Background: an optimization exercise with open tools, aiming at small area and a short achievable clock period. Do not read the settings as production practice.
The RTL was checked by simulation tests, not by an equivalence proof against the original design.
Some runs may be left out. An edit can pass the tests and still lose a function that they never use.

File: flow/config.mk
export PLATFORM = sky130hd
export DESIGN_NAME = qrs_top
export DESIGN_NICKNAME = qrs_top
export VERILOG_FILES = /design/flow/design.v
export SDC_FILE = /design/flow/constraint.sdc
export NUM_CORES = 4
export LEC_CHECK = 0
export CAP_MARGIN = 20
export CORE_MARGIN = 2
export CORE_UTILIZATION = 40
export SLEW_MARGIN = 20
File: flow/constraint.sdc
create_clock -name core_clock -period 36.0 [get_ports {clk}]
set_input_delay 7.2000 -clock core_clock [delete_from_list [all_inputs] [get_ports {clk}]]
set_output_delay 7.2000 -clock core_clock [all_outputs]
set_load 0.01 [all_outputs]
File: flow/design.v
`timescale 1ns/1ps
module fir_lpf (
    input clk,                      
    input reset,                    
    input enable,                    
    input signed [31:0] out_ecg,     
    output reg signed [31:0] filtered_ecg  
);
    parameter signed [31:0] COEF0 = 32'h00000800;  
    parameter signed [31:0] COEF1 = 32'h00001800;  
    parameter signed [31:0] COEF2 = 32'h00002800;  
    parameter signed [31:0] COEF3 = 32'h00003800;  
    parameter signed [31:0] COEF4 = COEF3;  
    parameter signed [31:0] COEF5 = COEF2;  
    reg signed [31:0] delay_line [5:0];
    wire signed [31:0] prod0, prod1, prod2, prod3, prod4, prod5;
    assign prod0 = (delay_line[0] >>> 5);  
    assign prod1 = (delay_line[1] >>> 4) + (delay_line[1] >>> 6);  
    assign prod2 = (delay_line[2] >>> 3) + (delay_line[2] >>> 6);  
    assign prod3 = (delay_line[3] >>> 2) + (delay_line[3] >>> 6);  
    assign prod4 = prod3;  
    assign prod5 = prod2;  
    always @(posedge clk or posedge reset) begin
        if (reset) begin
            delay_line[0] <= 32'b0;
            delay_line[1] <= 32'b0;
            delay_line[2] <= 32'b0;
            delay_line[3] <= 32'b0;
            delay_line[4] <= 32'b0;
            delay_line[5] <= 32'b0;
            filtered_ecg <= 32'b0;
        end else if (enable) begin
            delay_line[5] <= delay_line[4];
            delay_line[4] <= delay_line[3];
            delay_line[3] <= delay_line[2];
            delay_line[2] <= delay_line[1];
            delay_line[1] <= delay_line[0];
            delay_line[0] <= out_ecg;
            filtered_ecg <= prod0 + prod1 + prod2 + prod3 + prod4 + prod5;
        end
    end
endmodule
`timescale 1ns / 1ps
module wavelet_decomposer (
    input clk,               
    input rst,               
    input [31:0] filtered_ecg,  
    output reg [15:0] D1,    
    output reg [15:0] D2,    
    output reg [15:0] D3,    
    output reg [15:0] D4     
);
    parameter signed [15:0] H0 = 16'sd125,    
                            H1 = 16'sd475,    
                            H2 = 16'sd475,    
                            H3 = 16'sd125;    
    parameter signed [15:0] G0 = -16'sd125,   
                            G1 = 16'sd475,    
                            G2 = -16'sd475,   
                            G3 = 16'sd125;    
    reg signed [31:0] temp_L, temp_H;   
    reg [15:0] D1_n, D2_n, D3_n, D4_n;  
    always @(*) begin
        begin
            temp_L = (H0 * filtered_ecg[31:16]) + (H1 * filtered_ecg[15:0]) +
                     (H2 * filtered_ecg[31:16]) + (H3 * filtered_ecg[15:0]);
            temp_H = (G0 * filtered_ecg[31:16]) + (G1 * filtered_ecg[15:0]) +
                     (G2 * filtered_ecg[31:16]) + (G3 * filtered_ecg[15:0]);
            D1_n = temp_H[31:16];   
            temp_L = (H0 * temp_L[31:16]) + (H1 * temp_L[15:0]) +
                     (H2 * temp_L[31:16]) + (H3 * temp_L[15:0]);
            temp_H = (G0 * temp_L[31:16]) + (G1 * temp_L[15:0]) +
                     (G2 * temp_L[31:16]) + (G3 * temp_L[15:0]);
            D2_n = temp_H[31:16];
            temp_L = (H0 * temp_L[31:16]) + (H1 * temp_L[15:0]) +
                     (H2 * temp_L[31:16]) + (H3 * temp_L[15:0]);
            temp_H = (G0 * temp_L[31:16]) + (G1 * temp_L[15:0]) +
                     (G2 * temp_L[31:16]) + (G3 * temp_L[15:0]);
            D3_n = temp_H[31:16];
            temp_L = (H0 * temp_L[31:16]) + (H1 * temp_L[15:0]) +
                     (H2 * temp_L[31:16]) + (H3 * temp_L[15:0]);
            temp_H = (G0 * temp_L[31:16]) + (G1 * temp_L[15:0]) +
                     (G2 * temp_L[31:16]) + (G3 * temp_L[15:0]);
            D4_n = temp_H[31:16];
        end
    end
    always @(posedge clk or posedge rst) begin
        if (rst) begin
            D1 <= 16'd0;
            D2 <= 16'd0;
            D3 <= 16'd0;
            D4 <= 16'd0;
        end else begin
            D1 <= D1_n;
            D2 <= D2_n;
            D3 <= D3_n;
            D4 <= D4_n;
        end
    end
endmodule
`timescale 1ns / 1ps
module noise_detector (
    input wire clk,                 
    input wire reset,               
    input wire [15:0] D1,           
    input wire [15:0] Tn,           
    output reg Select               
);
    reg [15:0] accumulator_reg;     
    reg [3:0] count;                
    reg comparator_result;          
    always @(posedge clk or posedge reset) begin
        if (reset) begin
            accumulator_reg <= 16'b0;
            count <= 4'b0;
            comparator_result <= 0;
            Select <= 0;  
        end else begin
            if (D1 > Tn) begin
                comparator_result <= 1;
            end else begin
                comparator_result <= 0;
            end
            if (comparator_result) begin
                accumulator_reg <= accumulator_reg + 1;
            end
            if (accumulator_reg >= 3) begin
                count <= count + 1;
                accumulator_reg <= 16'b0;  
            end
            if (count >= 9) begin
                Select <= 1;   
            end else begin
                Select <= 0;   
            end
        end
    end
endmodule
module SignalMultiplier (
    input [15:0] D1,
    input [15:0] D2,
    input [15:0] D3,
    input [15:0] D4,
    input Select,
    output [31:0] MPavg
);
    reg [31:0] product;
    always @(*) begin
        if (Select)
            product = D3 * D4;   
        else
            product = D1 * D2;   
    end
    assign MPavg = (Select) ? (3 * product) >> 3 : (9 * product) >> 3;
endmodule
module AdaptiveThreshold (
    input [15:0] Vt1, Vt2, Vt3, Vt4,   
    input [31:0] MPavg,                
    output reg Out                     
);
    reg [15:0] lambda1, lambda2, lambda3;
    reg [15:0] mean_vt;
    reg MPavg_2_found;  
    always @(*) begin
        MPavg_2_found = (MPavg > 32'd500);  
        mean_vt = (Vt1 + Vt2 + Vt3 + Vt4) >> 2;   
        lambda1 = mean_vt + 16'd8;                
        lambda2 = (lambda1 * 5) >> 2;             
        lambda3 = MPavg_2_found ? (lambda1 * 3) >> 1 : (2 * Vt1 - lambda1);
        Out = (MPavg > lambda3);   
    end
endmodule
module qrs_top (
    input         clk,
    input         rst,
    input         enable,
    input  [31:0] ecg_in,
    input  [15:0] Tn,
    input  [15:0] Vt1,
    input  [15:0] Vt2,
    input  [15:0] Vt3,
    input  [15:0] Vt4,
    output [15:0] D1,
    output [15:0] D2,
    output [15:0] D3,
    output [15:0] D4,
    output        Select,
    output [31:0] MPavg,
    output        FinalOut
);
    wire signed [31:0] filtered_ecg;
    fir_lpf lpf (
        .clk(clk),
        .reset(rst),
        .enable(enable),
        .out_ecg(ecg_in),
        .filtered_ecg(filtered_ecg)
    );
    wavelet_decomposer wavelet (
        .clk(clk),
        .rst(rst),
        .filtered_ecg(filtered_ecg),
        .D1(D1),
        .D2(D2),
        .D3(D3),
        .D4(D4)
    );
    noise_detector noise (
        .clk(clk),
        .reset(rst),
        .D1(D1),
        .Tn(Tn),
        .Select(Select)
    );
    SignalMultiplier signal (
        .D1(D1),
        .D2(D2),
        .D3(D3),
        .D4(D4),
        .Select(Select),
        .MPavg(MPavg)
    );
    AdaptiveThreshold adaptive (
        .Vt1(Vt1),
        .Vt2(Vt2),
        .Vt3(Vt3),
        .Vt4(Vt4),
        .MPavg(MPavg),
        .Out(FinalOut)
    );
endmodule
File: flow/run.sh
#!/bin/bash
# synth_recipe.tcl (not shown) runs the flow's synth.tcl, then flattens the netlist and writes it again
# the make line also repeats each setting of config.mk as NAME=value (left out here)
make -C /OpenROAD-flow-scripts/flow DESIGN_CONFIG=/design/flow/config.mk WORK_HOME=/design/flow/orfs CLKGATE_MAP_FILE= SYNTH_SCRIPT=/design/flow/synth_recipe.tcl finish
==> run_1/class_map.png <==
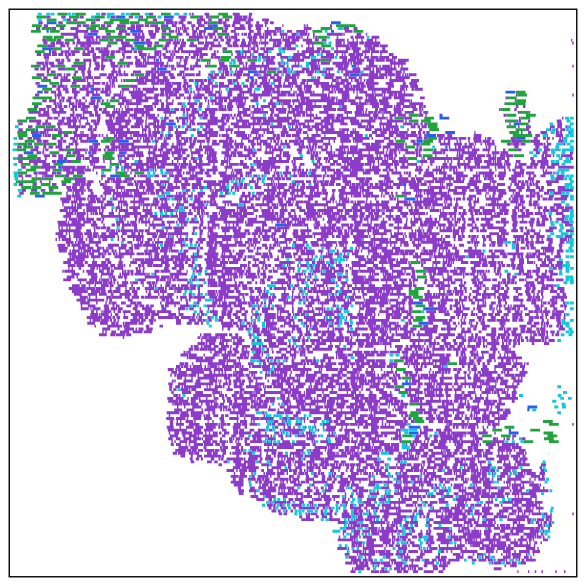
[remaining logic cells] purple | cells: 11605
[registers] green | cells: 229
[clock drivers and dummy loads] blue | cells: 61
[remaining buffers and delay cells] cyan | cells: 880
core region area: 279000 um2
Seq/total area: 0.0457
final core utilization: 0.450
Core Rows: 194

==> run_1/blocks.png <==
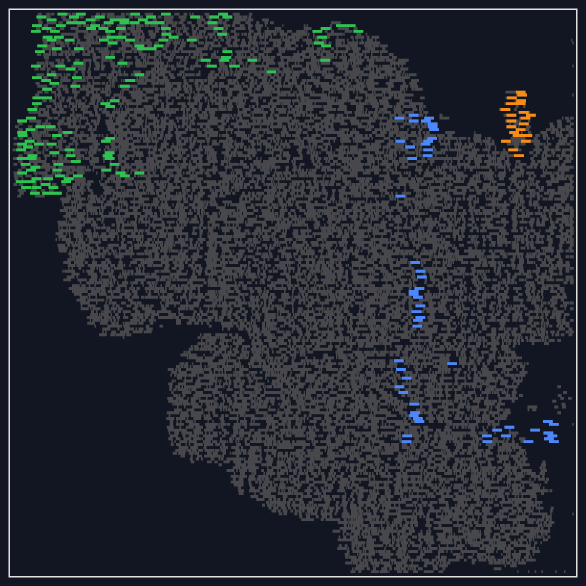
[`noise`] orange | flops: 22 | where: upper right
[`lpf`] green | flops: 152 | where: upper left
[`wavelet`] blue | flops: 55

==> run_1/clock_nets.png <==
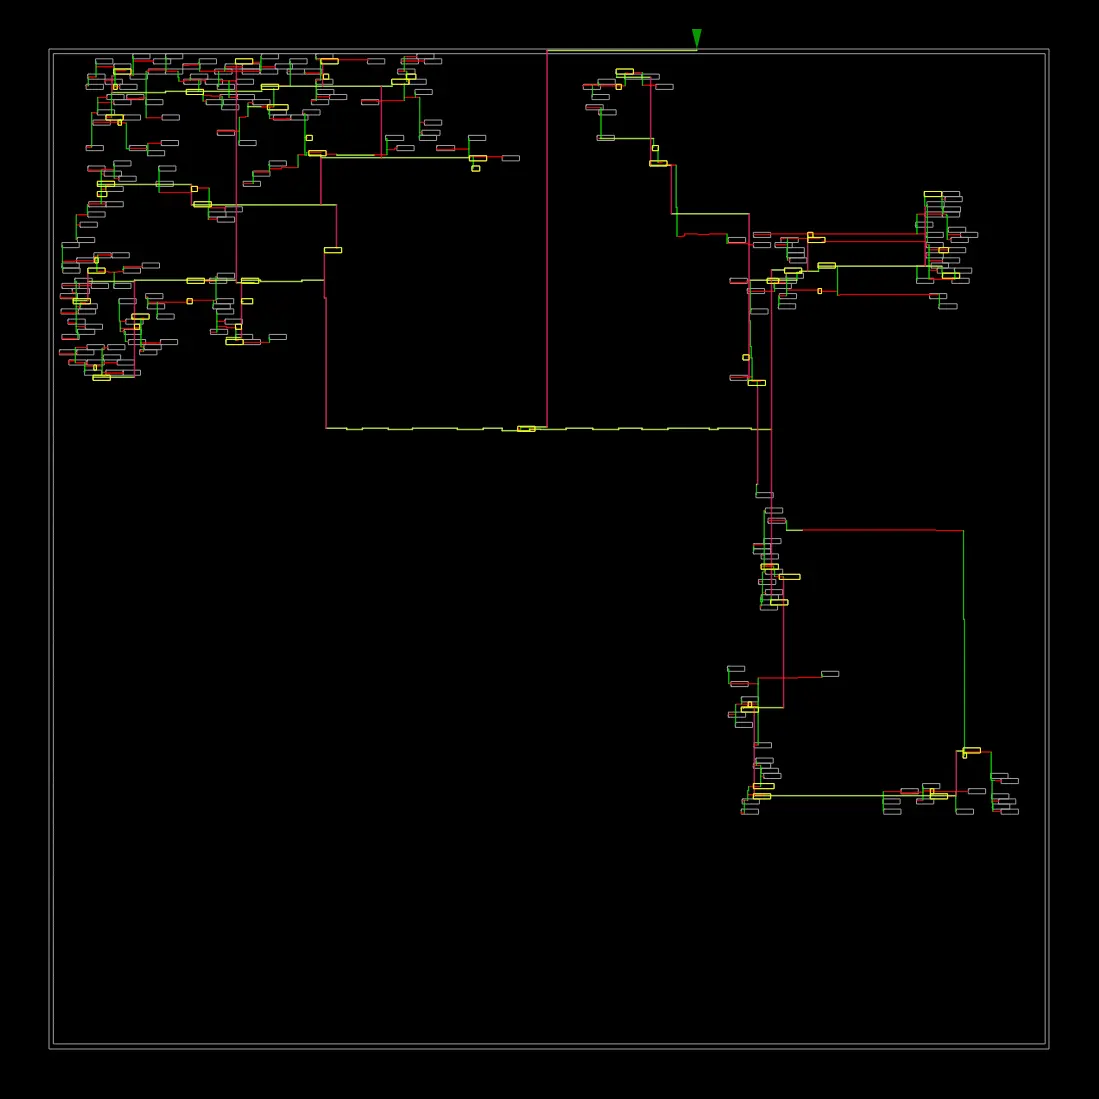
clk_skew: 0.0475 ns
Clock buffer cells: 38
total CTS buffers: 34

==> run summary, run 1 <==
GPL Wtd Cong=0.941; Setup TNS=0 ns; All-Layer GR Usage=0.206; Die X=533 um; multi-input gate share of total cell area=0.754; Async SR Flop Fraction=1.00; Sink Count=229; Max Cap Viol=0; critical-path maximum fanout=6; Crit Path Class=register to register; Tapcells=3724; WL final=290000 um; Compound-Gate Fraction of Synth Area=0.0885; main combinational cell family by area after synthesis=adder cells; port buffer count=198; RR Endpoint=wavelet.D4[3]; root buf cell=clkbuf_16; max reg flops=120; Seq/Total Area, Yosys=0.0512; largest registers=lpf.delay_line x120, lpf.filtered_ecg x32; status=no timing/DRC/antenna violations; initial antenna violation count=3; Multi-input gate area=94600 um2; # fillers=27100; drt pass-1 iters=6; global-route wire length before repair=464000 um; max frequency=29.0 MHz; Worst EP required=36.57 ns; top layer in use=met4; HP Class=register to register; Syn-to-layout area delta=12.1%; cell area after synthesis=112000 um2; Reg clk slew, reported paths=0.08 ns; crit start category=register; met1 WL=141000 um; Worst Reg2Reg Path Length in Cells=144; Slew @ Worst Pin=1.22 ns; Crit path depth=144; final hold slack=0.472 ns; Die ar.=284000 um2
==> run_1/m1.png <==
Scale bar: 200 um. Supply wires on this layer in gray.
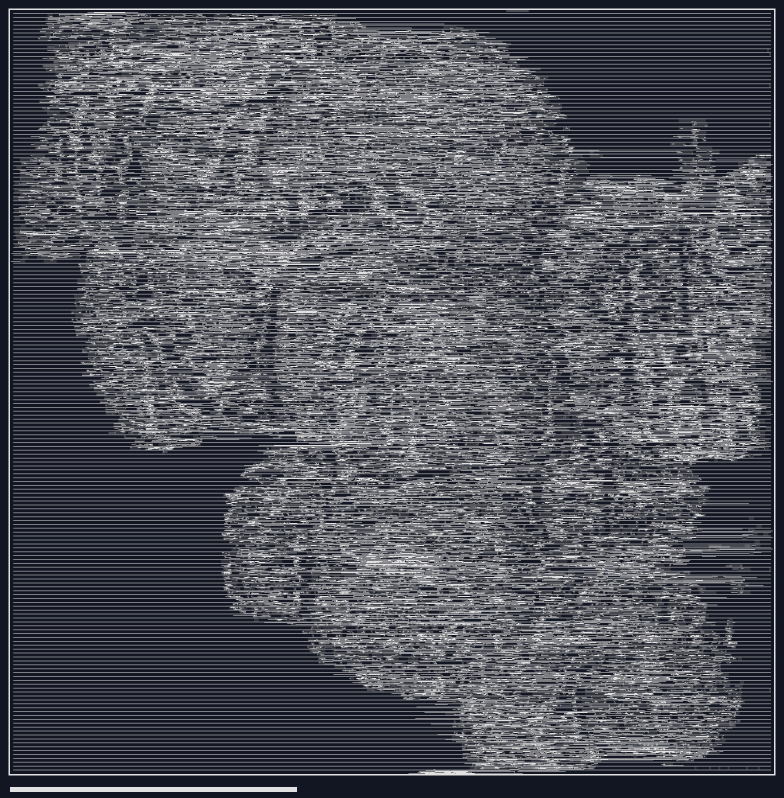

--- run 2 (changed files replaced; the others as in run 1) ---
==> flow/design.v <==
module fir_lpf (
    input         clk,
    input         reset,
    input         enable,
    input  [31:0] out_ecg,
    output [31:0] q
);
    reg  signed [31:2] d0;
    reg         [31:1] r3, r2;
    reg         [31:0] qr;
    assign q = qr;
    wire signed [31:0] x  = out_ecg;
    wire signed [31:0] y  = {d0, 2'b00};
    wire        [31:0] y2 = y >>> 2;
    wire        [31:0] y3 = y >>> 3;
    wire        [31:0] y4 = y >>> 4;
    wire        [31:0] y6 = y >>> 6;
    wire [30:0] r3n, r2n;
    rca #(31) a3 (.a(y2[30:0]), .b(y6[30:0]), .ci(1'b0), .s(r3n), .co());
    wire [30:0] c2s = r3 ^ y3[30:0] ^ y6[30:0];
    wire [30:0] c2c = (r3 & y3[30:0]) | (r3 & y6[30:0]) | (y3[30:0] & y6[30:0]);
    rca #(31) a2 (.a(c2s), .b({c2c[29:0], 1'b0}), .ci(1'b0), .s(r2n), .co());
    wire [31:0] r2w = {r2, 1'b0};
    wire [31:0] c1s = r2w ^ y4 ^ y6;
    wire [31:0] c1c = (r2w & y4) | (r2w & y6) | (y4 & y6);
    wire [31:0] r1;
    rca #(32) a1 (.a(c1s), .b({c1c[30:0], 1'b0}), .ci(1'b0), .s(r1), .co());
    wire [31:0] x5 = x >>> 5;
    wire [31:0] qn = r1 + x5;
    always @(posedge clk or posedge reset) begin
        if (reset) begin
            d0 <= 30'd0;
            r3 <= 31'd0;
            r2 <= 31'd0;
            qr <= 32'd0;
        end else if (enable) begin
            d0 <= out_ecg[31:2];
            r3 <= r3n;
            r2 <= r2n;
            qr <= qn;
        end
    end
endmodule
module rca #(parameter N = 8) (
    input  [N-1:0] a,
    input  [N-1:0] b,
    input          ci,
    output [N-1:0] s,
    output         co
);
    wire [N:0] c;
    assign c[0] = ci;
    genvar i;
    generate
        for (i = 0; i < N; i = i + 1) begin : bit_
            assign s[i]   = a[i] ^ b[i] ^ c[i];
            assign c[i+1] = (a[i] & b[i]) | (c[i] & (a[i] ^ b[i]));
        end
    endgenerate
    assign co = c[N];
endmodule
module wavelet_decomposer (
    input             clk,
    input             rst,
    input             enable,
    input      [31:0] q,
    output reg [15:0] D1,
    output     [15:0] D2,
    output     [15:0] D3,
    output     [15:0] D4
);
    wire [15:0] a = q[31:16];
    wire [15:0] b = q[15:0];
    wire        [16:0] s0 = a + b;
    wire        [23:0] u1 = {s0, 6'd0} + {s0, 3'd0} + {s0, 1'b0} + s0;
    wire        [16:0] s1n = u1[23:13] + {u1[12:0], 3'b000};
    wire        [16:0] e0  = {1'b0, b} - {1'b0, a};           
    wire        [23:0] e0x = {{7{e0[16]}}, e0};
    wire        [23:0] e75 = {e0x[17:0], 6'd0} + {e0x[20:0], 3'd0} + {e0x[22:0], 1'b0} + e0x;
    wire        [15:0] d1n = {a[14:0], 1'b0} + {{5{e75[23]}}, e75[23:13]};
    reg [15:0] d1q;
    reg [16:0] s1;
    wire [16:0] s2, s3, s4_unused;
    wire [10:0] d2n, d3n, d4n;
    wavelet_level l2 (.s(s1), .s_next(s2),        .d(d2n));
    wavelet_level l3 (.s(s2), .s_next(s3),        .d(d3n));
    wavelet_level l4 (.s(s3), .s_next(s4_unused), .d(d4n));
    reg [10:0] d2r, d3r, d4r;
    assign D2 = {5'd0, d2r};
    assign D3 = {5'd0, d3r};
    assign D4 = {5'd0, d4r};
    always @(posedge clk or posedge rst) begin
        if (rst) begin
            d1q <= 16'd0;
            s1  <= 17'd0;
        end else if (enable) begin
            d1q <= d1n;
            s1  <= s1n;
        end
    end
    always @(posedge clk or posedge rst) begin
        if (rst) begin
            D1  <= 16'd0;
            d2r <= 11'd0;
            d3r <= 11'd0;
            d4r <= 11'd0;
        end else begin
            D1  <= d1q;
            d2r <= d2n;
            d3r <= d3n;
            d4r <= d4n;
        end
    end
endmodule
module wavelet_level (
    input  [16:0] s,
    output [16:0] s_next,
    output [10:0] d
);
    wire        [22:0] u  = {s, 6'd0} + {s, 3'd0} + {s, 1'b0} + s;
    wire        [9:0]  hi = u[22:13];
    wire        [12:0] lo = u[12:0];
    assign s_next = hi + {lo, 3'b000};
    wire        [16:0] e   = {1'b0, lo, 3'b000} - {7'd0, hi};   
    wire        [23:0] ex  = {{7{e[16]}}, e};
    wire        [23:0] e75 = {ex[17:0], 6'd0} + {ex[20:0], 3'd0} + {ex[22:0], 1'b0} + ex;
    assign d = {hi, 1'b0} + e75[23:13];
endmodule
module noise_detector (
    input             clk,
    input             reset,
    input      [15:0] D1,
    input      [15:0] Tn,
    output reg        Select
);
    reg [1:0] acc;
    reg [3:0] count;
    reg       cmp;
    always @(posedge clk or posedge reset) begin
        if (reset) begin
            acc    <= 2'd0;
            count  <= 4'd0;
            cmp    <= 1'b0;
            Select <= 1'b0;
        end else begin
            cmp <= (D1 > Tn);
            if (acc == 2'd3) begin
                acc   <= 2'd0;
                count <= count + 4'd1;
            end else if (cmp) begin
                acc <= acc + 2'd1;
            end
            Select <= (count >= 4'd9);
        end
    end
endmodule
module SignalMultiplier (
    input  [15:0] D1,
    input  [15:0] D2,
    input  [15:0] D3,
    input  [15:0] D4,
    input         Select,
    output [31:0] MPavg
);
    wire [15:0] m1 = Select ? D3 : D1;
    wire [10:0] m2 = Select ? D4[10:0] : D2[10:0];
    wire [26:0] p  = m1 * m2;
    wire [30:0] q  = Select ? ({p, 1'b0} + p) : ({p, 3'b000} + p);
    assign MPavg = {4'd0, q[30:3]};
endmodule
module AdaptiveThreshold (
    input  [15:0] Vt1, Vt2, Vt3, Vt4,
    input  [31:0] MPavg,
    output        Out
);
    wire [15:0] sum     = Vt1 + Vt2 + Vt3 + Vt4;
    wire [15:0] lambda1 = {2'b00, sum[15:2]} + 16'd8;
    wire [15:0] l3a     = lambda1 + {1'b0, lambda1[15:1]};
    wire [15:0] l3b     = {Vt1[14:0], 1'b0} - lambda1;
    wire        found   = (MPavg > 32'd500);
    wire [15:0] lambda3 = found ? l3a : l3b;
    assign Out = (MPavg > {16'd0, lambda3});
endmodule
module qrs_top (
    input         clk,
    input         rst,
    input         enable,
    input  [31:0] ecg_in,
    input  [15:0] Tn,
    input  [15:0] Vt1,
    input  [15:0] Vt2,
    input  [15:0] Vt3,
    input  [15:0] Vt4,
    output [15:0] D1,
    output [15:0] D2,
    output [15:0] D3,
    output [15:0] D4,
    output        Select,
    output [31:0] MPavg,
    output        FinalOut
);
    wire [31:0] fq;
    fir_lpf lpf (
        .clk(clk),
        .reset(rst),
        .enable(enable),
        .out_ecg(ecg_in),
        .q(fq)
    );
    wavelet_decomposer wavelet (
        .clk(clk),
        .rst(rst),
        .enable(enable),
        .q(fq),
        .D1(D1),
        .D2(D2),
        .D3(D3),
        .D4(D4)
    );
    noise_detector noise (
        .clk(clk),
        .reset(rst),
        .D1(D1),
        .Tn(Tn),
        .Select(Select)
    );
    SignalMultiplier signal (
        .D1(D1),
        .D2(D2),
        .D3(D3),
        .D4(D4),
        .Select(Select),
        .MPavg(MPavg)
    );
    AdaptiveThreshold adaptive (
        .Vt1(Vt1),
        .Vt2(Vt2),
        .Vt3(Vt3),
        .Vt4(Vt4),
        .MPavg(MPavg),
        .Out(FinalOut)
    );
endmodule
==> run_2/m1.png <==
Scale bar: 100 um. Supply wires on this layer in gray.
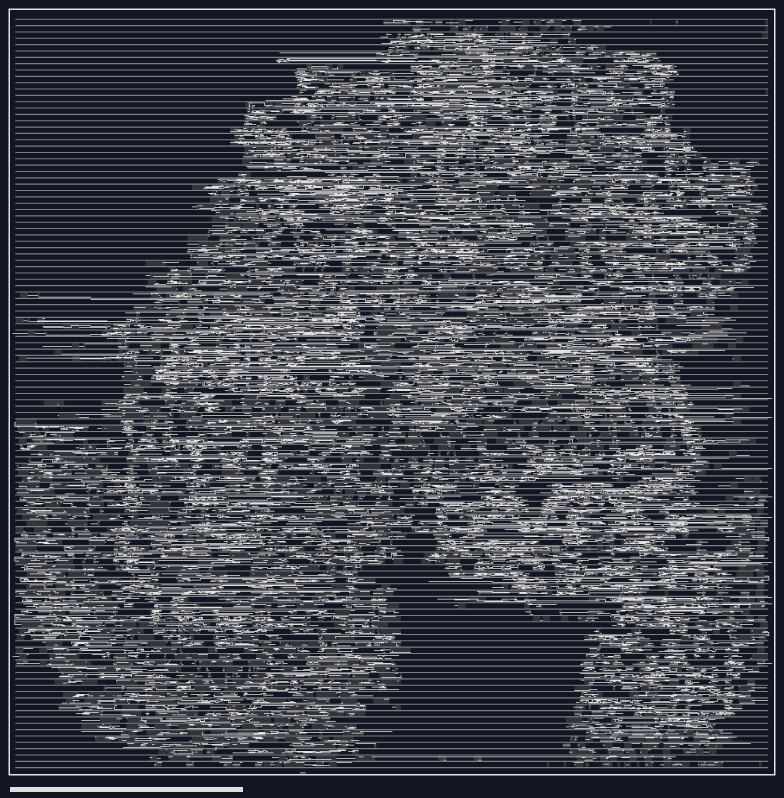
longest straight run: 130 um
share of all routed wire: 46%
WL final: 101000 um
M1 GR Usage: 0.262
DR vias: 31500

==> run_2/blocks.png <==
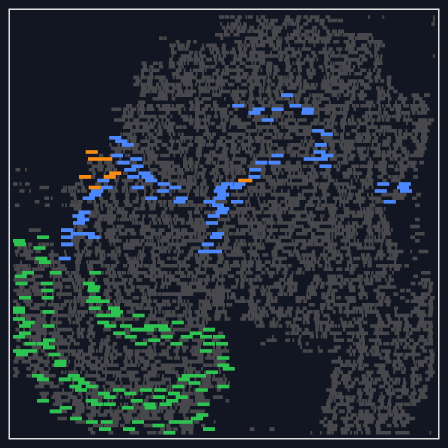
[`noise`] orange | flops: 8 | where: middle left
[`wavelet`] blue | flops: 82
[`lpf`] green | flops: 124
final core utilization: 0.446
Layout Cells excl Fill: 6161
Die ar.: 107000 um2

==> run summary, run 2 <==
status=no timing/DRC/antenna violations; initial antenna violation count=5 (+2); # fillers=10200 (-62%); Clock Latency Late Sink=0.58 ns; crit start category=input port; area leader, netlist=fa_1; drt pass-1 iters=5 (-1); GPL Wtd Cong=0.918 (-2.5%); multi-input gate share of total cell area=0.724 (-0.0300); Multi-input gate area=33400 um2 (-65%); Reg clk slew, reported paths=0.05 ns (-0.03 ns); final worst setup slack=14.06 ns; XOR/XNOR Fraction of Synth Area=0.0865; Die X=328 um (-39%); RR Endpoint=wavelet.d4r[10]; Crit path depth=27 (-81%); drt wl/cell=16.4 um; global-route wire length before repair=167000 um (-64%); Worst EP required=28.80 ns (-7.77 ns); met1 WL=46800 um (-67%); clk tree area frac=0.0184; Slew @ Worst Pin=1.07 ns (-0.151 ns); HP Class=register to register; Max Cap Viol=0 (unchanged); main combinational cell family by area after synthesis=adder cells; Worst Reg2Reg Path Length in Cells=97 (-33%); Async SR Flop Fraction=1.00 (unchanged); Setup TNS=0 ns (unchanged); Syn-to-layout area delta=10.2%; root buf cell=clkbuf_16; vias in the first global route=32300; max reg flops=32 (-73%); area share of and/or/nand/nor cells after synthesis=0.113; All-Layer GR Usage=0.192 (-0.0142); Synth Warn #=3; final hold slack=0.371 ns (-0.101 ns); port buffer count=191 (-3.5%); Final #Nets=5994; core region area=104000 um2 (-63%); Crit Path Class=input port to primary output; PostCTS Resize Cnt=0; cell area after synthesis=41900 um2 (-63%); Clock buffer cells=37 (-2.6%); Hold Path Origin=wavelet.d1q[0]; Compound-Gate Fraction of Synth Area=0.140 (+0.0513); max frequency=45.6 MHz (+57%); Tapcells=1380 (-63%); most flop-heavy register=lpf.qr; Seq/Total Area, Yosys=0.128 (+0.0766); top layer in use=met5; critical-path maximum fanout=4 (-2)
==> run_2/clock_nets.png <==
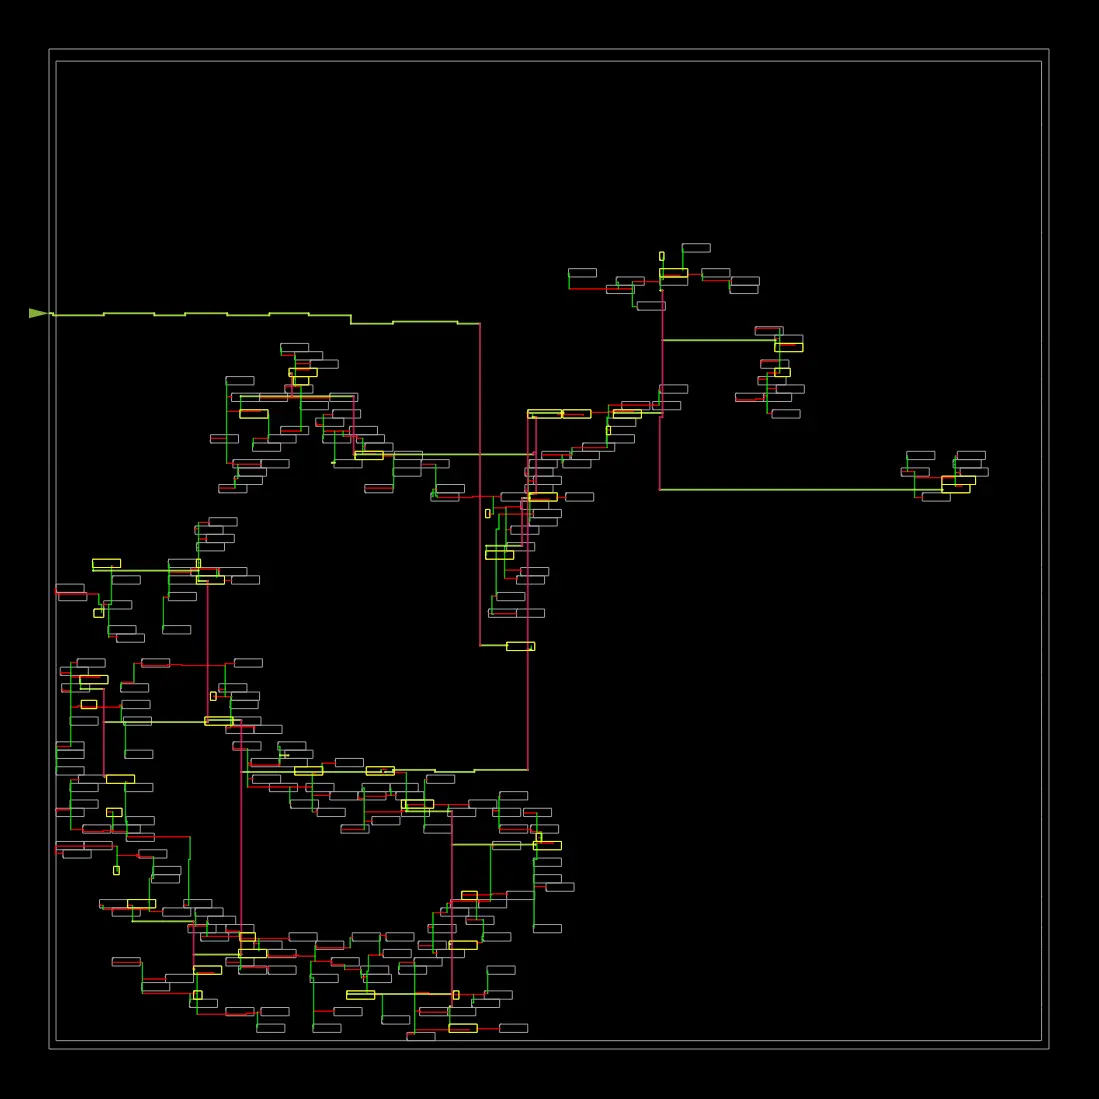
Sink Count: 214
sequential cell count: 214
total CTS buffers: 26
clk_skew: 0.0101 ns

==> run_2/class_map.png <==
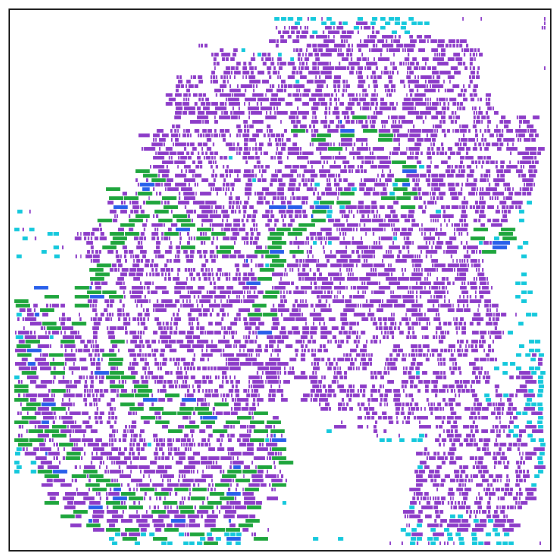
[clock drivers and dummy loads] blue | cells: 45
[registers] green | cells: 214
[remaining logic cells] purple | cells: 4314
[remaining buffers and delay cells] cyan | cells: 208
Core Rows: 118
post-route cell area: 46200 um2
Seq/total area: 0.116

==> run_2/closeup.png <==
Scale bar: 20 um. Window x 221 to 271, y 57 to 107 um. Cells in gray, sequential cells in the stronger gray; small squares are vias.
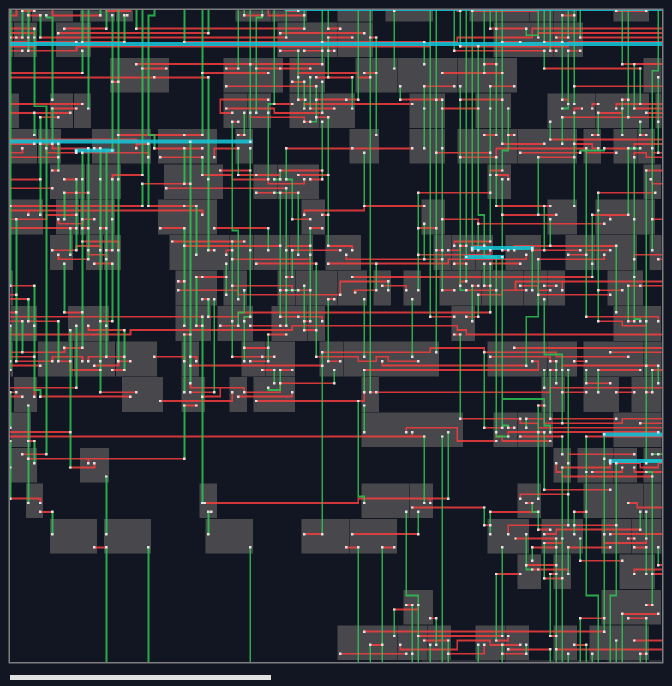

## Run 3: what changed since run 2
--- a/flow/design.v
+++ b/flow/design.v
@@ -165,7 +165,7 @@
     wire [15:0] m1 = Select ? D3 : D1;
     wire [10:0] m2 = Select ? D4[10:0] : D2[10:0];
     wire [26:0] p  = m1 * m2;
-    wire [30:0] q  = Select ? ({p, 1'b0} + p) : ({p, 3'b000} + p);
+    wire [30:0] q  = {4'd0, p} + (Select ? {3'd0, p, 1'b0} : {1'b0, p, 3'b000});
     assign MPavg = {4'd0, q[30:3]};
 endmodule
 module AdaptiveThreshold (
@@ -173,13 +173,15 @@
     input  [31:0] MPavg,
     output        Out
 );
-    wire [15:0] sum     = Vt1 + Vt2 + Vt3 + Vt4;
-    wire [15:0] lambda1 = {2'b00, sum[15:2]} + 16'd8;
-    wire [15:0] l3a     = lambda1 + {1'b0, lambda1[15:1]};
-    wire [15:0] l3b     = {Vt1[14:0], 1'b0} - lambda1;
-    wire        found   = (MPavg > 32'd500);
-    wire [15:0] lambda3 = found ? l3a : l3b;
-    assign Out = (MPavg > {16'd0, lambda3});
+    wire [15:0] sum = Vt1 + Vt2 + Vt3 + Vt4;
+    wire [13:0] m   = sum[15:2];
+    wire [15:0] mp  = MPavg[15:0];
+    wire [17:0] ta  = {2'b00, mp} - {4'd0, m} - {5'd0, m[13:1]} - 18'd13;
+    wire        gta = ~ta[17];
+    wire [15:0] l3b = {Vt1[14:0], 1'b0} - {2'b00, m} - 16'd8;
+    wire        gtb = mp > l3b;
+    wire found = (MPavg > 32'd500);
+    assign Out = (MPavg[31:16] != 16'd0) | (found ? gta : gtb);
 endmodule
 module qrs_top (
     input         clk,
--- a/flow/config.mk
+++ b/flow/config.mk
@@ -7,5 +7,5 @@
 export LEC_CHECK = 0
 export CAP_MARGIN = 20
 export CORE_MARGIN = 2
-export CORE_UTILIZATION = 40
+export CORE_UTILIZATION = 65
 export SLEW_MARGIN = 20
==> run_3/closeup.png <==
Scale bar: 20 um. Window x 167 to 217, y 39 to 89 um. Cells in gray, sequential cells in the stronger gray; small squares are vias.
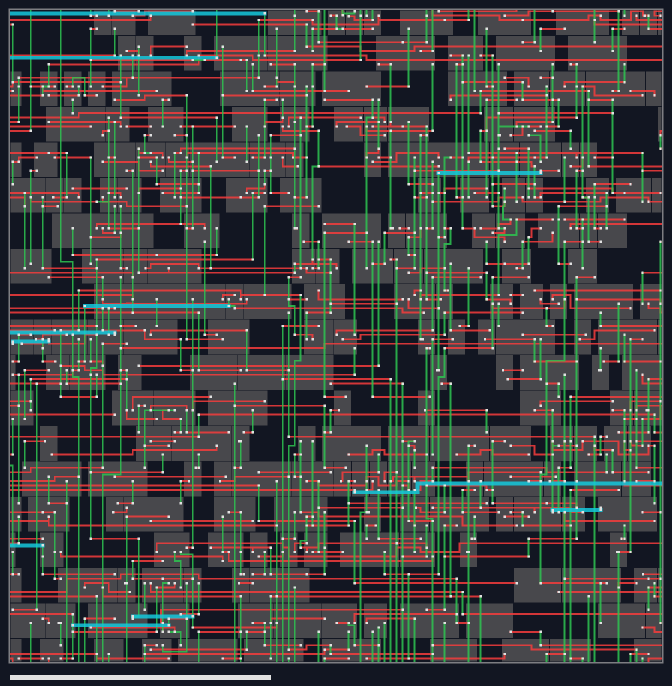
[M1] red
[M2] green
[M3] cyan
sequential cells in the window: 0
most frequent: ha_1 (38), inv_1 (27)
cells with their middle in the window: 217

==> run_3/m1.png <==
Scale bar: 100 um. Supply wires on this layer in gray.
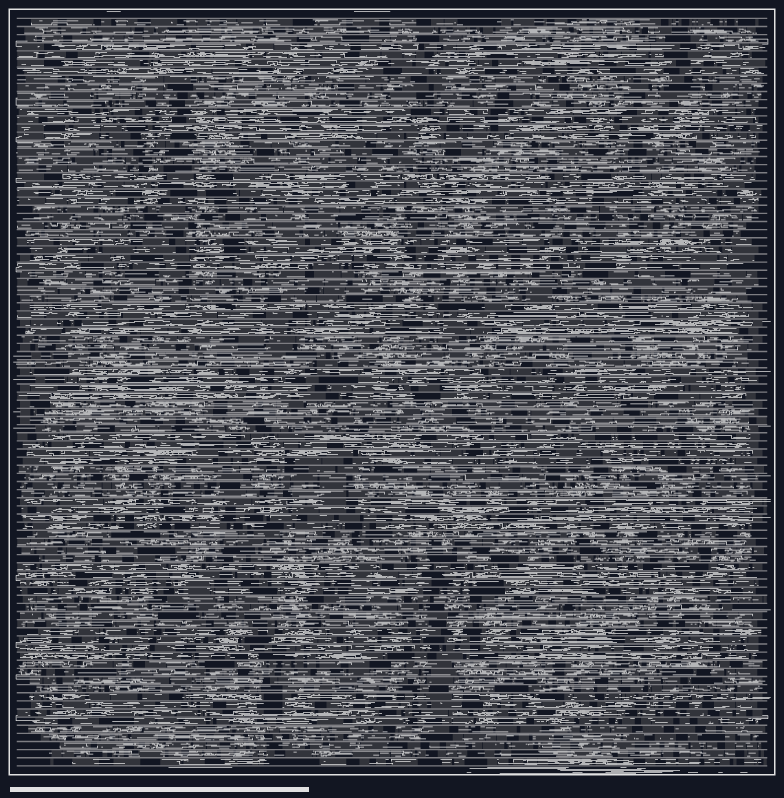
wire length on this layer: 43.1 mm
share of all routed wire: 44%
nets with wire on the layer: 5511

==> run summary, run 3 <==
status=no timing/DRC/antenna violations; port buffer count=191 (unchanged); RR Endpoint=wavelet.d4r[10]; HP Class=register to register; All-Layer GR Usage=0.306 (+0.113); main combinational cell family by area after synthesis=adder cells; Crit path depth=32 (+19%); Worst Reg2Reg Path Length in Cells=84 (-13%); DR vias=30900 (-2.1%); Tapcells=846 (-39%); global-route wire length before repair=161000 um (-3.7%); Sink Count=214 (unchanged); clk_skew=0.0322 ns (+0.0221 ns); Final #Nets=5866 (-2.1%); M1 GR Usage=0.417 (+0.155); Reg clk slew, reported paths=0.07 ns (+0.02 ns); max frequency=45.0 MHz (-1.4%); met1 WL=43100 um (-7.9%); Synth Warn #=3 (unchanged); max reg flops=32 (unchanged); multi-input gate share of total cell area=0.723 (about the same); GPL Wtd Cong=0.941 (+2.5%); vias in the first global route=30800 (-4.8%); root buf cell=clkbuf_16; critical-path maximum fanout=4 (unchanged); initial antenna violation count=3 (-2); Worst EP required=28.80 ns (about the same); Die X=256 um (-22%); area leader, netlist=fa_1; crit start category=input port; drt wl/cell=17.9 um (+8.6%); Clock buffer cells=33 (-11%); final hold slack=0.371 ns (-0.000318 ns)
==> run_3/class_map.png <==
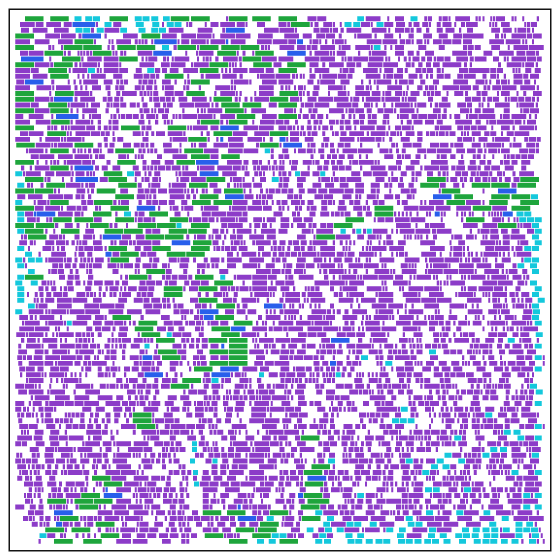
[clock drivers and dummy loads] blue | cells: 50
[registers] green | cells: 214
[remaining logic cells] purple | cells: 4179
[remaining buffers and delay cells] cyan | cells: 210
post-route cell area: 45000 um2
Seq/total area: 0.119
final core utilization: 0.716
Core Rows: 92
core region area: 62900 um2

==> run_3/blocks.png <==
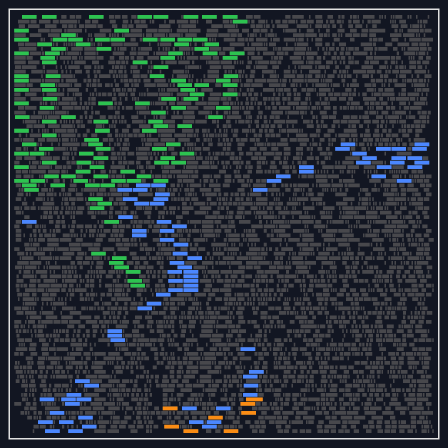
[`lpf`] green | flops: 124
[`noise`] orange | flops: 8 | where: bottom center
[`wavelet`] blue | flops: 82 | where: widely spread
Layout Cells excl Fill: 5499
Die ar.: 65400 um2

==> run_3/clock_nets.png <==
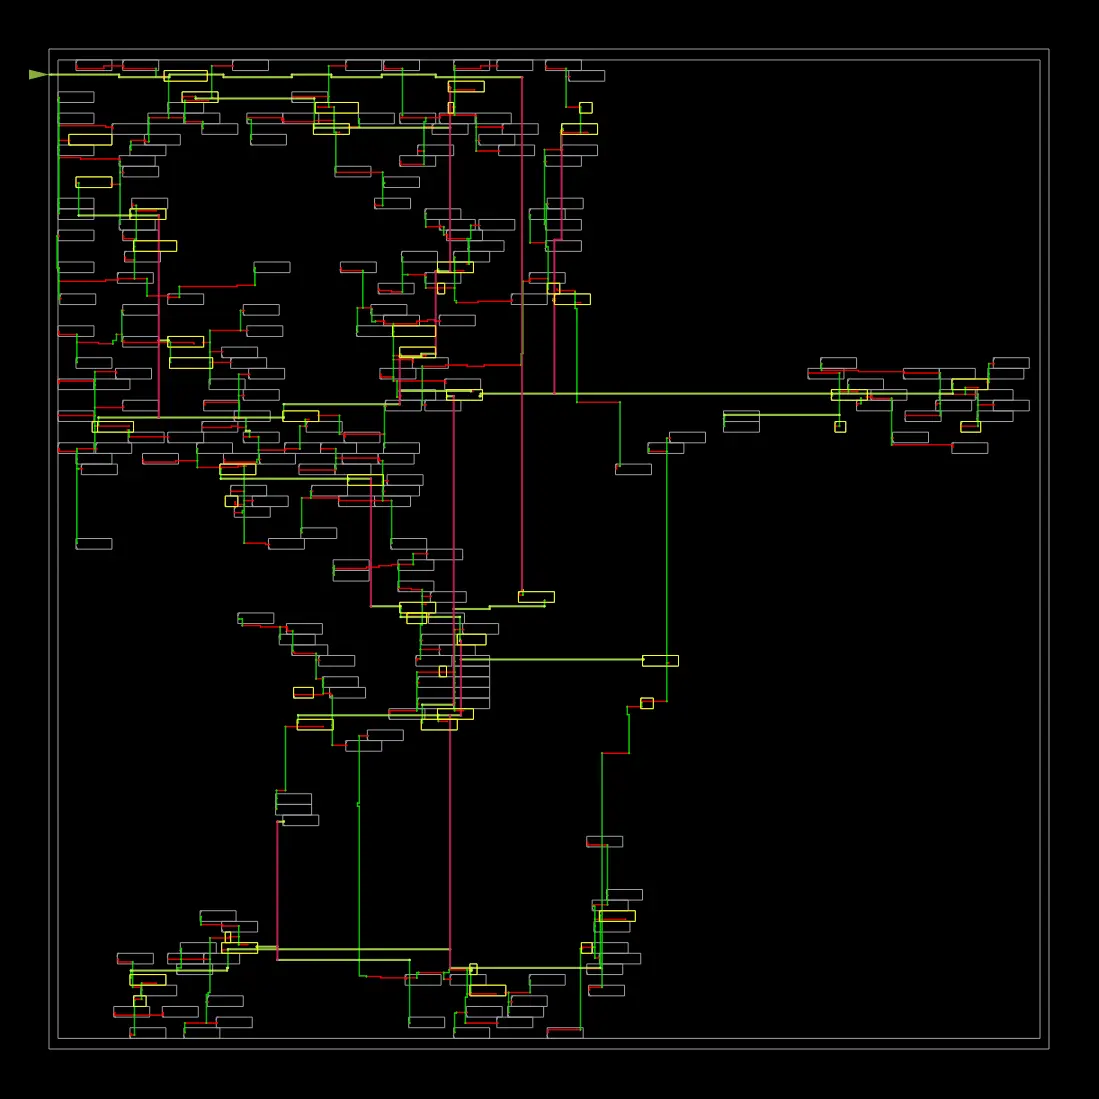

## Run 4: what changed since run 3
--- a/flow/config.mk
+++ b/flow/config.mk
@@ -5,6 +5,7 @@
 export SDC_FILE = /design/flow/constraint.sdc
 export NUM_CORES = 4
 export LEC_CHECK = 0
+export ABC_AREA = 1
 export CAP_MARGIN = 20
 export CORE_MARGIN = 2
 export CORE_UTILIZATION = 65
==> run_4/clock_nets.png <==
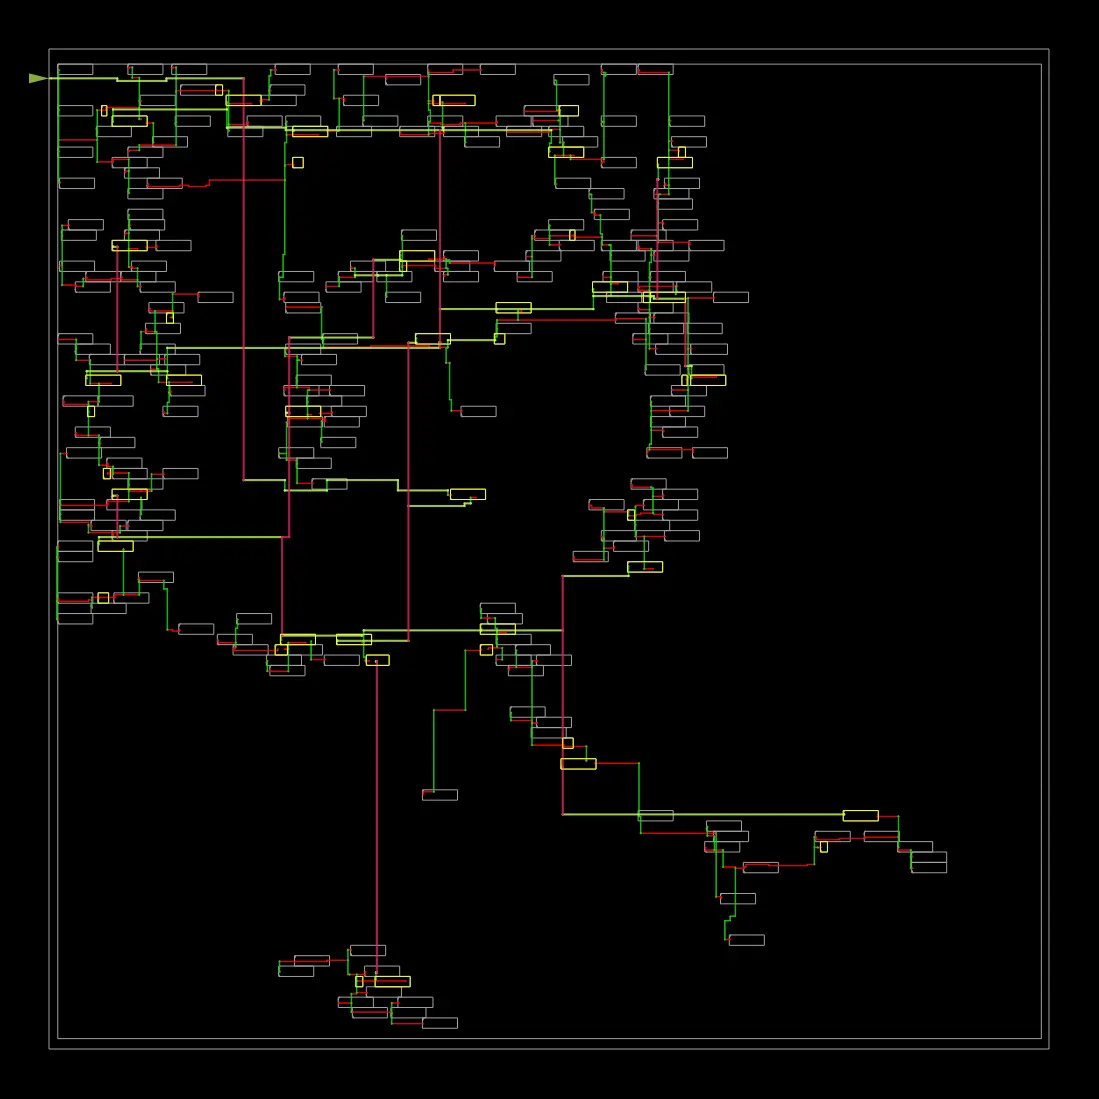
Clock Latency Late Sink: 0.57 ns
Clock buffer cells: 30
clk_skew: 0.0150 ns

==> run_4/blocks.png <==
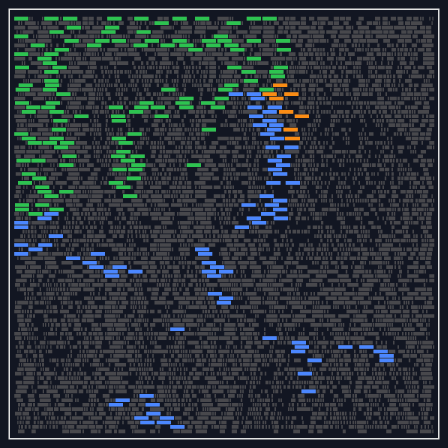
[`lpf`] green | flops: 124
[`wavelet`] blue | flops: 82
[`noise`] orange | flops: 8
final core utilization: 0.713
Layout Cells excl Fill: 6667

==> run_4/class_map.png <==
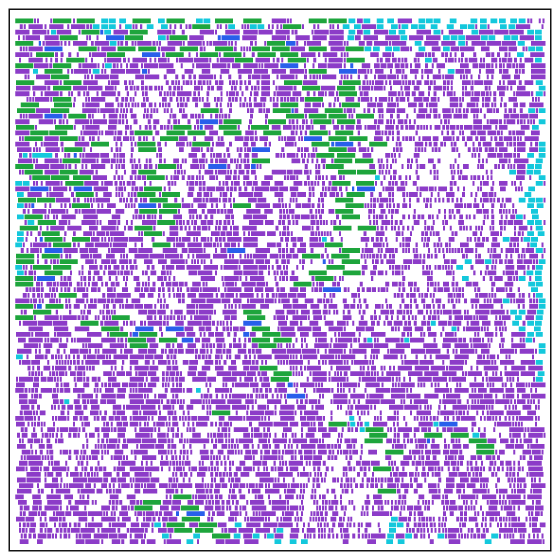
[remaining logic cells] purple | cells: 5333
[clock drivers and dummy loads] blue | cells: 48
[remaining buffers and delay cells] cyan | cells: 208
[registers] green | cells: 214

==> run_4/closeup.png <==
Scale bar: 20 um. Window x 172 to 222, y 41 to 91 um. Cells in gray, sequential cells in the stronger gray; small squares are vias.
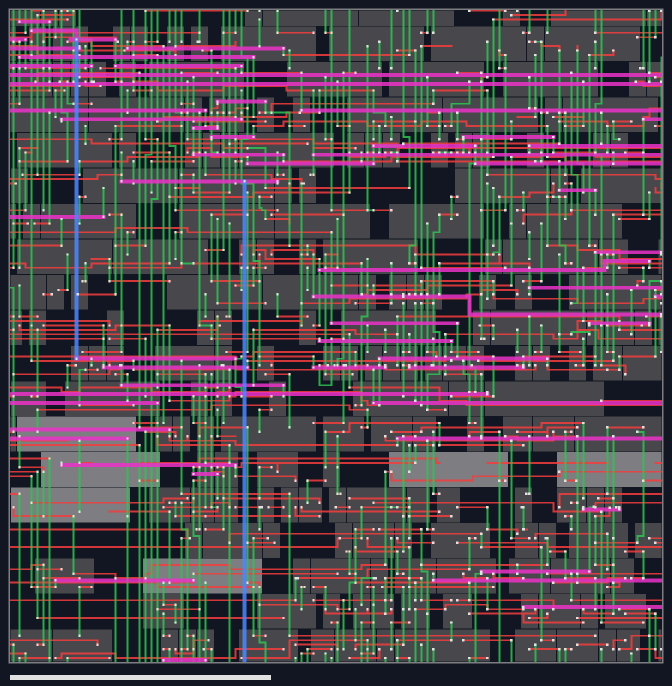
[M4] blue
[M1] red
[M3] magenta
[M2] green
most frequent: nand2_1 (51), fa_1 (38), inv_1 (33)
sequential cells in the window: 6
cells with their middle in the window: 201
netlist names of flops here include: `wavelet.d4r` (6)

==> run summary, run 4 <==
max reg flops=32 (unchanged); Crit path depth=37 (+16%); area leader, netlist=fa_1; global-route wire length before repair=178000 um (+10%); Tapcells=864 (+2.1%); Worst Reg2Reg Path Length in Cells=89 (+6.0%); crit start category=input port; RR Endpoint=wavelet.d4r[9]; Core Rows=94 (+2.2%); critical-path maximum fanout=4 (unchanged); status=no timing/DRC/antenna violations; All-Layer GR Usage=0.315 (+0.00949); Final #Nets=7017 (+20%); Worst EP required=28.80 ns (about the same); DR vias=36500 (+18%); vias in the first global route=35900 (+17%); met1 WL=48800 um (+13%); drt wl/cell=16.0 um (-11%); post-route cell area=47000 um2 (+4.5%); main combinational cell family by area after synthesis=adder cells; port buffer count=191 (unchanged); Reg clk slew, reported paths=0.06 ns (about the same); Seq/total area=0.114 (-0.00521); Die ar.=68800 um2 (+5.2%); final hold slack=0.375 ns (+0.00449 ns); Die X=262 um (+2.6%)
==> run_4/m1.png <==
Scale bar: 100 um. Supply wires on this layer in gray.
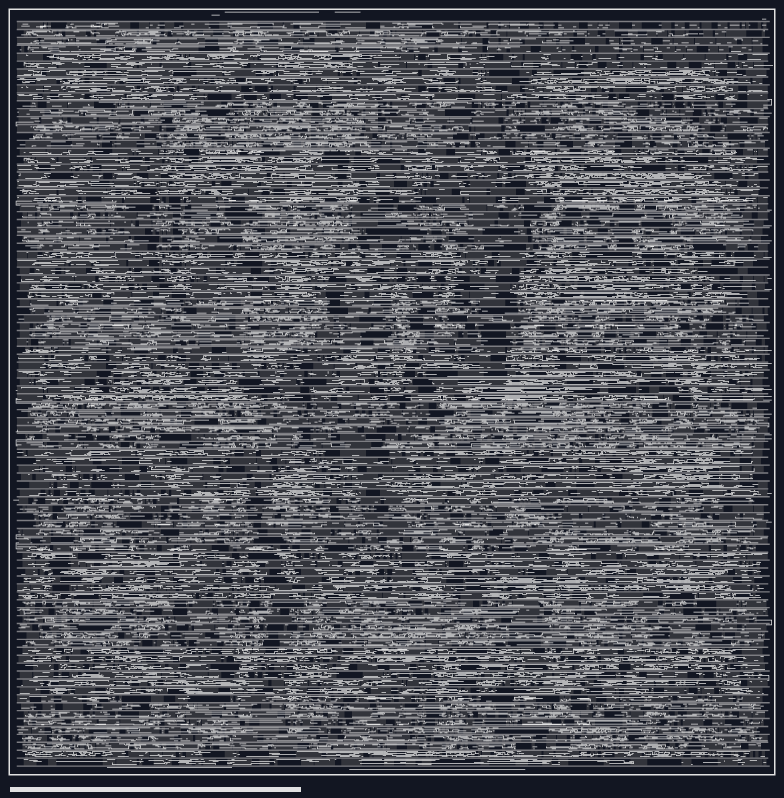

==> run 5: a larger rewrite; changed files in full <==
==> flow/design.v <==
module fir_lpf (
    input         clk,
    input         reset,
    input         enable,
    input  [31:0] out_ecg,
    output [31:0] q
);
    reg  signed [31:2] d0;
    reg         [31:1] r3, r2;
    reg         [31:0] qr;
    assign q = qr;
    wire signed [31:0] x  = out_ecg;
    wire signed [31:0] y  = {d0, 2'b00};
    wire        [31:0] y2 = y >>> 2;
    wire        [31:0] y3 = y >>> 3;
    wire        [31:0] y4 = y >>> 4;
    wire        [31:0] y6 = y >>> 6;
    wire [30:0] r3n, r2n;
    rca #(31) a3 (.a(y2[30:0]), .b(y6[30:0]), .ci(1'b0), .s(r3n), .co());
    wire [30:0] c2s = r3 ^ y3[30:0] ^ y6[30:0];
    wire [30:0] c2c = (r3 & y3[30:0]) | (r3 & y6[30:0]) | (y3[30:0] & y6[30:0]);
    rca #(31) a2 (.a(c2s), .b({c2c[29:0], 1'b0}), .ci(1'b0), .s(r2n), .co());
    wire [31:0] r2w = {r2, 1'b0};
    wire [31:0] c1s = r2w ^ y4 ^ y6;
    wire [31:0] c1c = (r2w & y4) | (r2w & y6) | (y4 & y6);
    wire [31:0] r1;
    rca #(32) a1 (.a(c1s), .b({c1c[30:0], 1'b0}), .ci(1'b0), .s(r1), .co());
    wire [31:0] x5 = x >>> 5;
    wire [31:0] qn = r1 + x5;
    always @(posedge clk or posedge reset) begin
        if (reset) begin
            d0 <= 30'd0;
            r3 <= 31'd0;
            r2 <= 31'd0;
            qr <= 32'd0;
        end else if (enable) begin
            d0 <= out_ecg[31:2];
            r3 <= r3n;
            r2 <= r2n;
            qr <= qn;
        end
    end
endmodule
module rca #(parameter N = 8) (
    input  [N-1:0] a,
    input  [N-1:0] b,
    input          ci,
    output [N-1:0] s,
    output         co
);
    wire [N:0] c;
    assign c[0] = ci;
    genvar i;
    generate
        for (i = 0; i < N; i = i + 1) begin : bit_
            assign s[i]   = a[i] ^ b[i] ^ c[i];
            assign c[i+1] = (a[i] & b[i]) | (c[i] & (a[i] ^ b[i]));
        end
    endgenerate
    assign co = c[N];
endmodule
module wavelet_decomposer (
    input             clk,
    input             rst,
    input             enable,
    input      [31:0] q,
    output reg [15:0] D1,
    output reg [15:0] D2,
    output     [15:0] D3,
    output     [15:0] D4
);
    wire [15:0] a = q[31:16];
    wire [15:0] b = q[15:0];
    wire [16:0] s0 = a + b;
    wire [23:0] u1 = {s0, 6'd0} + {s0, 3'd0} + {s0, 1'b0} + s0;
    wire [16:0] s1 = u1[23:13] + {u1[12:0], 3'b000};
    wire [16:0] e0;
    rca #(16) ae0 (.a(b), .b(~a), .ci(1'b1), .s(e0[15:0]), .co(e0[16]));
    wire [23:0] e0x = {{8{~e0[16]}}, e0[15:0]};     
    wire [23:0] e05, e75;
    rca #(24) a05 (.a({e0x[21:0], 2'b00}), .b(e0x), .ci(1'b0), .s(e05), .co());
    rca #(24) a75 (.a({e05[19:0], 4'b0000}), .b(~e05), .ci(1'b1), .s(e75), .co());
    wire [15:0] d1n;
    rca #(16) ad1 (.a({a[14:0], 1'b0}), .b({{5{e75[23]}}, e75[23:13]}), .ci(1'b0), .s(d1n), .co());
    wire [16:0] s2;
    wire [10:0] d2n;
    wavelet_level l2 (.s(s1), .s_next(s2), .d(d2n));
    reg [15:0] d1q;
    reg [10:0] d2q;
    reg [16:0] s2q;
    wire [16:0] s3, s4_unused;
    wire [10:0] d3n, d4n;
    wavelet_level l3 (.s(s2q), .s_next(s3),        .d(d3n));
    wavelet_level l4 (.s(s3),  .s_next(s4_unused), .d(d4n));
    reg [10:0] d2r, d3r, d4r;
    assign D3 = {5'd0, d3r};
    assign D4 = {5'd0, d4r};
    always @(posedge clk or posedge rst) begin
        if (rst) begin
            d1q <= 16'd0;
            d2q <= 11'd0;
            s2q <= 17'd0;
        end else if (enable) begin
            d1q <= d1n;
            d2q <= d2n;
            s2q <= s2;
        end
    end
    always @(posedge clk or posedge rst) begin
        if (rst) begin
            D1  <= 16'd0;
            D2  <= 16'd0;
            d3r <= 11'd0;
            d4r <= 11'd0;
        end else begin
            D1  <= d1q;
            D2  <= {5'd0, d2q};
            d3r <= d3n;
            d4r <= d4n;
        end
    end
endmodule
module wavelet_level (
    input  [16:0] s,
    output [16:0] s_next,
    output [10:0] d
);
    wire        [22:0] u  = {s, 6'd0} + {s, 3'd0} + {s, 1'b0} + s;
    wire        [9:0]  hi = u[22:13];
    wire        [12:0] lo = u[12:0];
    assign s_next = hi + {lo, 3'b000};
    wire [16:0] e;
    rca #(17) ae (.a({1'b0, lo, 3'b000}), .b(~{7'd0, hi}), .ci(1'b1), .s(e), .co());
    wire [23:0] ex = {{7{e[16]}}, e};
    wire [23:0] e5, e75;
    rca #(24) a5 (.a({ex[21:0], 2'b00}), .b(ex), .ci(1'b0), .s(e5), .co());
    rca #(24) a75 (.a({e5[19:0], 4'b0000}), .b(~e5), .ci(1'b1), .s(e75), .co());
    rca #(11) ad (.a({hi, 1'b0}), .b(e75[23:13]), .ci(1'b0), .s(d), .co());
endmodule
module noise_detector (
    input             clk,
    input             reset,
    input      [15:0] D1,
    input      [15:0] Tn,
    output reg        Select
);
    reg [1:0] acc;
    reg [3:0] count;
    reg       cmp;
    always @(posedge clk or posedge reset) begin
        if (reset) begin
            acc    <= 2'd0;
            count  <= 4'd0;
            cmp    <= 1'b0;
            Select <= 1'b0;
        end else begin
            cmp <= (D1 > Tn);
            if (acc == 2'd3) begin
                acc   <= 2'd0;
                count <= count + 4'd1;
            end else if (cmp) begin
                acc <= acc + 2'd1;
            end
            Select <= (count >= 4'd9);
        end
    end
endmodule
module SignalMultiplier (
    input  [15:0] D1,
    input  [15:0] D2,
    input  [15:0] D3,
    input  [15:0] D4,
    input         Select,
    output [31:0] MPavg
);
    wire [15:0] m1 = Select ? D3 : D1;
    wire [10:0] m2 = Select ? D4[10:0] : D2[10:0];
    wire [26:0] px, py;
    mul16x11 mul (.a(m1), .b(m2), .x(px), .y(py));
    wire [26:0] p  = px + py;
    wire [30:0] q  = {4'd0, p} + (Select ? {3'd0, p, 1'b0} : {1'b0, p, 3'b000});
    assign MPavg = {4'd0, q[30:3]};
endmodule
module mul16x11 (
    input  [15:0] a,
    input  [10:0] b,
    output [26:0] x,
    output [26:0] y
);
    wire t1 = (a[9] & b[0]) ^ (a[8] & b[1]);
    wire t2 = (a[9] & b[0]) & (a[8] & b[1]);
    wire t3 = (a[10] & b[0]) ^ (a[9] & b[1]) ^ (a[8] & b[2]);
    wire t4 = ((a[10] & b[0]) & (a[9] & b[1])) | ((a[10] & b[0]) & (a[8] & b[2])) | ((a[9] & b[1]) & (a[8] & b[2]));
    wire t5 = (a[7] & b[3]) ^ (a[6] & b[4]);
    wire t6 = (a[7] & b[3]) & (a[6] & b[4]);
    wire t7 = (a[11] & b[0]) ^ (a[10] & b[1]) ^ (a[9] & b[2]);
    wire t8 = ((a[11] & b[0]) & (a[10] & b[1])) | ((a[11] & b[0]) & (a[9] & b[2])) | ((a[10] & b[1]) & (a[9] & b[2]));
    wire t9 = (a[8] & b[3]) ^ (a[7] & b[4]) ^ (a[6] & b[5]);
    wire t10 = ((a[8] & b[3]) & (a[7] & b[4])) | ((a[8] & b[3]) & (a[6] & b[5])) | ((a[7] & b[4]) & (a[6] & b[5]));
    wire t11 = (a[12] & b[0]) ^ (a[11] & b[1]) ^ (a[10] & b[2]);
    wire t12 = ((a[12] & b[0]) & (a[11] & b[1])) | ((a[12] & b[0]) & (a[10] & b[2])) | ((a[11] & b[1]) & (a[10] & b[2]));
    wire t13 = (a[9] & b[3]) ^ (a[8] & b[4]) ^ (a[7] & b[5]);
    wire t14 = ((a[9] & b[3]) & (a[8] & b[4])) | ((a[9] & b[3]) & (a[7] & b[5])) | ((a[8] & b[4]) & (a[7] & b[5]));
    wire t15 = (a[13] & b[0]) ^ (a[12] & b[1]) ^ (a[11] & b[2]);
    wire t16 = ((a[13] & b[0]) & (a[12] & b[1])) | ((a[13] & b[0]) & (a[11] & b[2])) | ((a[12] & b[1]) & (a[11] & b[2]));
    wire t17 = (a[10] & b[3]) ^ (a[9] & b[4]) ^ (a[8] & b[5]);
    wire t18 = ((a[10] & b[3]) & (a[9] & b[4])) | ((a[10] & b[3]) & (a[8] & b[5])) | ((a[9] & b[4]) & (a[8] & b[5]));
    wire t19 = (a[14] & b[0]) ^ (a[13] & b[1]) ^ (a[12] & b[2]);
    wire t20 = ((a[14] & b[0]) & (a[13] & b[1])) | ((a[14] & b[0]) & (a[12] & b[2])) | ((a[13] & b[1]) & (a[12] & b[2]));
    wire t21 = (a[11] & b[3]) ^ (a[10] & b[4]) ^ (a[9] & b[5]);
    wire t22 = ((a[11] & b[3]) & (a[10] & b[4])) | ((a[11] & b[3]) & (a[9] & b[5])) | ((a[10] & b[4]) & (a[9] & b[5]));
    wire t23 = (a[15] & b[0]) ^ (a[14] & b[1]) ^ (a[13] & b[2]);
    wire t24 = ((a[15] & b[0]) & (a[14] & b[1])) | ((a[15] & b[0]) & (a[13] & b[2])) | ((a[14] & b[1]) & (a[13] & b[2]));
    wire t25 = (a[12] & b[3]) ^ (a[11] & b[4]) ^ (a[10] & b[5]);
    wire t26 = ((a[12] & b[3]) & (a[11] & b[4])) | ((a[12] & b[3]) & (a[10] & b[5])) | ((a[11] & b[4]) & (a[10] & b[5]));
    wire t27 = (a[15] & b[1]) ^ (a[14] & b[2]) ^ (a[13] & b[3]);
    wire t28 = ((a[15] & b[1]) & (a[14] & b[2])) | ((a[15] & b[1]) & (a[13] & b[3])) | ((a[14] & b[2]) & (a[13] & b[3]));
    wire t29 = (a[12] & b[4]) ^ (a[11] & b[5]);
    wire t30 = (a[12] & b[4]) & (a[11] & b[5]);
    wire t31 = (a[15] & b[2]) ^ (a[14] & b[3]) ^ (a[13] & b[4]);
    wire t32 = ((a[15] & b[2]) & (a[14] & b[3])) | ((a[15] & b[2]) & (a[13] & b[4])) | ((a[14] & b[3]) & (a[13] & b[4]));
    wire t33 = (a[6] & b[0]) ^ (a[5] & b[1]);
    wire t34 = (a[6] & b[0]) & (a[5] & b[1]);
    wire t35 = (a[7] & b[0]) ^ (a[6] & b[1]) ^ (a[5] & b[2]);
    wire t36 = ((a[7] & b[0]) & (a[6] & b[1])) | ((a[7] & b[0]) & (a[5] & b[2])) | ((a[6] & b[1]) & (a[5] & b[2]));
    wire t37 = (a[4] & b[3]) ^ (a[3] & b[4]);
    wire t38 = (a[4] & b[3]) & (a[3] & b[4]);
    wire t39 = (a[8] & b[0]) ^ (a[7] & b[1]) ^ (a[6] & b[2]);
    wire t40 = ((a[8] & b[0]) & (a[7] & b[1])) | ((a[8] & b[0]) & (a[6] & b[2])) | ((a[7] & b[1]) & (a[6] & b[2]));
    wire t41 = (a[5] & b[3]) ^ (a[4] & b[4]) ^ (a[3] & b[5]);
    wire t42 = ((a[5] & b[3]) & (a[4] & b[4])) | ((a[5] & b[3]) & (a[3] & b[5])) | ((a[4] & b[4]) & (a[3] & b[5]));
    wire t43 = (a[2] & b[6]) ^ (a[1] & b[7]);
    wire t44 = (a[2] & b[6]) & (a[1] & b[7]);
    wire t45 = (a[7] & b[2]) ^ (a[6] & b[3]) ^ (a[5] & b[4]);
    wire t46 = ((a[7] & b[2]) & (a[6] & b[3])) | ((a[7] & b[2]) & (a[5] & b[4])) | ((a[6] & b[3]) & (a[5] & b[4]));
    wire t47 = (a[4] & b[5]) ^ (a[3] & b[6]) ^ (a[2] & b[7]);
    wire t48 = ((a[4] & b[5]) & (a[3] & b[6])) | ((a[4] & b[5]) & (a[2] & b[7])) | ((a[3] & b[6]) & (a[2] & b[7]));
    wire t49 = (a[1] & b[8]) ^ (a[0] & b[9]) ^ t1;
    wire t50 = ((a[1] & b[8]) & (a[0] & b[9])) | ((a[1] & b[8]) & t1) | ((a[0] & b[9]) & t1);
    wire t51 = (a[5] & b[5]) ^ (a[4] & b[6]) ^ (a[3] & b[7]);
    wire t52 = ((a[5] & b[5]) & (a[4] & b[6])) | ((a[5] & b[5]) & (a[3] & b[7])) | ((a[4] & b[6]) & (a[3] & b[7]));
    wire t53 = (a[2] & b[8]) ^ (a[1] & b[9]) ^ (a[0] & b[10]);
    wire t54 = ((a[2] & b[8]) & (a[1] & b[9])) | ((a[2] & b[8]) & (a[0] & b[10])) | ((a[1] & b[9]) & (a[0] & b[10]));
    wire t55 = t2 ^ t3 ^ t5;
    wire t56 = (t2 & t3) | (t2 & t5) | (t3 & t5);
    wire t57 = (a[5] & b[6]) ^ (a[4] & b[7]) ^ (a[3] & b[8]);
    wire t58 = ((a[5] & b[6]) & (a[4] & b[7])) | ((a[5] & b[6]) & (a[3] & b[8])) | ((a[4] & b[7]) & (a[3] & b[8]));
    wire t59 = (a[2] & b[9]) ^ (a[1] & b[10]) ^ t4;
    wire t60 = ((a[2] & b[9]) & (a[1] & b[10])) | ((a[2] & b[9]) & t4) | ((a[1] & b[10]) & t4);
    wire t61 = t6 ^ t7 ^ t9;
    wire t62 = (t6 & t7) | (t6 & t9) | (t7 & t9);
    wire t63 = (a[6] & b[6]) ^ (a[5] & b[7]) ^ (a[4] & b[8]);
    wire t64 = ((a[6] & b[6]) & (a[5] & b[7])) | ((a[6] & b[6]) & (a[4] & b[8])) | ((a[5] & b[7]) & (a[4] & b[8]));
    wire t65 = (a[3] & b[9]) ^ (a[2] & b[10]) ^ t8;
    wire t66 = ((a[3] & b[9]) & (a[2] & b[10])) | ((a[3] & b[9]) & t8) | ((a[2] & b[10]) & t8);
    wire t67 = t10 ^ t11 ^ t13;
    wire t68 = (t10 & t11) | (t10 & t13) | (t11 & t13);
    wire t69 = (a[7] & b[6]) ^ (a[6] & b[7]) ^ (a[5] & b[8]);
    wire t70 = ((a[7] & b[6]) & (a[6] & b[7])) | ((a[7] & b[6]) & (a[5] & b[8])) | ((a[6] & b[7]) & (a[5] & b[8]));
    wire t71 = (a[4] & b[9]) ^ (a[3] & b[10]) ^ t12;
    wire t72 = ((a[4] & b[9]) & (a[3] & b[10])) | ((a[4] & b[9]) & t12) | ((a[3] & b[10]) & t12);
    wire t73 = t14 ^ t15 ^ t17;
    wire t74 = (t14 & t15) | (t14 & t17) | (t15 & t17);
    wire t75 = (a[8] & b[6]) ^ (a[7] & b[7]) ^ (a[6] & b[8]);
    wire t76 = ((a[8] & b[6]) & (a[7] & b[7])) | ((a[8] & b[6]) & (a[6] & b[8])) | ((a[7] & b[7]) & (a[6] & b[8]));
    wire t77 = (a[5] & b[9]) ^ (a[4] & b[10]) ^ t16;
    wire t78 = ((a[5] & b[9]) & (a[4] & b[10])) | ((a[5] & b[9]) & t16) | ((a[4] & b[10]) & t16);
    wire t79 = t18 ^ t19 ^ t21;
    wire t80 = (t18 & t19) | (t18 & t21) | (t19 & t21);
    wire t81 = (a[9] & b[6]) ^ (a[8] & b[7]) ^ (a[7] & b[8]);
    wire t82 = ((a[9] & b[6]) & (a[8] & b[7])) | ((a[9] & b[6]) & (a[7] & b[8])) | ((a[8] & b[7]) & (a[7] & b[8]));
    wire t83 = (a[6] & b[9]) ^ (a[5] & b[10]) ^ t20;
    wire t84 = ((a[6] & b[9]) & (a[5] & b[10])) | ((a[6] & b[9]) & t20) | ((a[5] & b[10]) & t20);
    wire t85 = t22 ^ t23 ^ t25;
    wire t86 = (t22 & t23) | (t22 & t25) | (t23 & t25);
    wire t87 = (a[10] & b[6]) ^ (a[9] & b[7]) ^ (a[8] & b[8]);
    wire t88 = ((a[10] & b[6]) & (a[9] & b[7])) | ((a[10] & b[6]) & (a[8] & b[8])) | ((a[9] & b[7]) & (a[8] & b[8]));
    wire t89 = (a[7] & b[9]) ^ (a[6] & b[10]) ^ t24;
    wire t90 = ((a[7] & b[9]) & (a[6] & b[10])) | ((a[7] & b[9]) & t24) | ((a[6] & b[10]) & t24);
    wire t91 = t26 ^ t27 ^ t29;
    wire t92 = (t26 & t27) | (t26 & t29) | (t27 & t29);
    wire t93 = (a[12] & b[5]) ^ (a[11] & b[6]) ^ (a[10] & b[7]);
    wire t94 = ((a[12] & b[5]) & (a[11] & b[6])) | ((a[12] & b[5]) & (a[10] & b[7])) | ((a[11] & b[6]) & (a[10] & b[7]));
    wire t95 = (a[9] & b[8]) ^ (a[8] & b[9]) ^ (a[7] & b[10]);
    wire t96 = ((a[9] & b[8]) & (a[8] & b[9])) | ((a[9] & b[8]) & (a[7] & b[10])) | ((a[8] & b[9]) & (a[7] & b[10]));
    wire t97 = t28 ^ t30 ^ t31;
    wire t98 = (t28 & t30) | (t28 & t31) | (t30 & t31);
    wire t99 = (a[15] & b[3]) ^ (a[14] & b[4]) ^ (a[13] & b[5]);
    wire t100 = ((a[15] & b[3]) & (a[14] & b[4])) | ((a[15] & b[3]) & (a[13] & b[5])) | ((a[14] & b[4]) & (a[13] & b[5]));
    wire t101 = (a[12] & b[6]) ^ (a[11] & b[7]) ^ (a[10] & b[8]);
    wire t102 = ((a[12] & b[6]) & (a[11] & b[7])) | ((a[12] & b[6]) & (a[10] & b[8])) | ((a[11] & b[7]) & (a[10] & b[8]));
    wire t103 = (a[9] & b[9]) ^ (a[8] & b[10]) ^ t32;
    wire t104 = ((a[9] & b[9]) & (a[8] & b[10])) | ((a[9] & b[9]) & t32) | ((a[8] & b[10]) & t32);
    wire t105 = (a[15] & b[4]) ^ (a[14] & b[5]) ^ (a[13] & b[6]);
    wire t106 = ((a[15] & b[4]) & (a[14] & b[5])) | ((a[15] & b[4]) & (a[13] & b[6])) | ((a[14] & b[5]) & (a[13] & b[6]));
    wire t107 = (a[12] & b[7]) ^ (a[11] & b[8]) ^ (a[10] & b[9]);
    wire t108 = ((a[12] & b[7]) & (a[11] & b[8])) | ((a[12] & b[7]) & (a[10] & b[9])) | ((a[11] & b[8]) & (a[10] & b[9]));
    wire t109 = (a[15] & b[5]) ^ (a[14] & b[6]) ^ (a[13] & b[7]);
    wire t110 = ((a[15] & b[5]) & (a[14] & b[6])) | ((a[15] & b[5]) & (a[13] & b[7])) | ((a[14] & b[6]) & (a[13] & b[7]));
    wire t111 = (a[4] & b[0]) ^ (a[3] & b[1]);
    wire t112 = (a[4] & b[0]) & (a[3] & b[1]);
    wire t113 = (a[5] & b[0]) ^ (a[4] & b[1]) ^ (a[3] & b[2]);
    wire t114 = ((a[5] & b[0]) & (a[4] & b[1])) | ((a[5] & b[0]) & (a[3] & b[2])) | ((a[4] & b[1]) & (a[3] & b[2]));
    wire t115 = (a[2] & b[3]) ^ (a[1] & b[4]);
    wire t116 = (a[2] & b[3]) & (a[1] & b[4]);
    wire t117 = (a[4] & b[2]) ^ (a[3] & b[3]) ^ (a[2] & b[4]);
    wire t118 = ((a[4] & b[2]) & (a[3] & b[3])) | ((a[4] & b[2]) & (a[2] & b[4])) | ((a[3] & b[3]) & (a[2] & b[4]));
    wire t119 = (a[1] & b[5]) ^ (a[0] & b[6]) ^ t33;
    wire t120 = ((a[1] & b[5]) & (a[0] & b[6])) | ((a[1] & b[5]) & t33) | ((a[0] & b[6]) & t33);
    wire t121 = (a[2] & b[5]) ^ (a[1] & b[6]) ^ (a[0] & b[7]);
    wire t122 = ((a[2] & b[5]) & (a[1] & b[6])) | ((a[2] & b[5]) & (a[0] & b[7])) | ((a[1] & b[6]) & (a[0] & b[7]));
    wire t123 = t34 ^ t35 ^ t37;
    wire t124 = (t34 & t35) | (t34 & t37) | (t35 & t37);
    wire t125 = (a[0] & b[8]) ^ t36 ^ t38;
    wire t126 = ((a[0] & b[8]) & t36) | ((a[0] & b[8]) & t38) | (t36 & t38);
    wire t127 = t39 ^ t41 ^ t43;
    wire t128 = (t39 & t41) | (t39 & t43) | (t41 & t43);
    wire t129 = t40 ^ t42 ^ t44;
    wire t130 = (t40 & t42) | (t40 & t44) | (t42 & t44);
    wire t131 = t45 ^ t47 ^ t49;
    wire t132 = (t45 & t47) | (t45 & t49) | (t47 & t49);
    wire t133 = t46 ^ t48 ^ t50;
    wire t134 = (t46 & t48) | (t46 & t50) | (t48 & t50);
    wire t135 = t51 ^ t53 ^ t55;
    wire t136 = (t51 & t53) | (t51 & t55) | (t53 & t55);
    wire t137 = t52 ^ t54 ^ t56;
    wire t138 = (t52 & t54) | (t52 & t56) | (t54 & t56);
    wire t139 = t57 ^ t59 ^ t61;
    wire t140 = (t57 & t59) | (t57 & t61) | (t59 & t61);
    wire t141 = t58 ^ t60 ^ t62;
    wire t142 = (t58 & t60) | (t58 & t62) | (t60 & t62);
    wire t143 = t63 ^ t65 ^ t67;
    wire t144 = (t63 & t65) | (t63 & t67) | (t65 & t67);
    wire t145 = t64 ^ t66 ^ t68;
    wire t146 = (t64 & t66) | (t64 & t68) | (t66 & t68);
    wire t147 = t69 ^ t71 ^ t73;
    wire t148 = (t69 & t71) | (t69 & t73) | (t71 & t73);
    wire t149 = t70 ^ t72 ^ t74;
    wire t150 = (t70 & t72) | (t70 & t74) | (t72 & t74);
    wire t151 = t75 ^ t77 ^ t79;
    wire t152 = (t75 & t77) | (t75 & t79) | (t77 & t79);
    wire t153 = t76 ^ t78 ^ t80;
    wire t154 = (t76 & t78) | (t76 & t80) | (t78 & t80);
    wire t155 = t81 ^ t83 ^ t85;
    wire t156 = (t81 & t83) | (t81 & t85) | (t83 & t85);
    wire t157 = t82 ^ t84 ^ t86;
    wire t158 = (t82 & t84) | (t82 & t86) | (t84 & t86);
    wire t159 = t87 ^ t89 ^ t91;
    wire t160 = (t87 & t89) | (t87 & t91) | (t89 & t91);
    wire t161 = t88 ^ t90 ^ t92;
    wire t162 = (t88 & t90) | (t88 & t92) | (t90 & t92);
    wire t163 = t93 ^ t95 ^ t97;
    wire t164 = (t93 & t95) | (t93 & t97) | (t95 & t97);
    wire t165 = t94 ^ t96 ^ t98;
    wire t166 = (t94 & t96) | (t94 & t98) | (t96 & t98);
    wire t167 = t99 ^ t101 ^ t103;
    wire t168 = (t99 & t101) | (t99 & t103) | (t101 & t103);
    wire t169 = (a[9] & b[10]) ^ t100 ^ t102;
    wire t170 = ((a[9] & b[10]) & t100) | ((a[9] & b[10]) & t102) | (t100 & t102);
    wire t171 = t104 ^ t105 ^ t107;
    wire t172 = (t104 & t105) | (t104 & t107) | (t105 & t107);
    wire t173 = (a[12] & b[8]) ^ (a[11] & b[9]) ^ (a[10] & b[10]);
    wire t174 = ((a[12] & b[8]) & (a[11] & b[9])) | ((a[12] & b[8]) & (a[10] & b[10])) | ((a[11] & b[9]) & (a[10] & b[10]));
    wire t175 = t106 ^ t108 ^ t109;
    wire t176 = (t106 & t108) | (t106 & t109) | (t108 & t109);
    wire t177 = (a[15] & b[6]) ^ (a[14] & b[7]) ^ (a[13] & b[8]);
    wire t178 = ((a[15] & b[6]) & (a[14] & b[7])) | ((a[15] & b[6]) & (a[13] & b[8])) | ((a[14] & b[7]) & (a[13] & b[8]));
    wire t179 = (a[12] & b[9]) ^ (a[11] & b[10]) ^ t110;
    wire t180 = ((a[12] & b[9]) & (a[11] & b[10])) | ((a[12] & b[9]) & t110) | ((a[11] & b[10]) & t110);
    wire t181 = (a[15] & b[7]) ^ (a[14] & b[8]) ^ (a[13] & b[9]);
    wire t182 = ((a[15] & b[7]) & (a[14] & b[8])) | ((a[15] & b[7]) & (a[13] & b[9])) | ((a[14] & b[8]) & (a[13] & b[9]));
    wire t183 = (a[3] & b[0]) ^ (a[2] & b[1]);
    wire t184 = (a[3] & b[0]) & (a[2] & b[1]);
    wire t185 = (a[2] & b[2]) ^ (a[1] & b[3]) ^ (a[0] & b[4]);
    wire t186 = ((a[2] & b[2]) & (a[1] & b[3])) | ((a[2] & b[2]) & (a[0] & b[4])) | ((a[1] & b[3]) & (a[0] & b[4]));
    wire t187 = (a[0] & b[5]) ^ t112 ^ t113;
    wire t188 = ((a[0] & b[5]) & t112) | ((a[0] & b[5]) & t113) | (t112 & t113);
    wire t189 = t114 ^ t116 ^ t117;
    wire t190 = (t114 & t116) | (t114 & t117) | (t116 & t117);
    wire t191 = t118 ^ t120 ^ t121;
    wire t192 = (t118 & t120) | (t118 & t121) | (t120 & t121);
    wire t193 = t122 ^ t124 ^ t125;
    wire t194 = (t122 & t124) | (t122 & t125) | (t124 & t125);
    wire t195 = t126 ^ t128 ^ t129;
    wire t196 = (t126 & t128) | (t126 & t129) | (t128 & t129);
    wire t197 = t130 ^ t132 ^ t133;
    wire t198 = (t130 & t132) | (t130 & t133) | (t132 & t133);
    wire t199 = t134 ^ t136 ^ t137;
    wire t200 = (t134 & t136) | (t134 & t137) | (t136 & t137);
    wire t201 = t138 ^ t140 ^ t141;
    wire t202 = (t138 & t140) | (t138 & t141) | (t140 & t141);
    wire t203 = t142 ^ t144 ^ t145;
    wire t204 = (t142 & t144) | (t142 & t145) | (t144 & t145);
    wire t205 = t146 ^ t148 ^ t149;
    wire t206 = (t146 & t148) | (t146 & t149) | (t148 & t149);
    wire t207 = t150 ^ t152 ^ t153;
    wire t208 = (t150 & t152) | (t150 & t153) | (t152 & t153);
    wire t209 = t154 ^ t156 ^ t157;
    wire t210 = (t154 & t156) | (t154 & t157) | (t156 & t157);
    wire t211 = t158 ^ t160 ^ t161;
    wire t212 = (t158 & t160) | (t158 & t161) | (t160 & t161);
    wire t213 = t162 ^ t164 ^ t165;
    wire t214 = (t162 & t164) | (t162 & t165) | (t164 & t165);
    wire t215 = t166 ^ t168 ^ t169;
    wire t216 = (t166 & t168) | (t166 & t169) | (t168 & t169);
    wire t217 = t170 ^ t172 ^ t173;
    wire t218 = (t170 & t172) | (t170 & t173) | (t172 & t173);
    wire t219 = t174 ^ t176 ^ t177;
    wire t220 = (t174 & t176) | (t174 & t177) | (t176 & t177);
    wire t221 = (a[12] & b[10]) ^ t178 ^ t180;
    wire t222 = ((a[12] & b[10]) & t178) | ((a[12] & b[10]) & t180) | (t178 & t180);
    wire t223 = (a[15] & b[8]) ^ (a[14] & b[9]) ^ (a[13] & b[10]);
    wire t224 = ((a[15] & b[8]) & (a[14] & b[9])) | ((a[15] & b[8]) & (a[13] & b[10])) | ((a[14] & b[9]) & (a[13] & b[10]));
    wire t225 = (a[2] & b[0]) ^ (a[1] & b[1]);
    wire t226 = (a[2] & b[0]) & (a[1] & b[1]);
    wire t227 = (a[1] & b[2]) ^ (a[0] & b[3]) ^ t183;
    wire t228 = ((a[1] & b[2]) & (a[0] & b[3])) | ((a[1] & b[2]) & t183) | ((a[0] & b[3]) & t183);
    wire t229 = t111 ^ t184 ^ t185;
    wire t230 = (t111 & t184) | (t111 & t185) | (t184 & t185);
    wire t231 = t115 ^ t186 ^ t187;
    wire t232 = (t115 & t186) | (t115 & t187) | (t186 & t187);
    wire t233 = t119 ^ t188 ^ t189;
    wire t234 = (t119 & t188) | (t119 & t189) | (t188 & t189);
    wire t235 = t123 ^ t190 ^ t191;
    wire t236 = (t123 & t190) | (t123 & t191) | (t190 & t191);
    wire t237 = t127 ^ t192 ^ t193;
    wire t238 = (t127 & t192) | (t127 & t193) | (t192 & t193);
    wire t239 = t131 ^ t194 ^ t195;
    wire t240 = (t131 & t194) | (t131 & t195) | (t194 & t195);
    wire t241 = t135 ^ t196 ^ t197;
    wire t242 = (t135 & t196) | (t135 & t197) | (t196 & t197);
    wire t243 = t139 ^ t198 ^ t199;
    wire t244 = (t139 & t198) | (t139 & t199) | (t198 & t199);
    wire t245 = t143 ^ t200 ^ t201;
    wire t246 = (t143 & t200) | (t143 & t201) | (t200 & t201);
    wire t247 = t147 ^ t202 ^ t203;
    wire t248 = (t147 & t202) | (t147 & t203) | (t202 & t203);
    wire t249 = t151 ^ t204 ^ t205;
    wire t250 = (t151 & t204) | (t151 & t205) | (t204 & t205);
    wire t251 = t155 ^ t206 ^ t207;
    wire t252 = (t155 & t206) | (t155 & t207) | (t206 & t207);
    wire t253 = t159 ^ t208 ^ t209;
    wire t254 = (t159 & t208) | (t159 & t209) | (t208 & t209);
    wire t255 = t163 ^ t210 ^ t211;
    wire t256 = (t163 & t210) | (t163 & t211) | (t210 & t211);
    wire t257 = t167 ^ t212 ^ t213;
    wire t258 = (t167 & t212) | (t167 & t213) | (t212 & t213);
    wire t259 = t171 ^ t214 ^ t215;
    wire t260 = (t171 & t214) | (t171 & t215) | (t214 & t215);
    wire t261 = t175 ^ t216 ^ t217;
    wire t262 = (t175 & t216) | (t175 & t217) | (t216 & t217);
    wire t263 = t179 ^ t218 ^ t219;
    wire t264 = (t179 & t218) | (t179 & t219) | (t218 & t219);
    wire t265 = t181 ^ t220 ^ t221;
    wire t266 = (t181 & t220) | (t181 & t221) | (t220 & t221);
    wire t267 = t182 ^ t222 ^ t223;
    wire t268 = (t182 & t222) | (t182 & t223) | (t222 & t223);
    wire t269 = (a[15] & b[9]) ^ (a[14] & b[10]) ^ t224;
    wire t270 = ((a[15] & b[9]) & (a[14] & b[10])) | ((a[15] & b[9]) & t224) | ((a[14] & b[10]) & t224);
    assign x = {1'b0, (a[15] & b[10]), t268, t266, t264, t262, t260, t258, t256, t254, t252, t250, t248, t246, t244, t242, t240, t238, t236, t234, t232, t230, t228, t226, (a[0] & b[2]), (a[1] & b[0]), (a[0] & b[0])};
    assign y = {1'b0, t270, t269, t267, t265, t263, t261, t259, t257, t255, t253, t251, t249, t247, t245, t243, t241, t239, t237, t235, t233, t231, t229, t227, t225, (a[0] & b[1]), 1'b0};
endmodule
module AdaptiveThreshold (
    input  [15:0] Vt1, Vt2, Vt3, Vt4,
    input  [31:0] MPavg,
    output        Out
);
    wire [15:0] sum     = Vt1 + Vt2 + Vt3 + Vt4;
    wire [15:0] lambda1 = {2'b00, sum[15:2]} + 16'd8;
    wire [15:0] l3a     = lambda1 + {1'b0, lambda1[15:1]};
    wire [15:0] l3b     = {Vt1[14:0], 1'b0} - lambda1;
    wire        found   = (MPavg > 32'd500);
    wire [15:0] lambda3 = found ? l3a : l3b;
    assign Out = (MPavg > {16'd0, lambda3});
endmodule
module qrs_top (
    input         clk,
    input         rst,
    input         enable,
    input  [31:0] ecg_in,
    input  [15:0] Tn,
    input  [15:0] Vt1,
    input  [15:0] Vt2,
    input  [15:0] Vt3,
    input  [15:0] Vt4,
    output [15:0] D1,
    output [15:0] D2,
    output [15:0] D3,
    output [15:0] D4,
    output        Select,
    output [31:0] MPavg,
    output        FinalOut
);
    wire [31:0] fq;
    fir_lpf lpf (
        .clk(clk),
        .reset(rst),
        .enable(enable),
        .out_ecg(ecg_in),
        .q(fq)
    );
    wavelet_decomposer wavelet (
        .clk(clk),
        .rst(rst),
        .enable(enable),
        .q(fq),
        .D1(D1),
        .D2(D2),
        .D3(D3),
        .D4(D4)
    );
    noise_detector noise (
        .clk(clk),
        .reset(rst),
        .D1(D1),
        .Tn(Tn),
        .Select(Select)
    );
    SignalMultiplier signal (
        .D1(D1),
        .D2(D2),
        .D3(D3),
        .D4(D4),
        .Select(Select),
        .MPavg(MPavg)
    );
    AdaptiveThreshold adaptive (
        .Vt1(Vt1),
        .Vt2(Vt2),
        .Vt3(Vt3),
        .Vt4(Vt4),
        .MPavg(MPavg),
        .Out(FinalOut)
    );
endmodule
==> flow/config.mk <==
export PLATFORM = sky130hd
export DESIGN_NAME = qrs_top
export DESIGN_NICKNAME = qrs_top
export VERILOG_FILES = /design/flow/design.v
export SDC_FILE = /design/flow/constraint.sdc
export NUM_CORES = 4
export LEC_CHECK = 0
export CAP_MARGIN = 20
export CORE_MARGIN = 2
export CORE_UTILIZATION = 40
export SLEW_MARGIN = 20
==> run_5/m1.png <==
Scale bar: 100 um. Supply wires on this layer in gray.
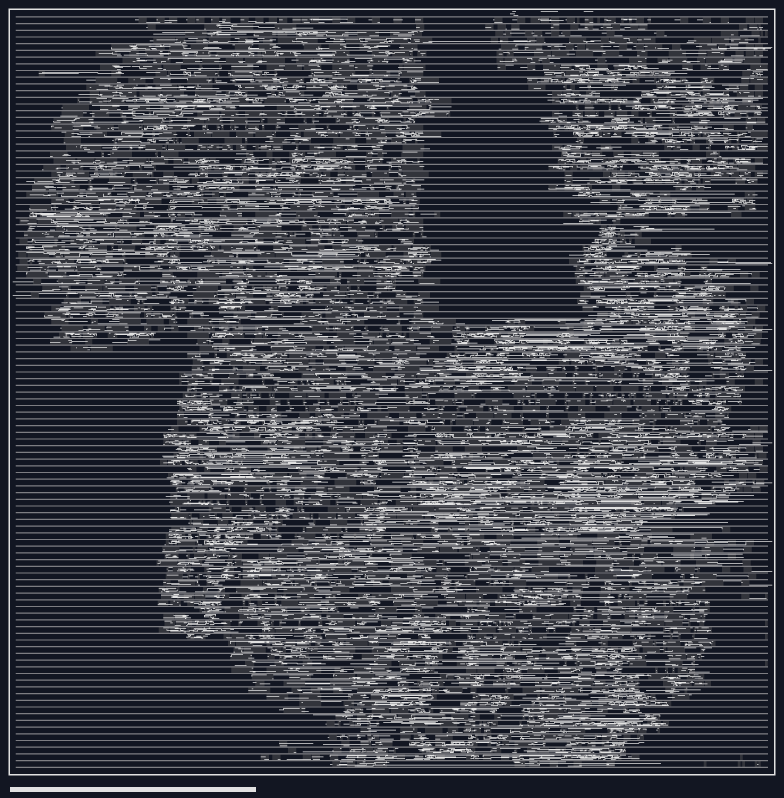
main direction: horizontal
longest straight run: 88.8 um
nets with wire on the layer: 4835
wire length on this layer: 39.0 mm
WL final: 86600 um
DR vias: 26600
M1 GR Usage: 0.251

==> run_5/closeup.png <==
Scale bar: 20 um. Window x 208 to 258, y 53 to 103 um. Cells in gray, sequential cells in the stronger gray; small squares are vias.
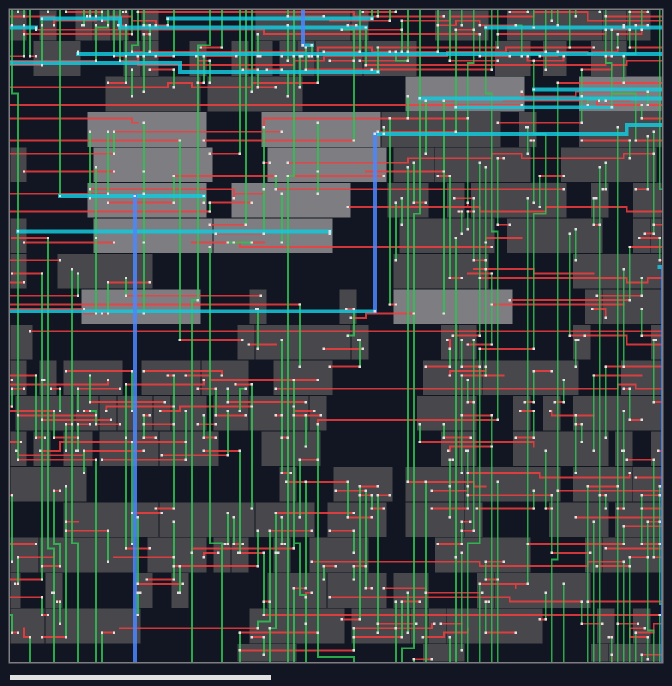
[M4] blue
[M3] cyan
[M2] green
[M1] red
sequential cells in the window: 12
cells with their middle in the window: 141
netlist names of flops here include: `wavelet.d3r` (7), `wavelet.d4r` (5)
most frequent: inv_1 (47), fa_1 (29), ha_1 (25)

==> run_5/clock_nets.png <==
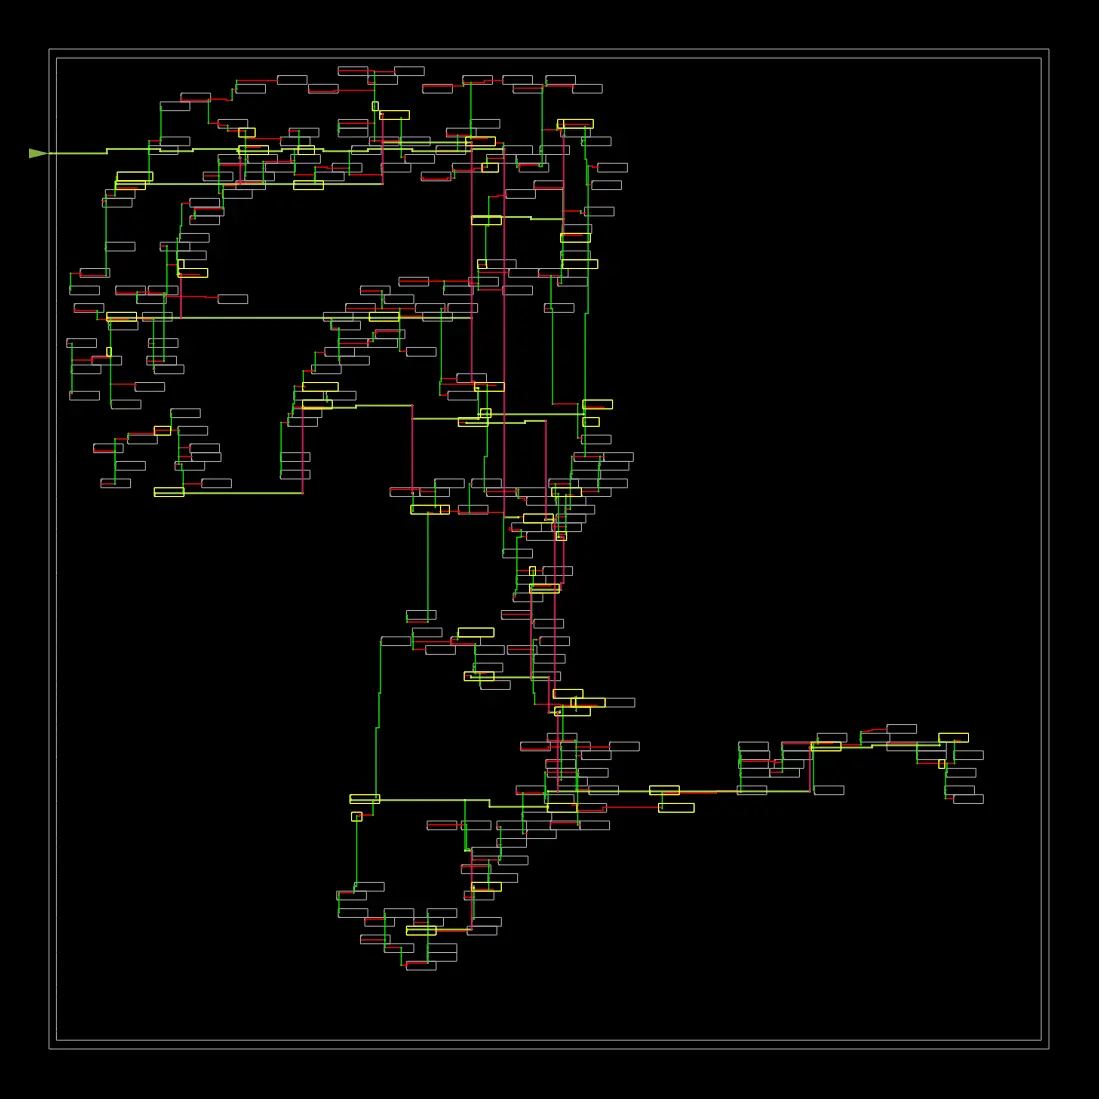
Sink Count: 225
sequential cell count: 225

==> run_5/class_map.png <==
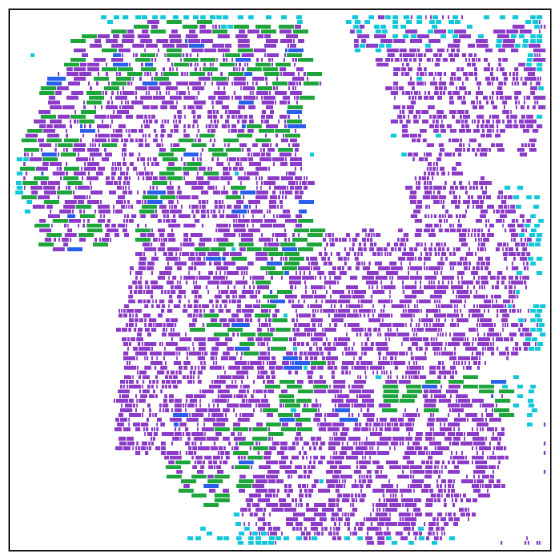
[remaining logic cells] purple | cells: 3639
[registers] green | cells: 225
[remaining buffers and delay cells] cyan | cells: 201
[clock drivers and dummy loads] blue | cells: 53
final core utilization: 0.449
core region area: 93000 um2
Core Rows: 112
post-route cell area: 41800 um2
Seq/total area: 0.135

==> run summary, run 5 <==
status=no timing/DRC/antenna violations; Worst EP required=28.80 ns (about the same); Reg clk slew, reported paths=0.06 ns (about the same); I/O pin count=213; global-route wire length before repair=143000 um (-20%); vias in the first global route=27300 (-24%); area leader, netlist=fa_1; post-synthesis cell count=3924; final hold slack=0.364 ns (-0.0112 ns); max reg flops=32 (unchanged); Clock buffer cells=37 (+23%); Tapcells=1254 (+45%); Worst Reg2Reg Path Length in Cells=72 (-19%); Layout Cells excl Fill=5372 (-19%); Die X=310 um (+18%); clk_skew=0.0414 ns (+0.0264 ns); RR Endpoint=wavelet.d2q[10]; port buffer count=191 (unchanged); Die ar.=96200 um2 (+40%); Crit path depth=26 (-30%); crit start category=input port; drt wl/cell=16.1 um (+1.1%); Hold Path Depth=0
==> run_5/blocks.png <==
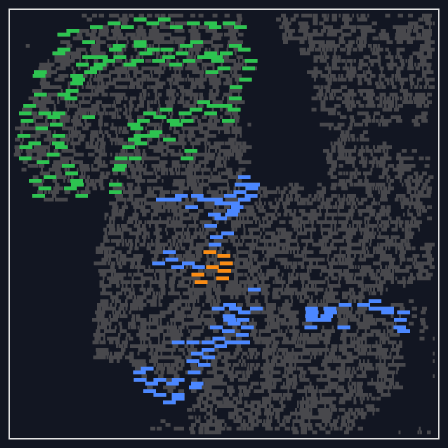

## Run 6: what changed since run 5
==> flow/flow/run.sh (new file) <==
#!/bin/bash
# The standard layout, with plain buffers (instead of the flow's default
# choice) on the input and output ports.
set -euo pipefail
export BUFFER_PORTS_ARGS="-buffer_cell sky130_fd_sc_hd__buf_2"
bash standard.sh > standard.log 2>&1
==> flow/standard.sh (new file) <==
#!/bin/bash
# synth_recipe.tcl (not shown) runs the flow's synth.tcl, then flattens the netlist and writes it again
# the make line also repeats each setting of config.mk as NAME=value (left out here)
make -C /OpenROAD-flow-scripts/flow DESIGN_CONFIG=/design/flow/config.mk WORK_HOME=/design/flow/orfs CLKGATE_MAP_FILE= SYNTH_SCRIPT=/design/flow/synth_recipe.tcl "${@:-finish}"
removed: flow/run.sh
==> run_6/blocks.png <==
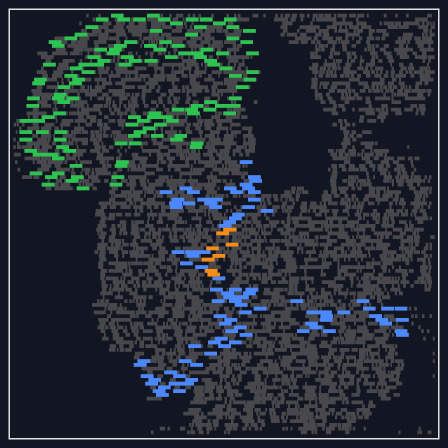
[`wavelet`] blue | flops: 93
[`lpf`] green | flops: 124
[`noise`] orange | flops: 8 | where: center

==> run_6/clock_nets.png <==
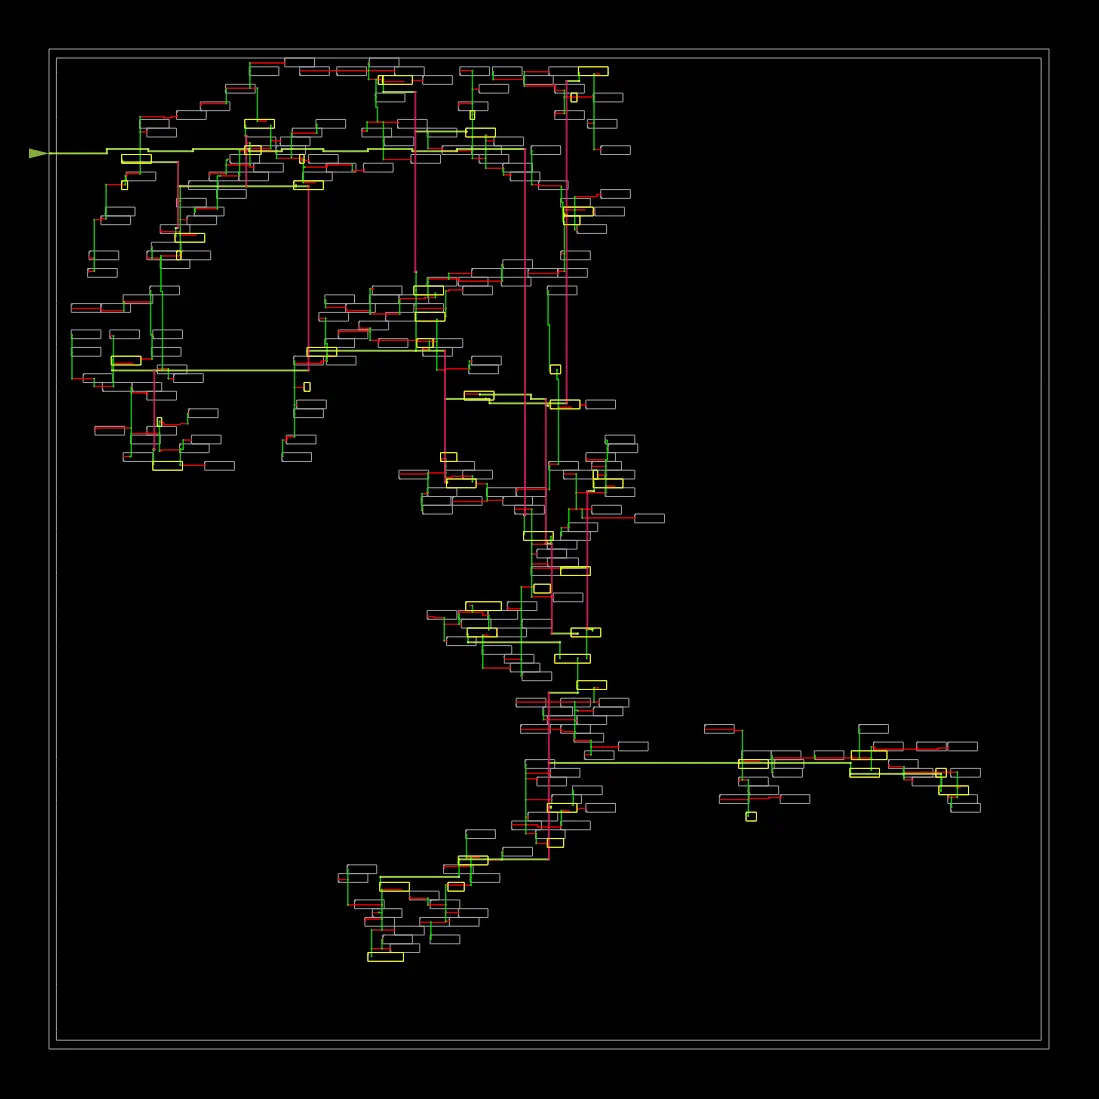
Clock buffer cells: 41
Clock Latency Late Sink: 0.59 ns
clk_skew: 0.0388 ns
total CTS buffers: 28

==> run summary, run 6 <==
Hold Path Depth=0 (unchanged); final hold slack=0.369 ns (+0.00532 ns); Place WS=14.92 ns; Crit path depth=26 (unchanged); drt pass-1 iters=5; final worst setup slack=14.90 ns; Period minus WS final=21.10 ns; status=no timing/DRC/antenna violations; Final setup viols=0; core region area=93000 um2 (unchanged); register area=5630 um2; Tapcells=1254 (unchanged); final core utilization=0.438 (-0.0114); Die X=310 um (unchanged); GPL Wtd Cong=0.913; Max Cap Viol=0; post-route cell area=40700 um2 (-2.5%); Slew @ Worst Pin=1.16 ns; area leader, netlist=fa_1; Core Rows=112 (unchanged); Worst Reg2Reg Path Length in Cells=75 (+4.2%); Multi-Input Combinational=2868; max reg flops=32 (unchanged); Worst EP required=28.80 ns (about the same); port buffer count=191 (unchanged); non-clk buf share=0.0251; count leader, synth=inv_1; sequential cell count=225 (unchanged); Sink Count=225 (unchanged); Worst R2R Start=lpf.qr[16]; WL final=86600 um (about the same); drt wl/cell=16.1 um (about the same); commonest non-fill, non-tap cell in the layout=inv_1; post-synthesis cell count=3924 (unchanged); vias in the first global route=26900 (-1.3%); crit start category=input port; Seq/total area=0.138 (+0.00351); global-route wire length before repair=141000 um (-1.2%); Hold Crit Endpoint=wavelet.D1[1]; Die ar.=96200 um2 (unchanged); I/O pin count=213 (unchanged); Layout Cells excl Fill=5367 (-0.093%); # fillers=9103; Reg clk slew, reported paths=0.06 ns (about the same); met2 Resource Use GR=0.318; RR Endpoint=wavelet.d2q[10]; nonclk inv count=771; Synth Area in Adders=0.452
==> run_6/class_map.png <==
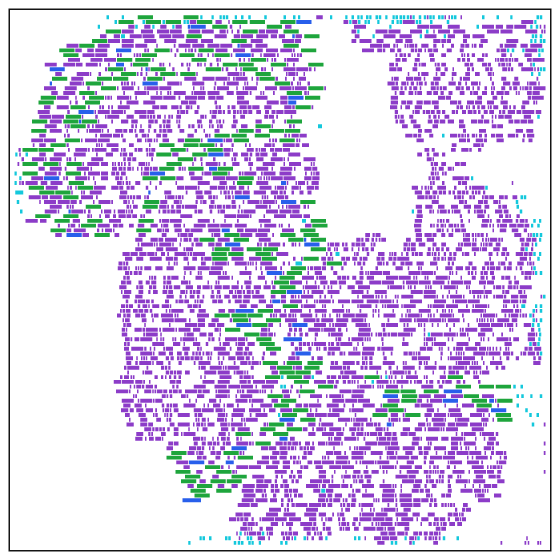
[remaining buffers and delay cells] cyan | cells: 198
[registers] green | cells: 225
[remaining logic cells] purple | cells: 3639
[clock drivers and dummy loads] blue | cells: 51

==> run_6/m1.png <==
Scale bar: 100 um. Supply wires on this layer in gray.
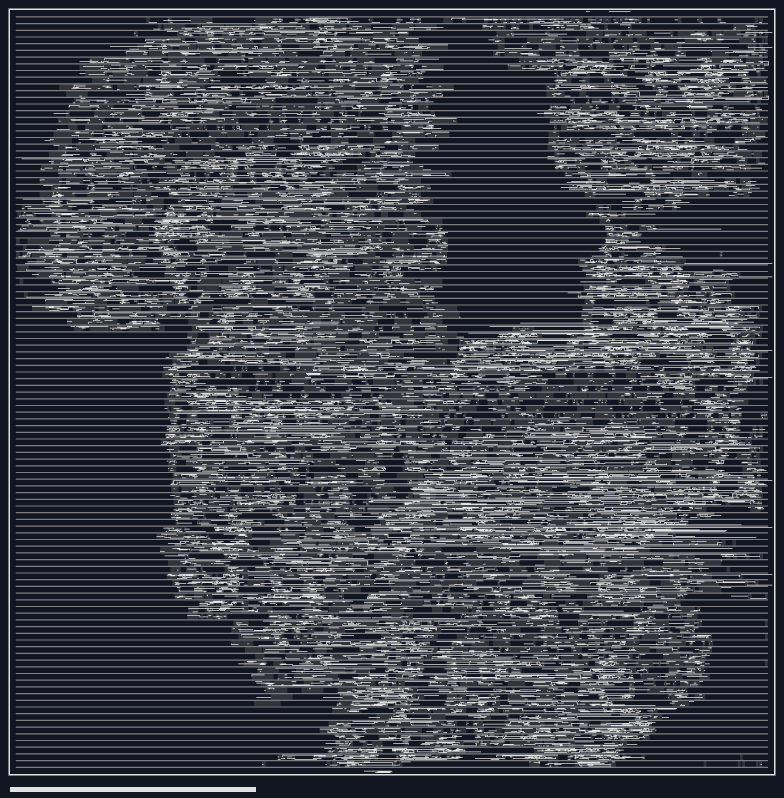
share of all routed wire: 44%
nets with wire on the layer: 4821
longest straight run: 92.9 um
wire length on this layer: 38.4 mm
M1 GR Usage: 0.243
DR vias: 26500

==> run_6/closeup.png <==
Scale bar: 20 um. Window x 208 to 258, y 53 to 103 um. Cells in gray, sequential cells in the stronger gray; small squares are vias.
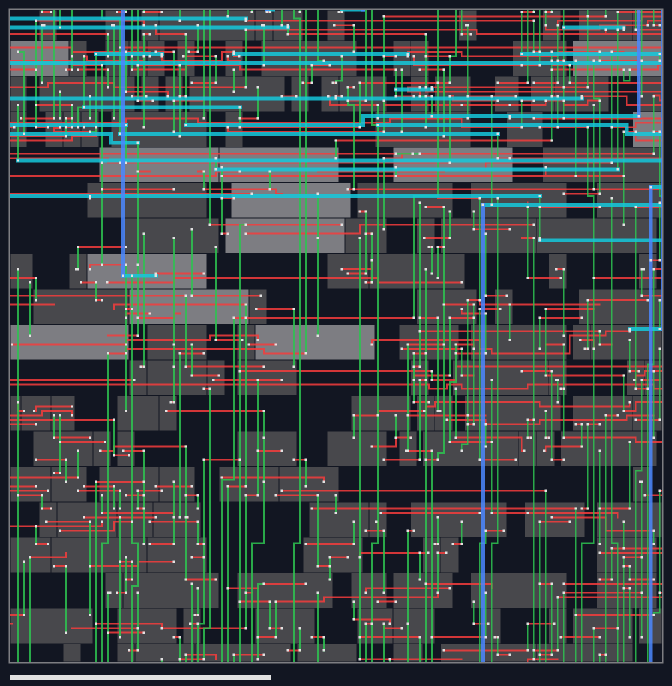

## Run 7: what changed since run 6
==> flow/flow/run.sh (replaced) <==
#!/bin/bash
# The standard layout, with plain buffers (instead of the flow's default
# choice) on the input and output ports, and timing repair asked to leave
# more setup slack than the clock period needs.
set -euo pipefail
export BUFFER_PORTS_ARGS="-buffer_cell sky130_fd_sc_hd__buf_2"
export SETUP_SLACK_MARGIN=16
bash standard.sh > standard.log 2>&1
==> run_7/closeup.png <==
Scale bar: 20 um. Window x 208 to 258, y 53 to 103 um. Cells in gray, sequential cells in the stronger gray; small squares are vias.
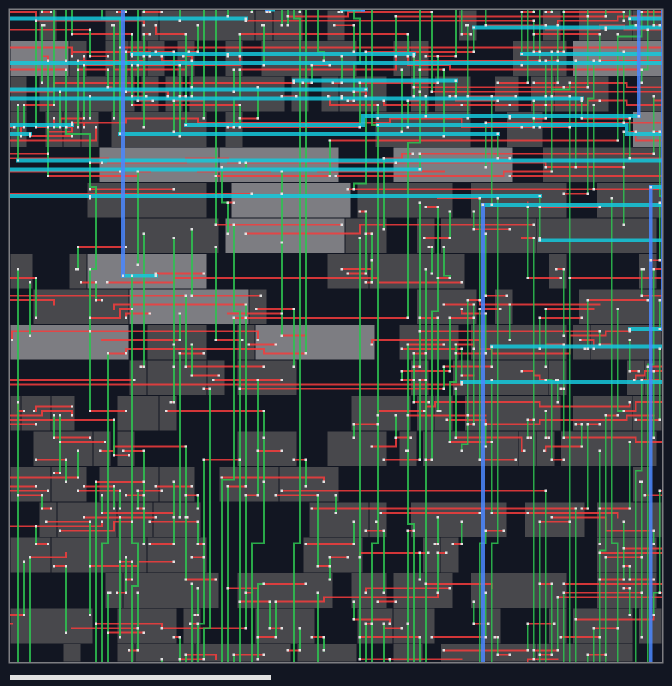
[M1] red
[M3] cyan
[M4] blue
[M2] green
cells with their middle in the window: 152
most frequent: inv_1 (41), fa_1 (30), ha_1 (27)
sequential cells in the window: 10
netlist names of flops here include: `wavelet.d3r` (6), `wavelet.d4r` (4)

==> run_7/clock_nets.png <==
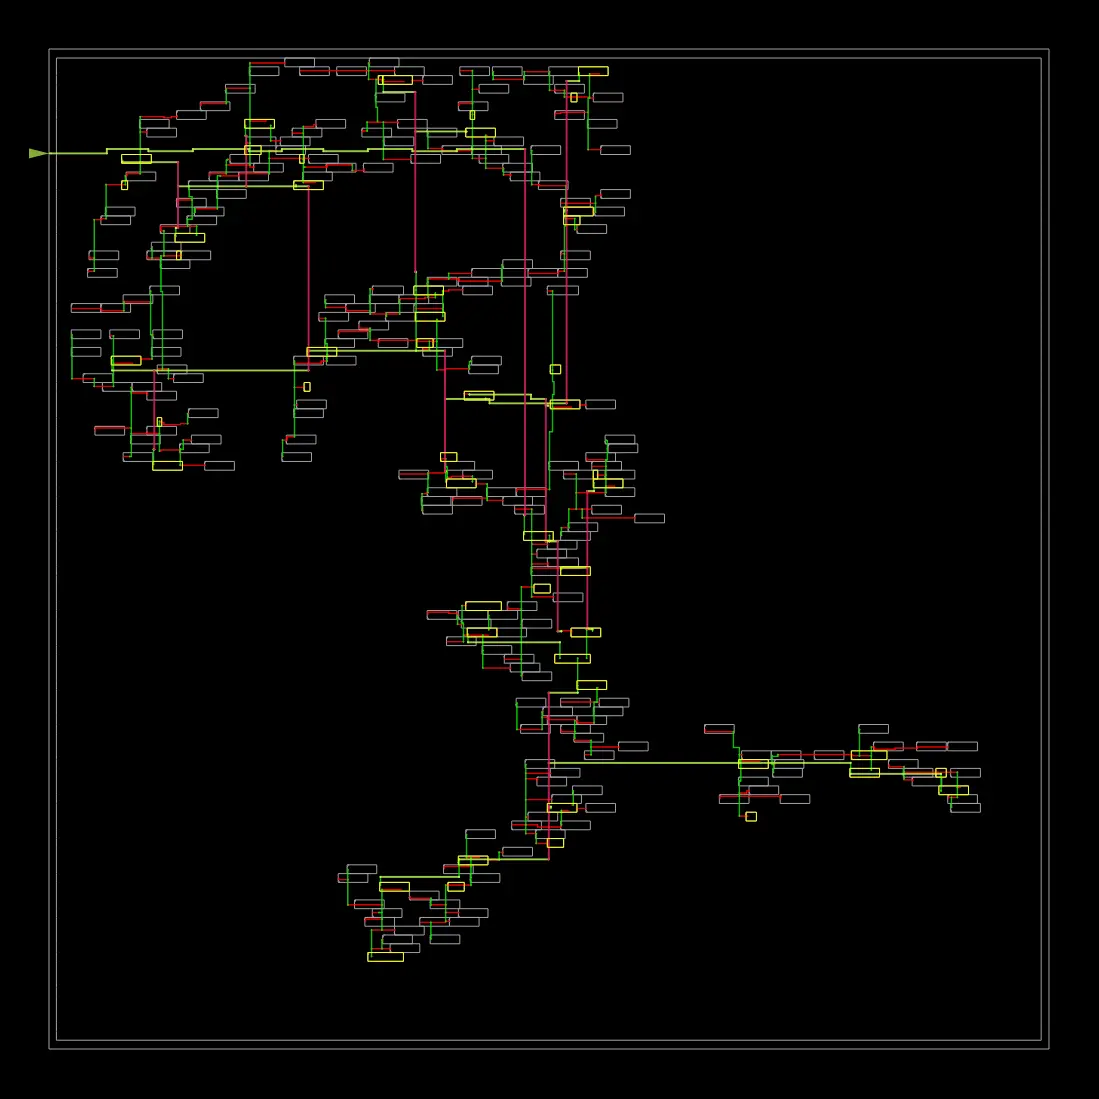
clk_skew: 0.0376 ns

==> run_7/class_map.png <==
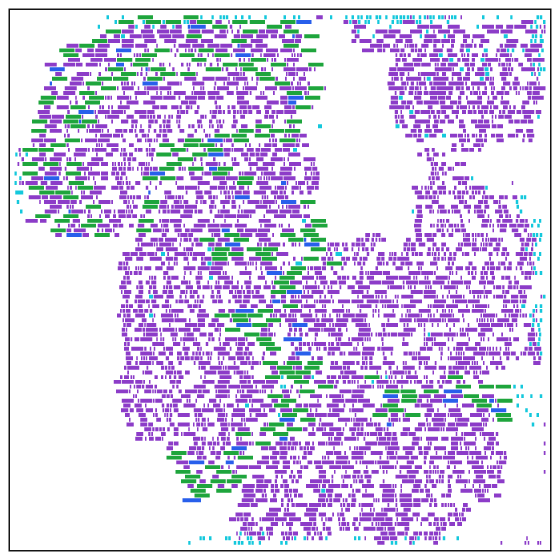
[remaining buffers and delay cells] cyan | cells: 221
[clock drivers and dummy loads] blue | cells: 51
[registers] green | cells: 225
[remaining logic cells] purple | cells: 3639

==> run_7/m1.png <==
Scale bar: 100 um. Supply wires on this layer in gray.
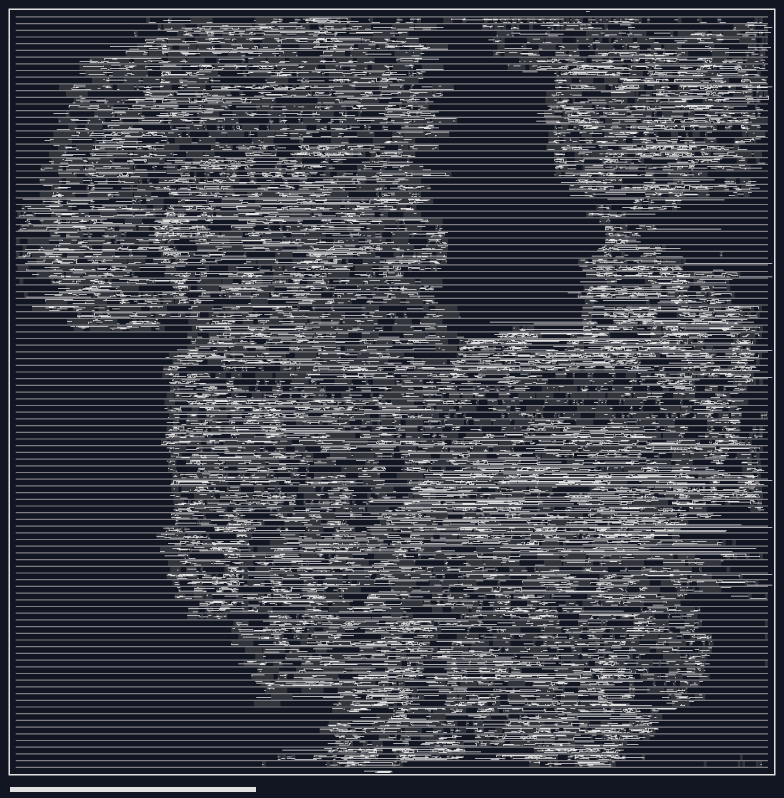
nets with wire on the layer: 4854
share of all routed wire: 44%
longest straight run: 92.9 um
main direction: horizontal
DR vias: 26700
WL final: 87800 um
M1 GR Usage: 0.244

==> run summary, run 7 <==
status=no timing/DRC/antenna violations; # fillers=9004 (-1.1%); count leader, synth=inv_1; Sink Count=225 (unchanged); Clock Latency Late Sink=0.59 ns (about the same); final hold slack=0.369 ns (-0.000146 ns); Seq/total area=0.135 (-0.00288); non-clk buf share=0.0289 (+0.00383); Core Rows=112 (unchanged); Tapcells=1254 (unchanged); Synth Area in Adders=0.452 (unchanged); Layout Cells excl Fill=5390 (+0.43%); vias in the first global route=27200 (+1.1%); Die X=310 um (unchanged); Clock buffer cells=41 (unchanged); Worst Reg2Reg Path Length in Cells=75 (unchanged); Place WS=14.92 ns (unchanged); core region area=93000 um2 (unchanged); commonest non-fill, non-tap cell in the layout=inv_1; Worst EP required=28.80 ns (about the same); Die ar.=96200 um2 (unchanged); Slew @ Worst Pin=1.21 ns (+0.0416 ns); Reg clk slew, reported paths=0.06 ns (about the same); port buffer count=191 (unchanged); final core utilization=0.447 (+0.00951); total CTS buffers=28 (unchanged); Hold Path Depth=0 (unchanged); register area=5630 um2 (about the same); GPL Wtd Cong=0.913 (unchanged); max reg flops=32 (unchanged); Period minus WS final=20.37 ns (-0.723 ns); drt wl/cell=16.3 um (+0.95%); post-route cell area=41600 um2 (+2.2%); RR Endpoint=wavelet.d2q[10]; Worst R2R Start=lpf.qr[16]

## re-timing with driven ports
How much do the figures lean on ideal ports? The routed layouts below were timed once more, with nothing changed but the port constraints. Step 1 assumes that a clkbuf_16 drives the clock port and a buf_2 every other input. Step 2 times the ports against the registers' clock, not the clock port: input delays grow and output delays shrink by t, the midpoint of the rising clock arrivals with the driver on. Slacks: ideal ports / drivers / drivers and shift; pairs: ideal ports / drivers.
run | shift t [ns] | slack for setup (ns) | worst data-port slew with drivers (ns)
run 1 | 0.695 | 1.465 / 1.465 / 1.465 | 0.09
run 2 | 0.642 | 14.064 / 14.042 / 14.042 | 0.04
run 3 | 0.651 | 13.755 / 13.730 / 13.730 | 0.07
run 4 | 0.631 | 14.589 / 14.563 / 14.563 | 0.05
run 5 | 0.650 | 14.139 / 14.112 / 14.112 | 0.07
run 6 | 0.641 | 14.903 / 14.883 / 14.883 | 0.05
run 7 | 0.641 | 15.626 / 15.602 / 15.602 | 0.05
After both steps setup and hold are still met in every run listed. The setup slack of run 5, which loses most, moves by -0.027 ns with the drivers and by -0.027 ns with both steps.
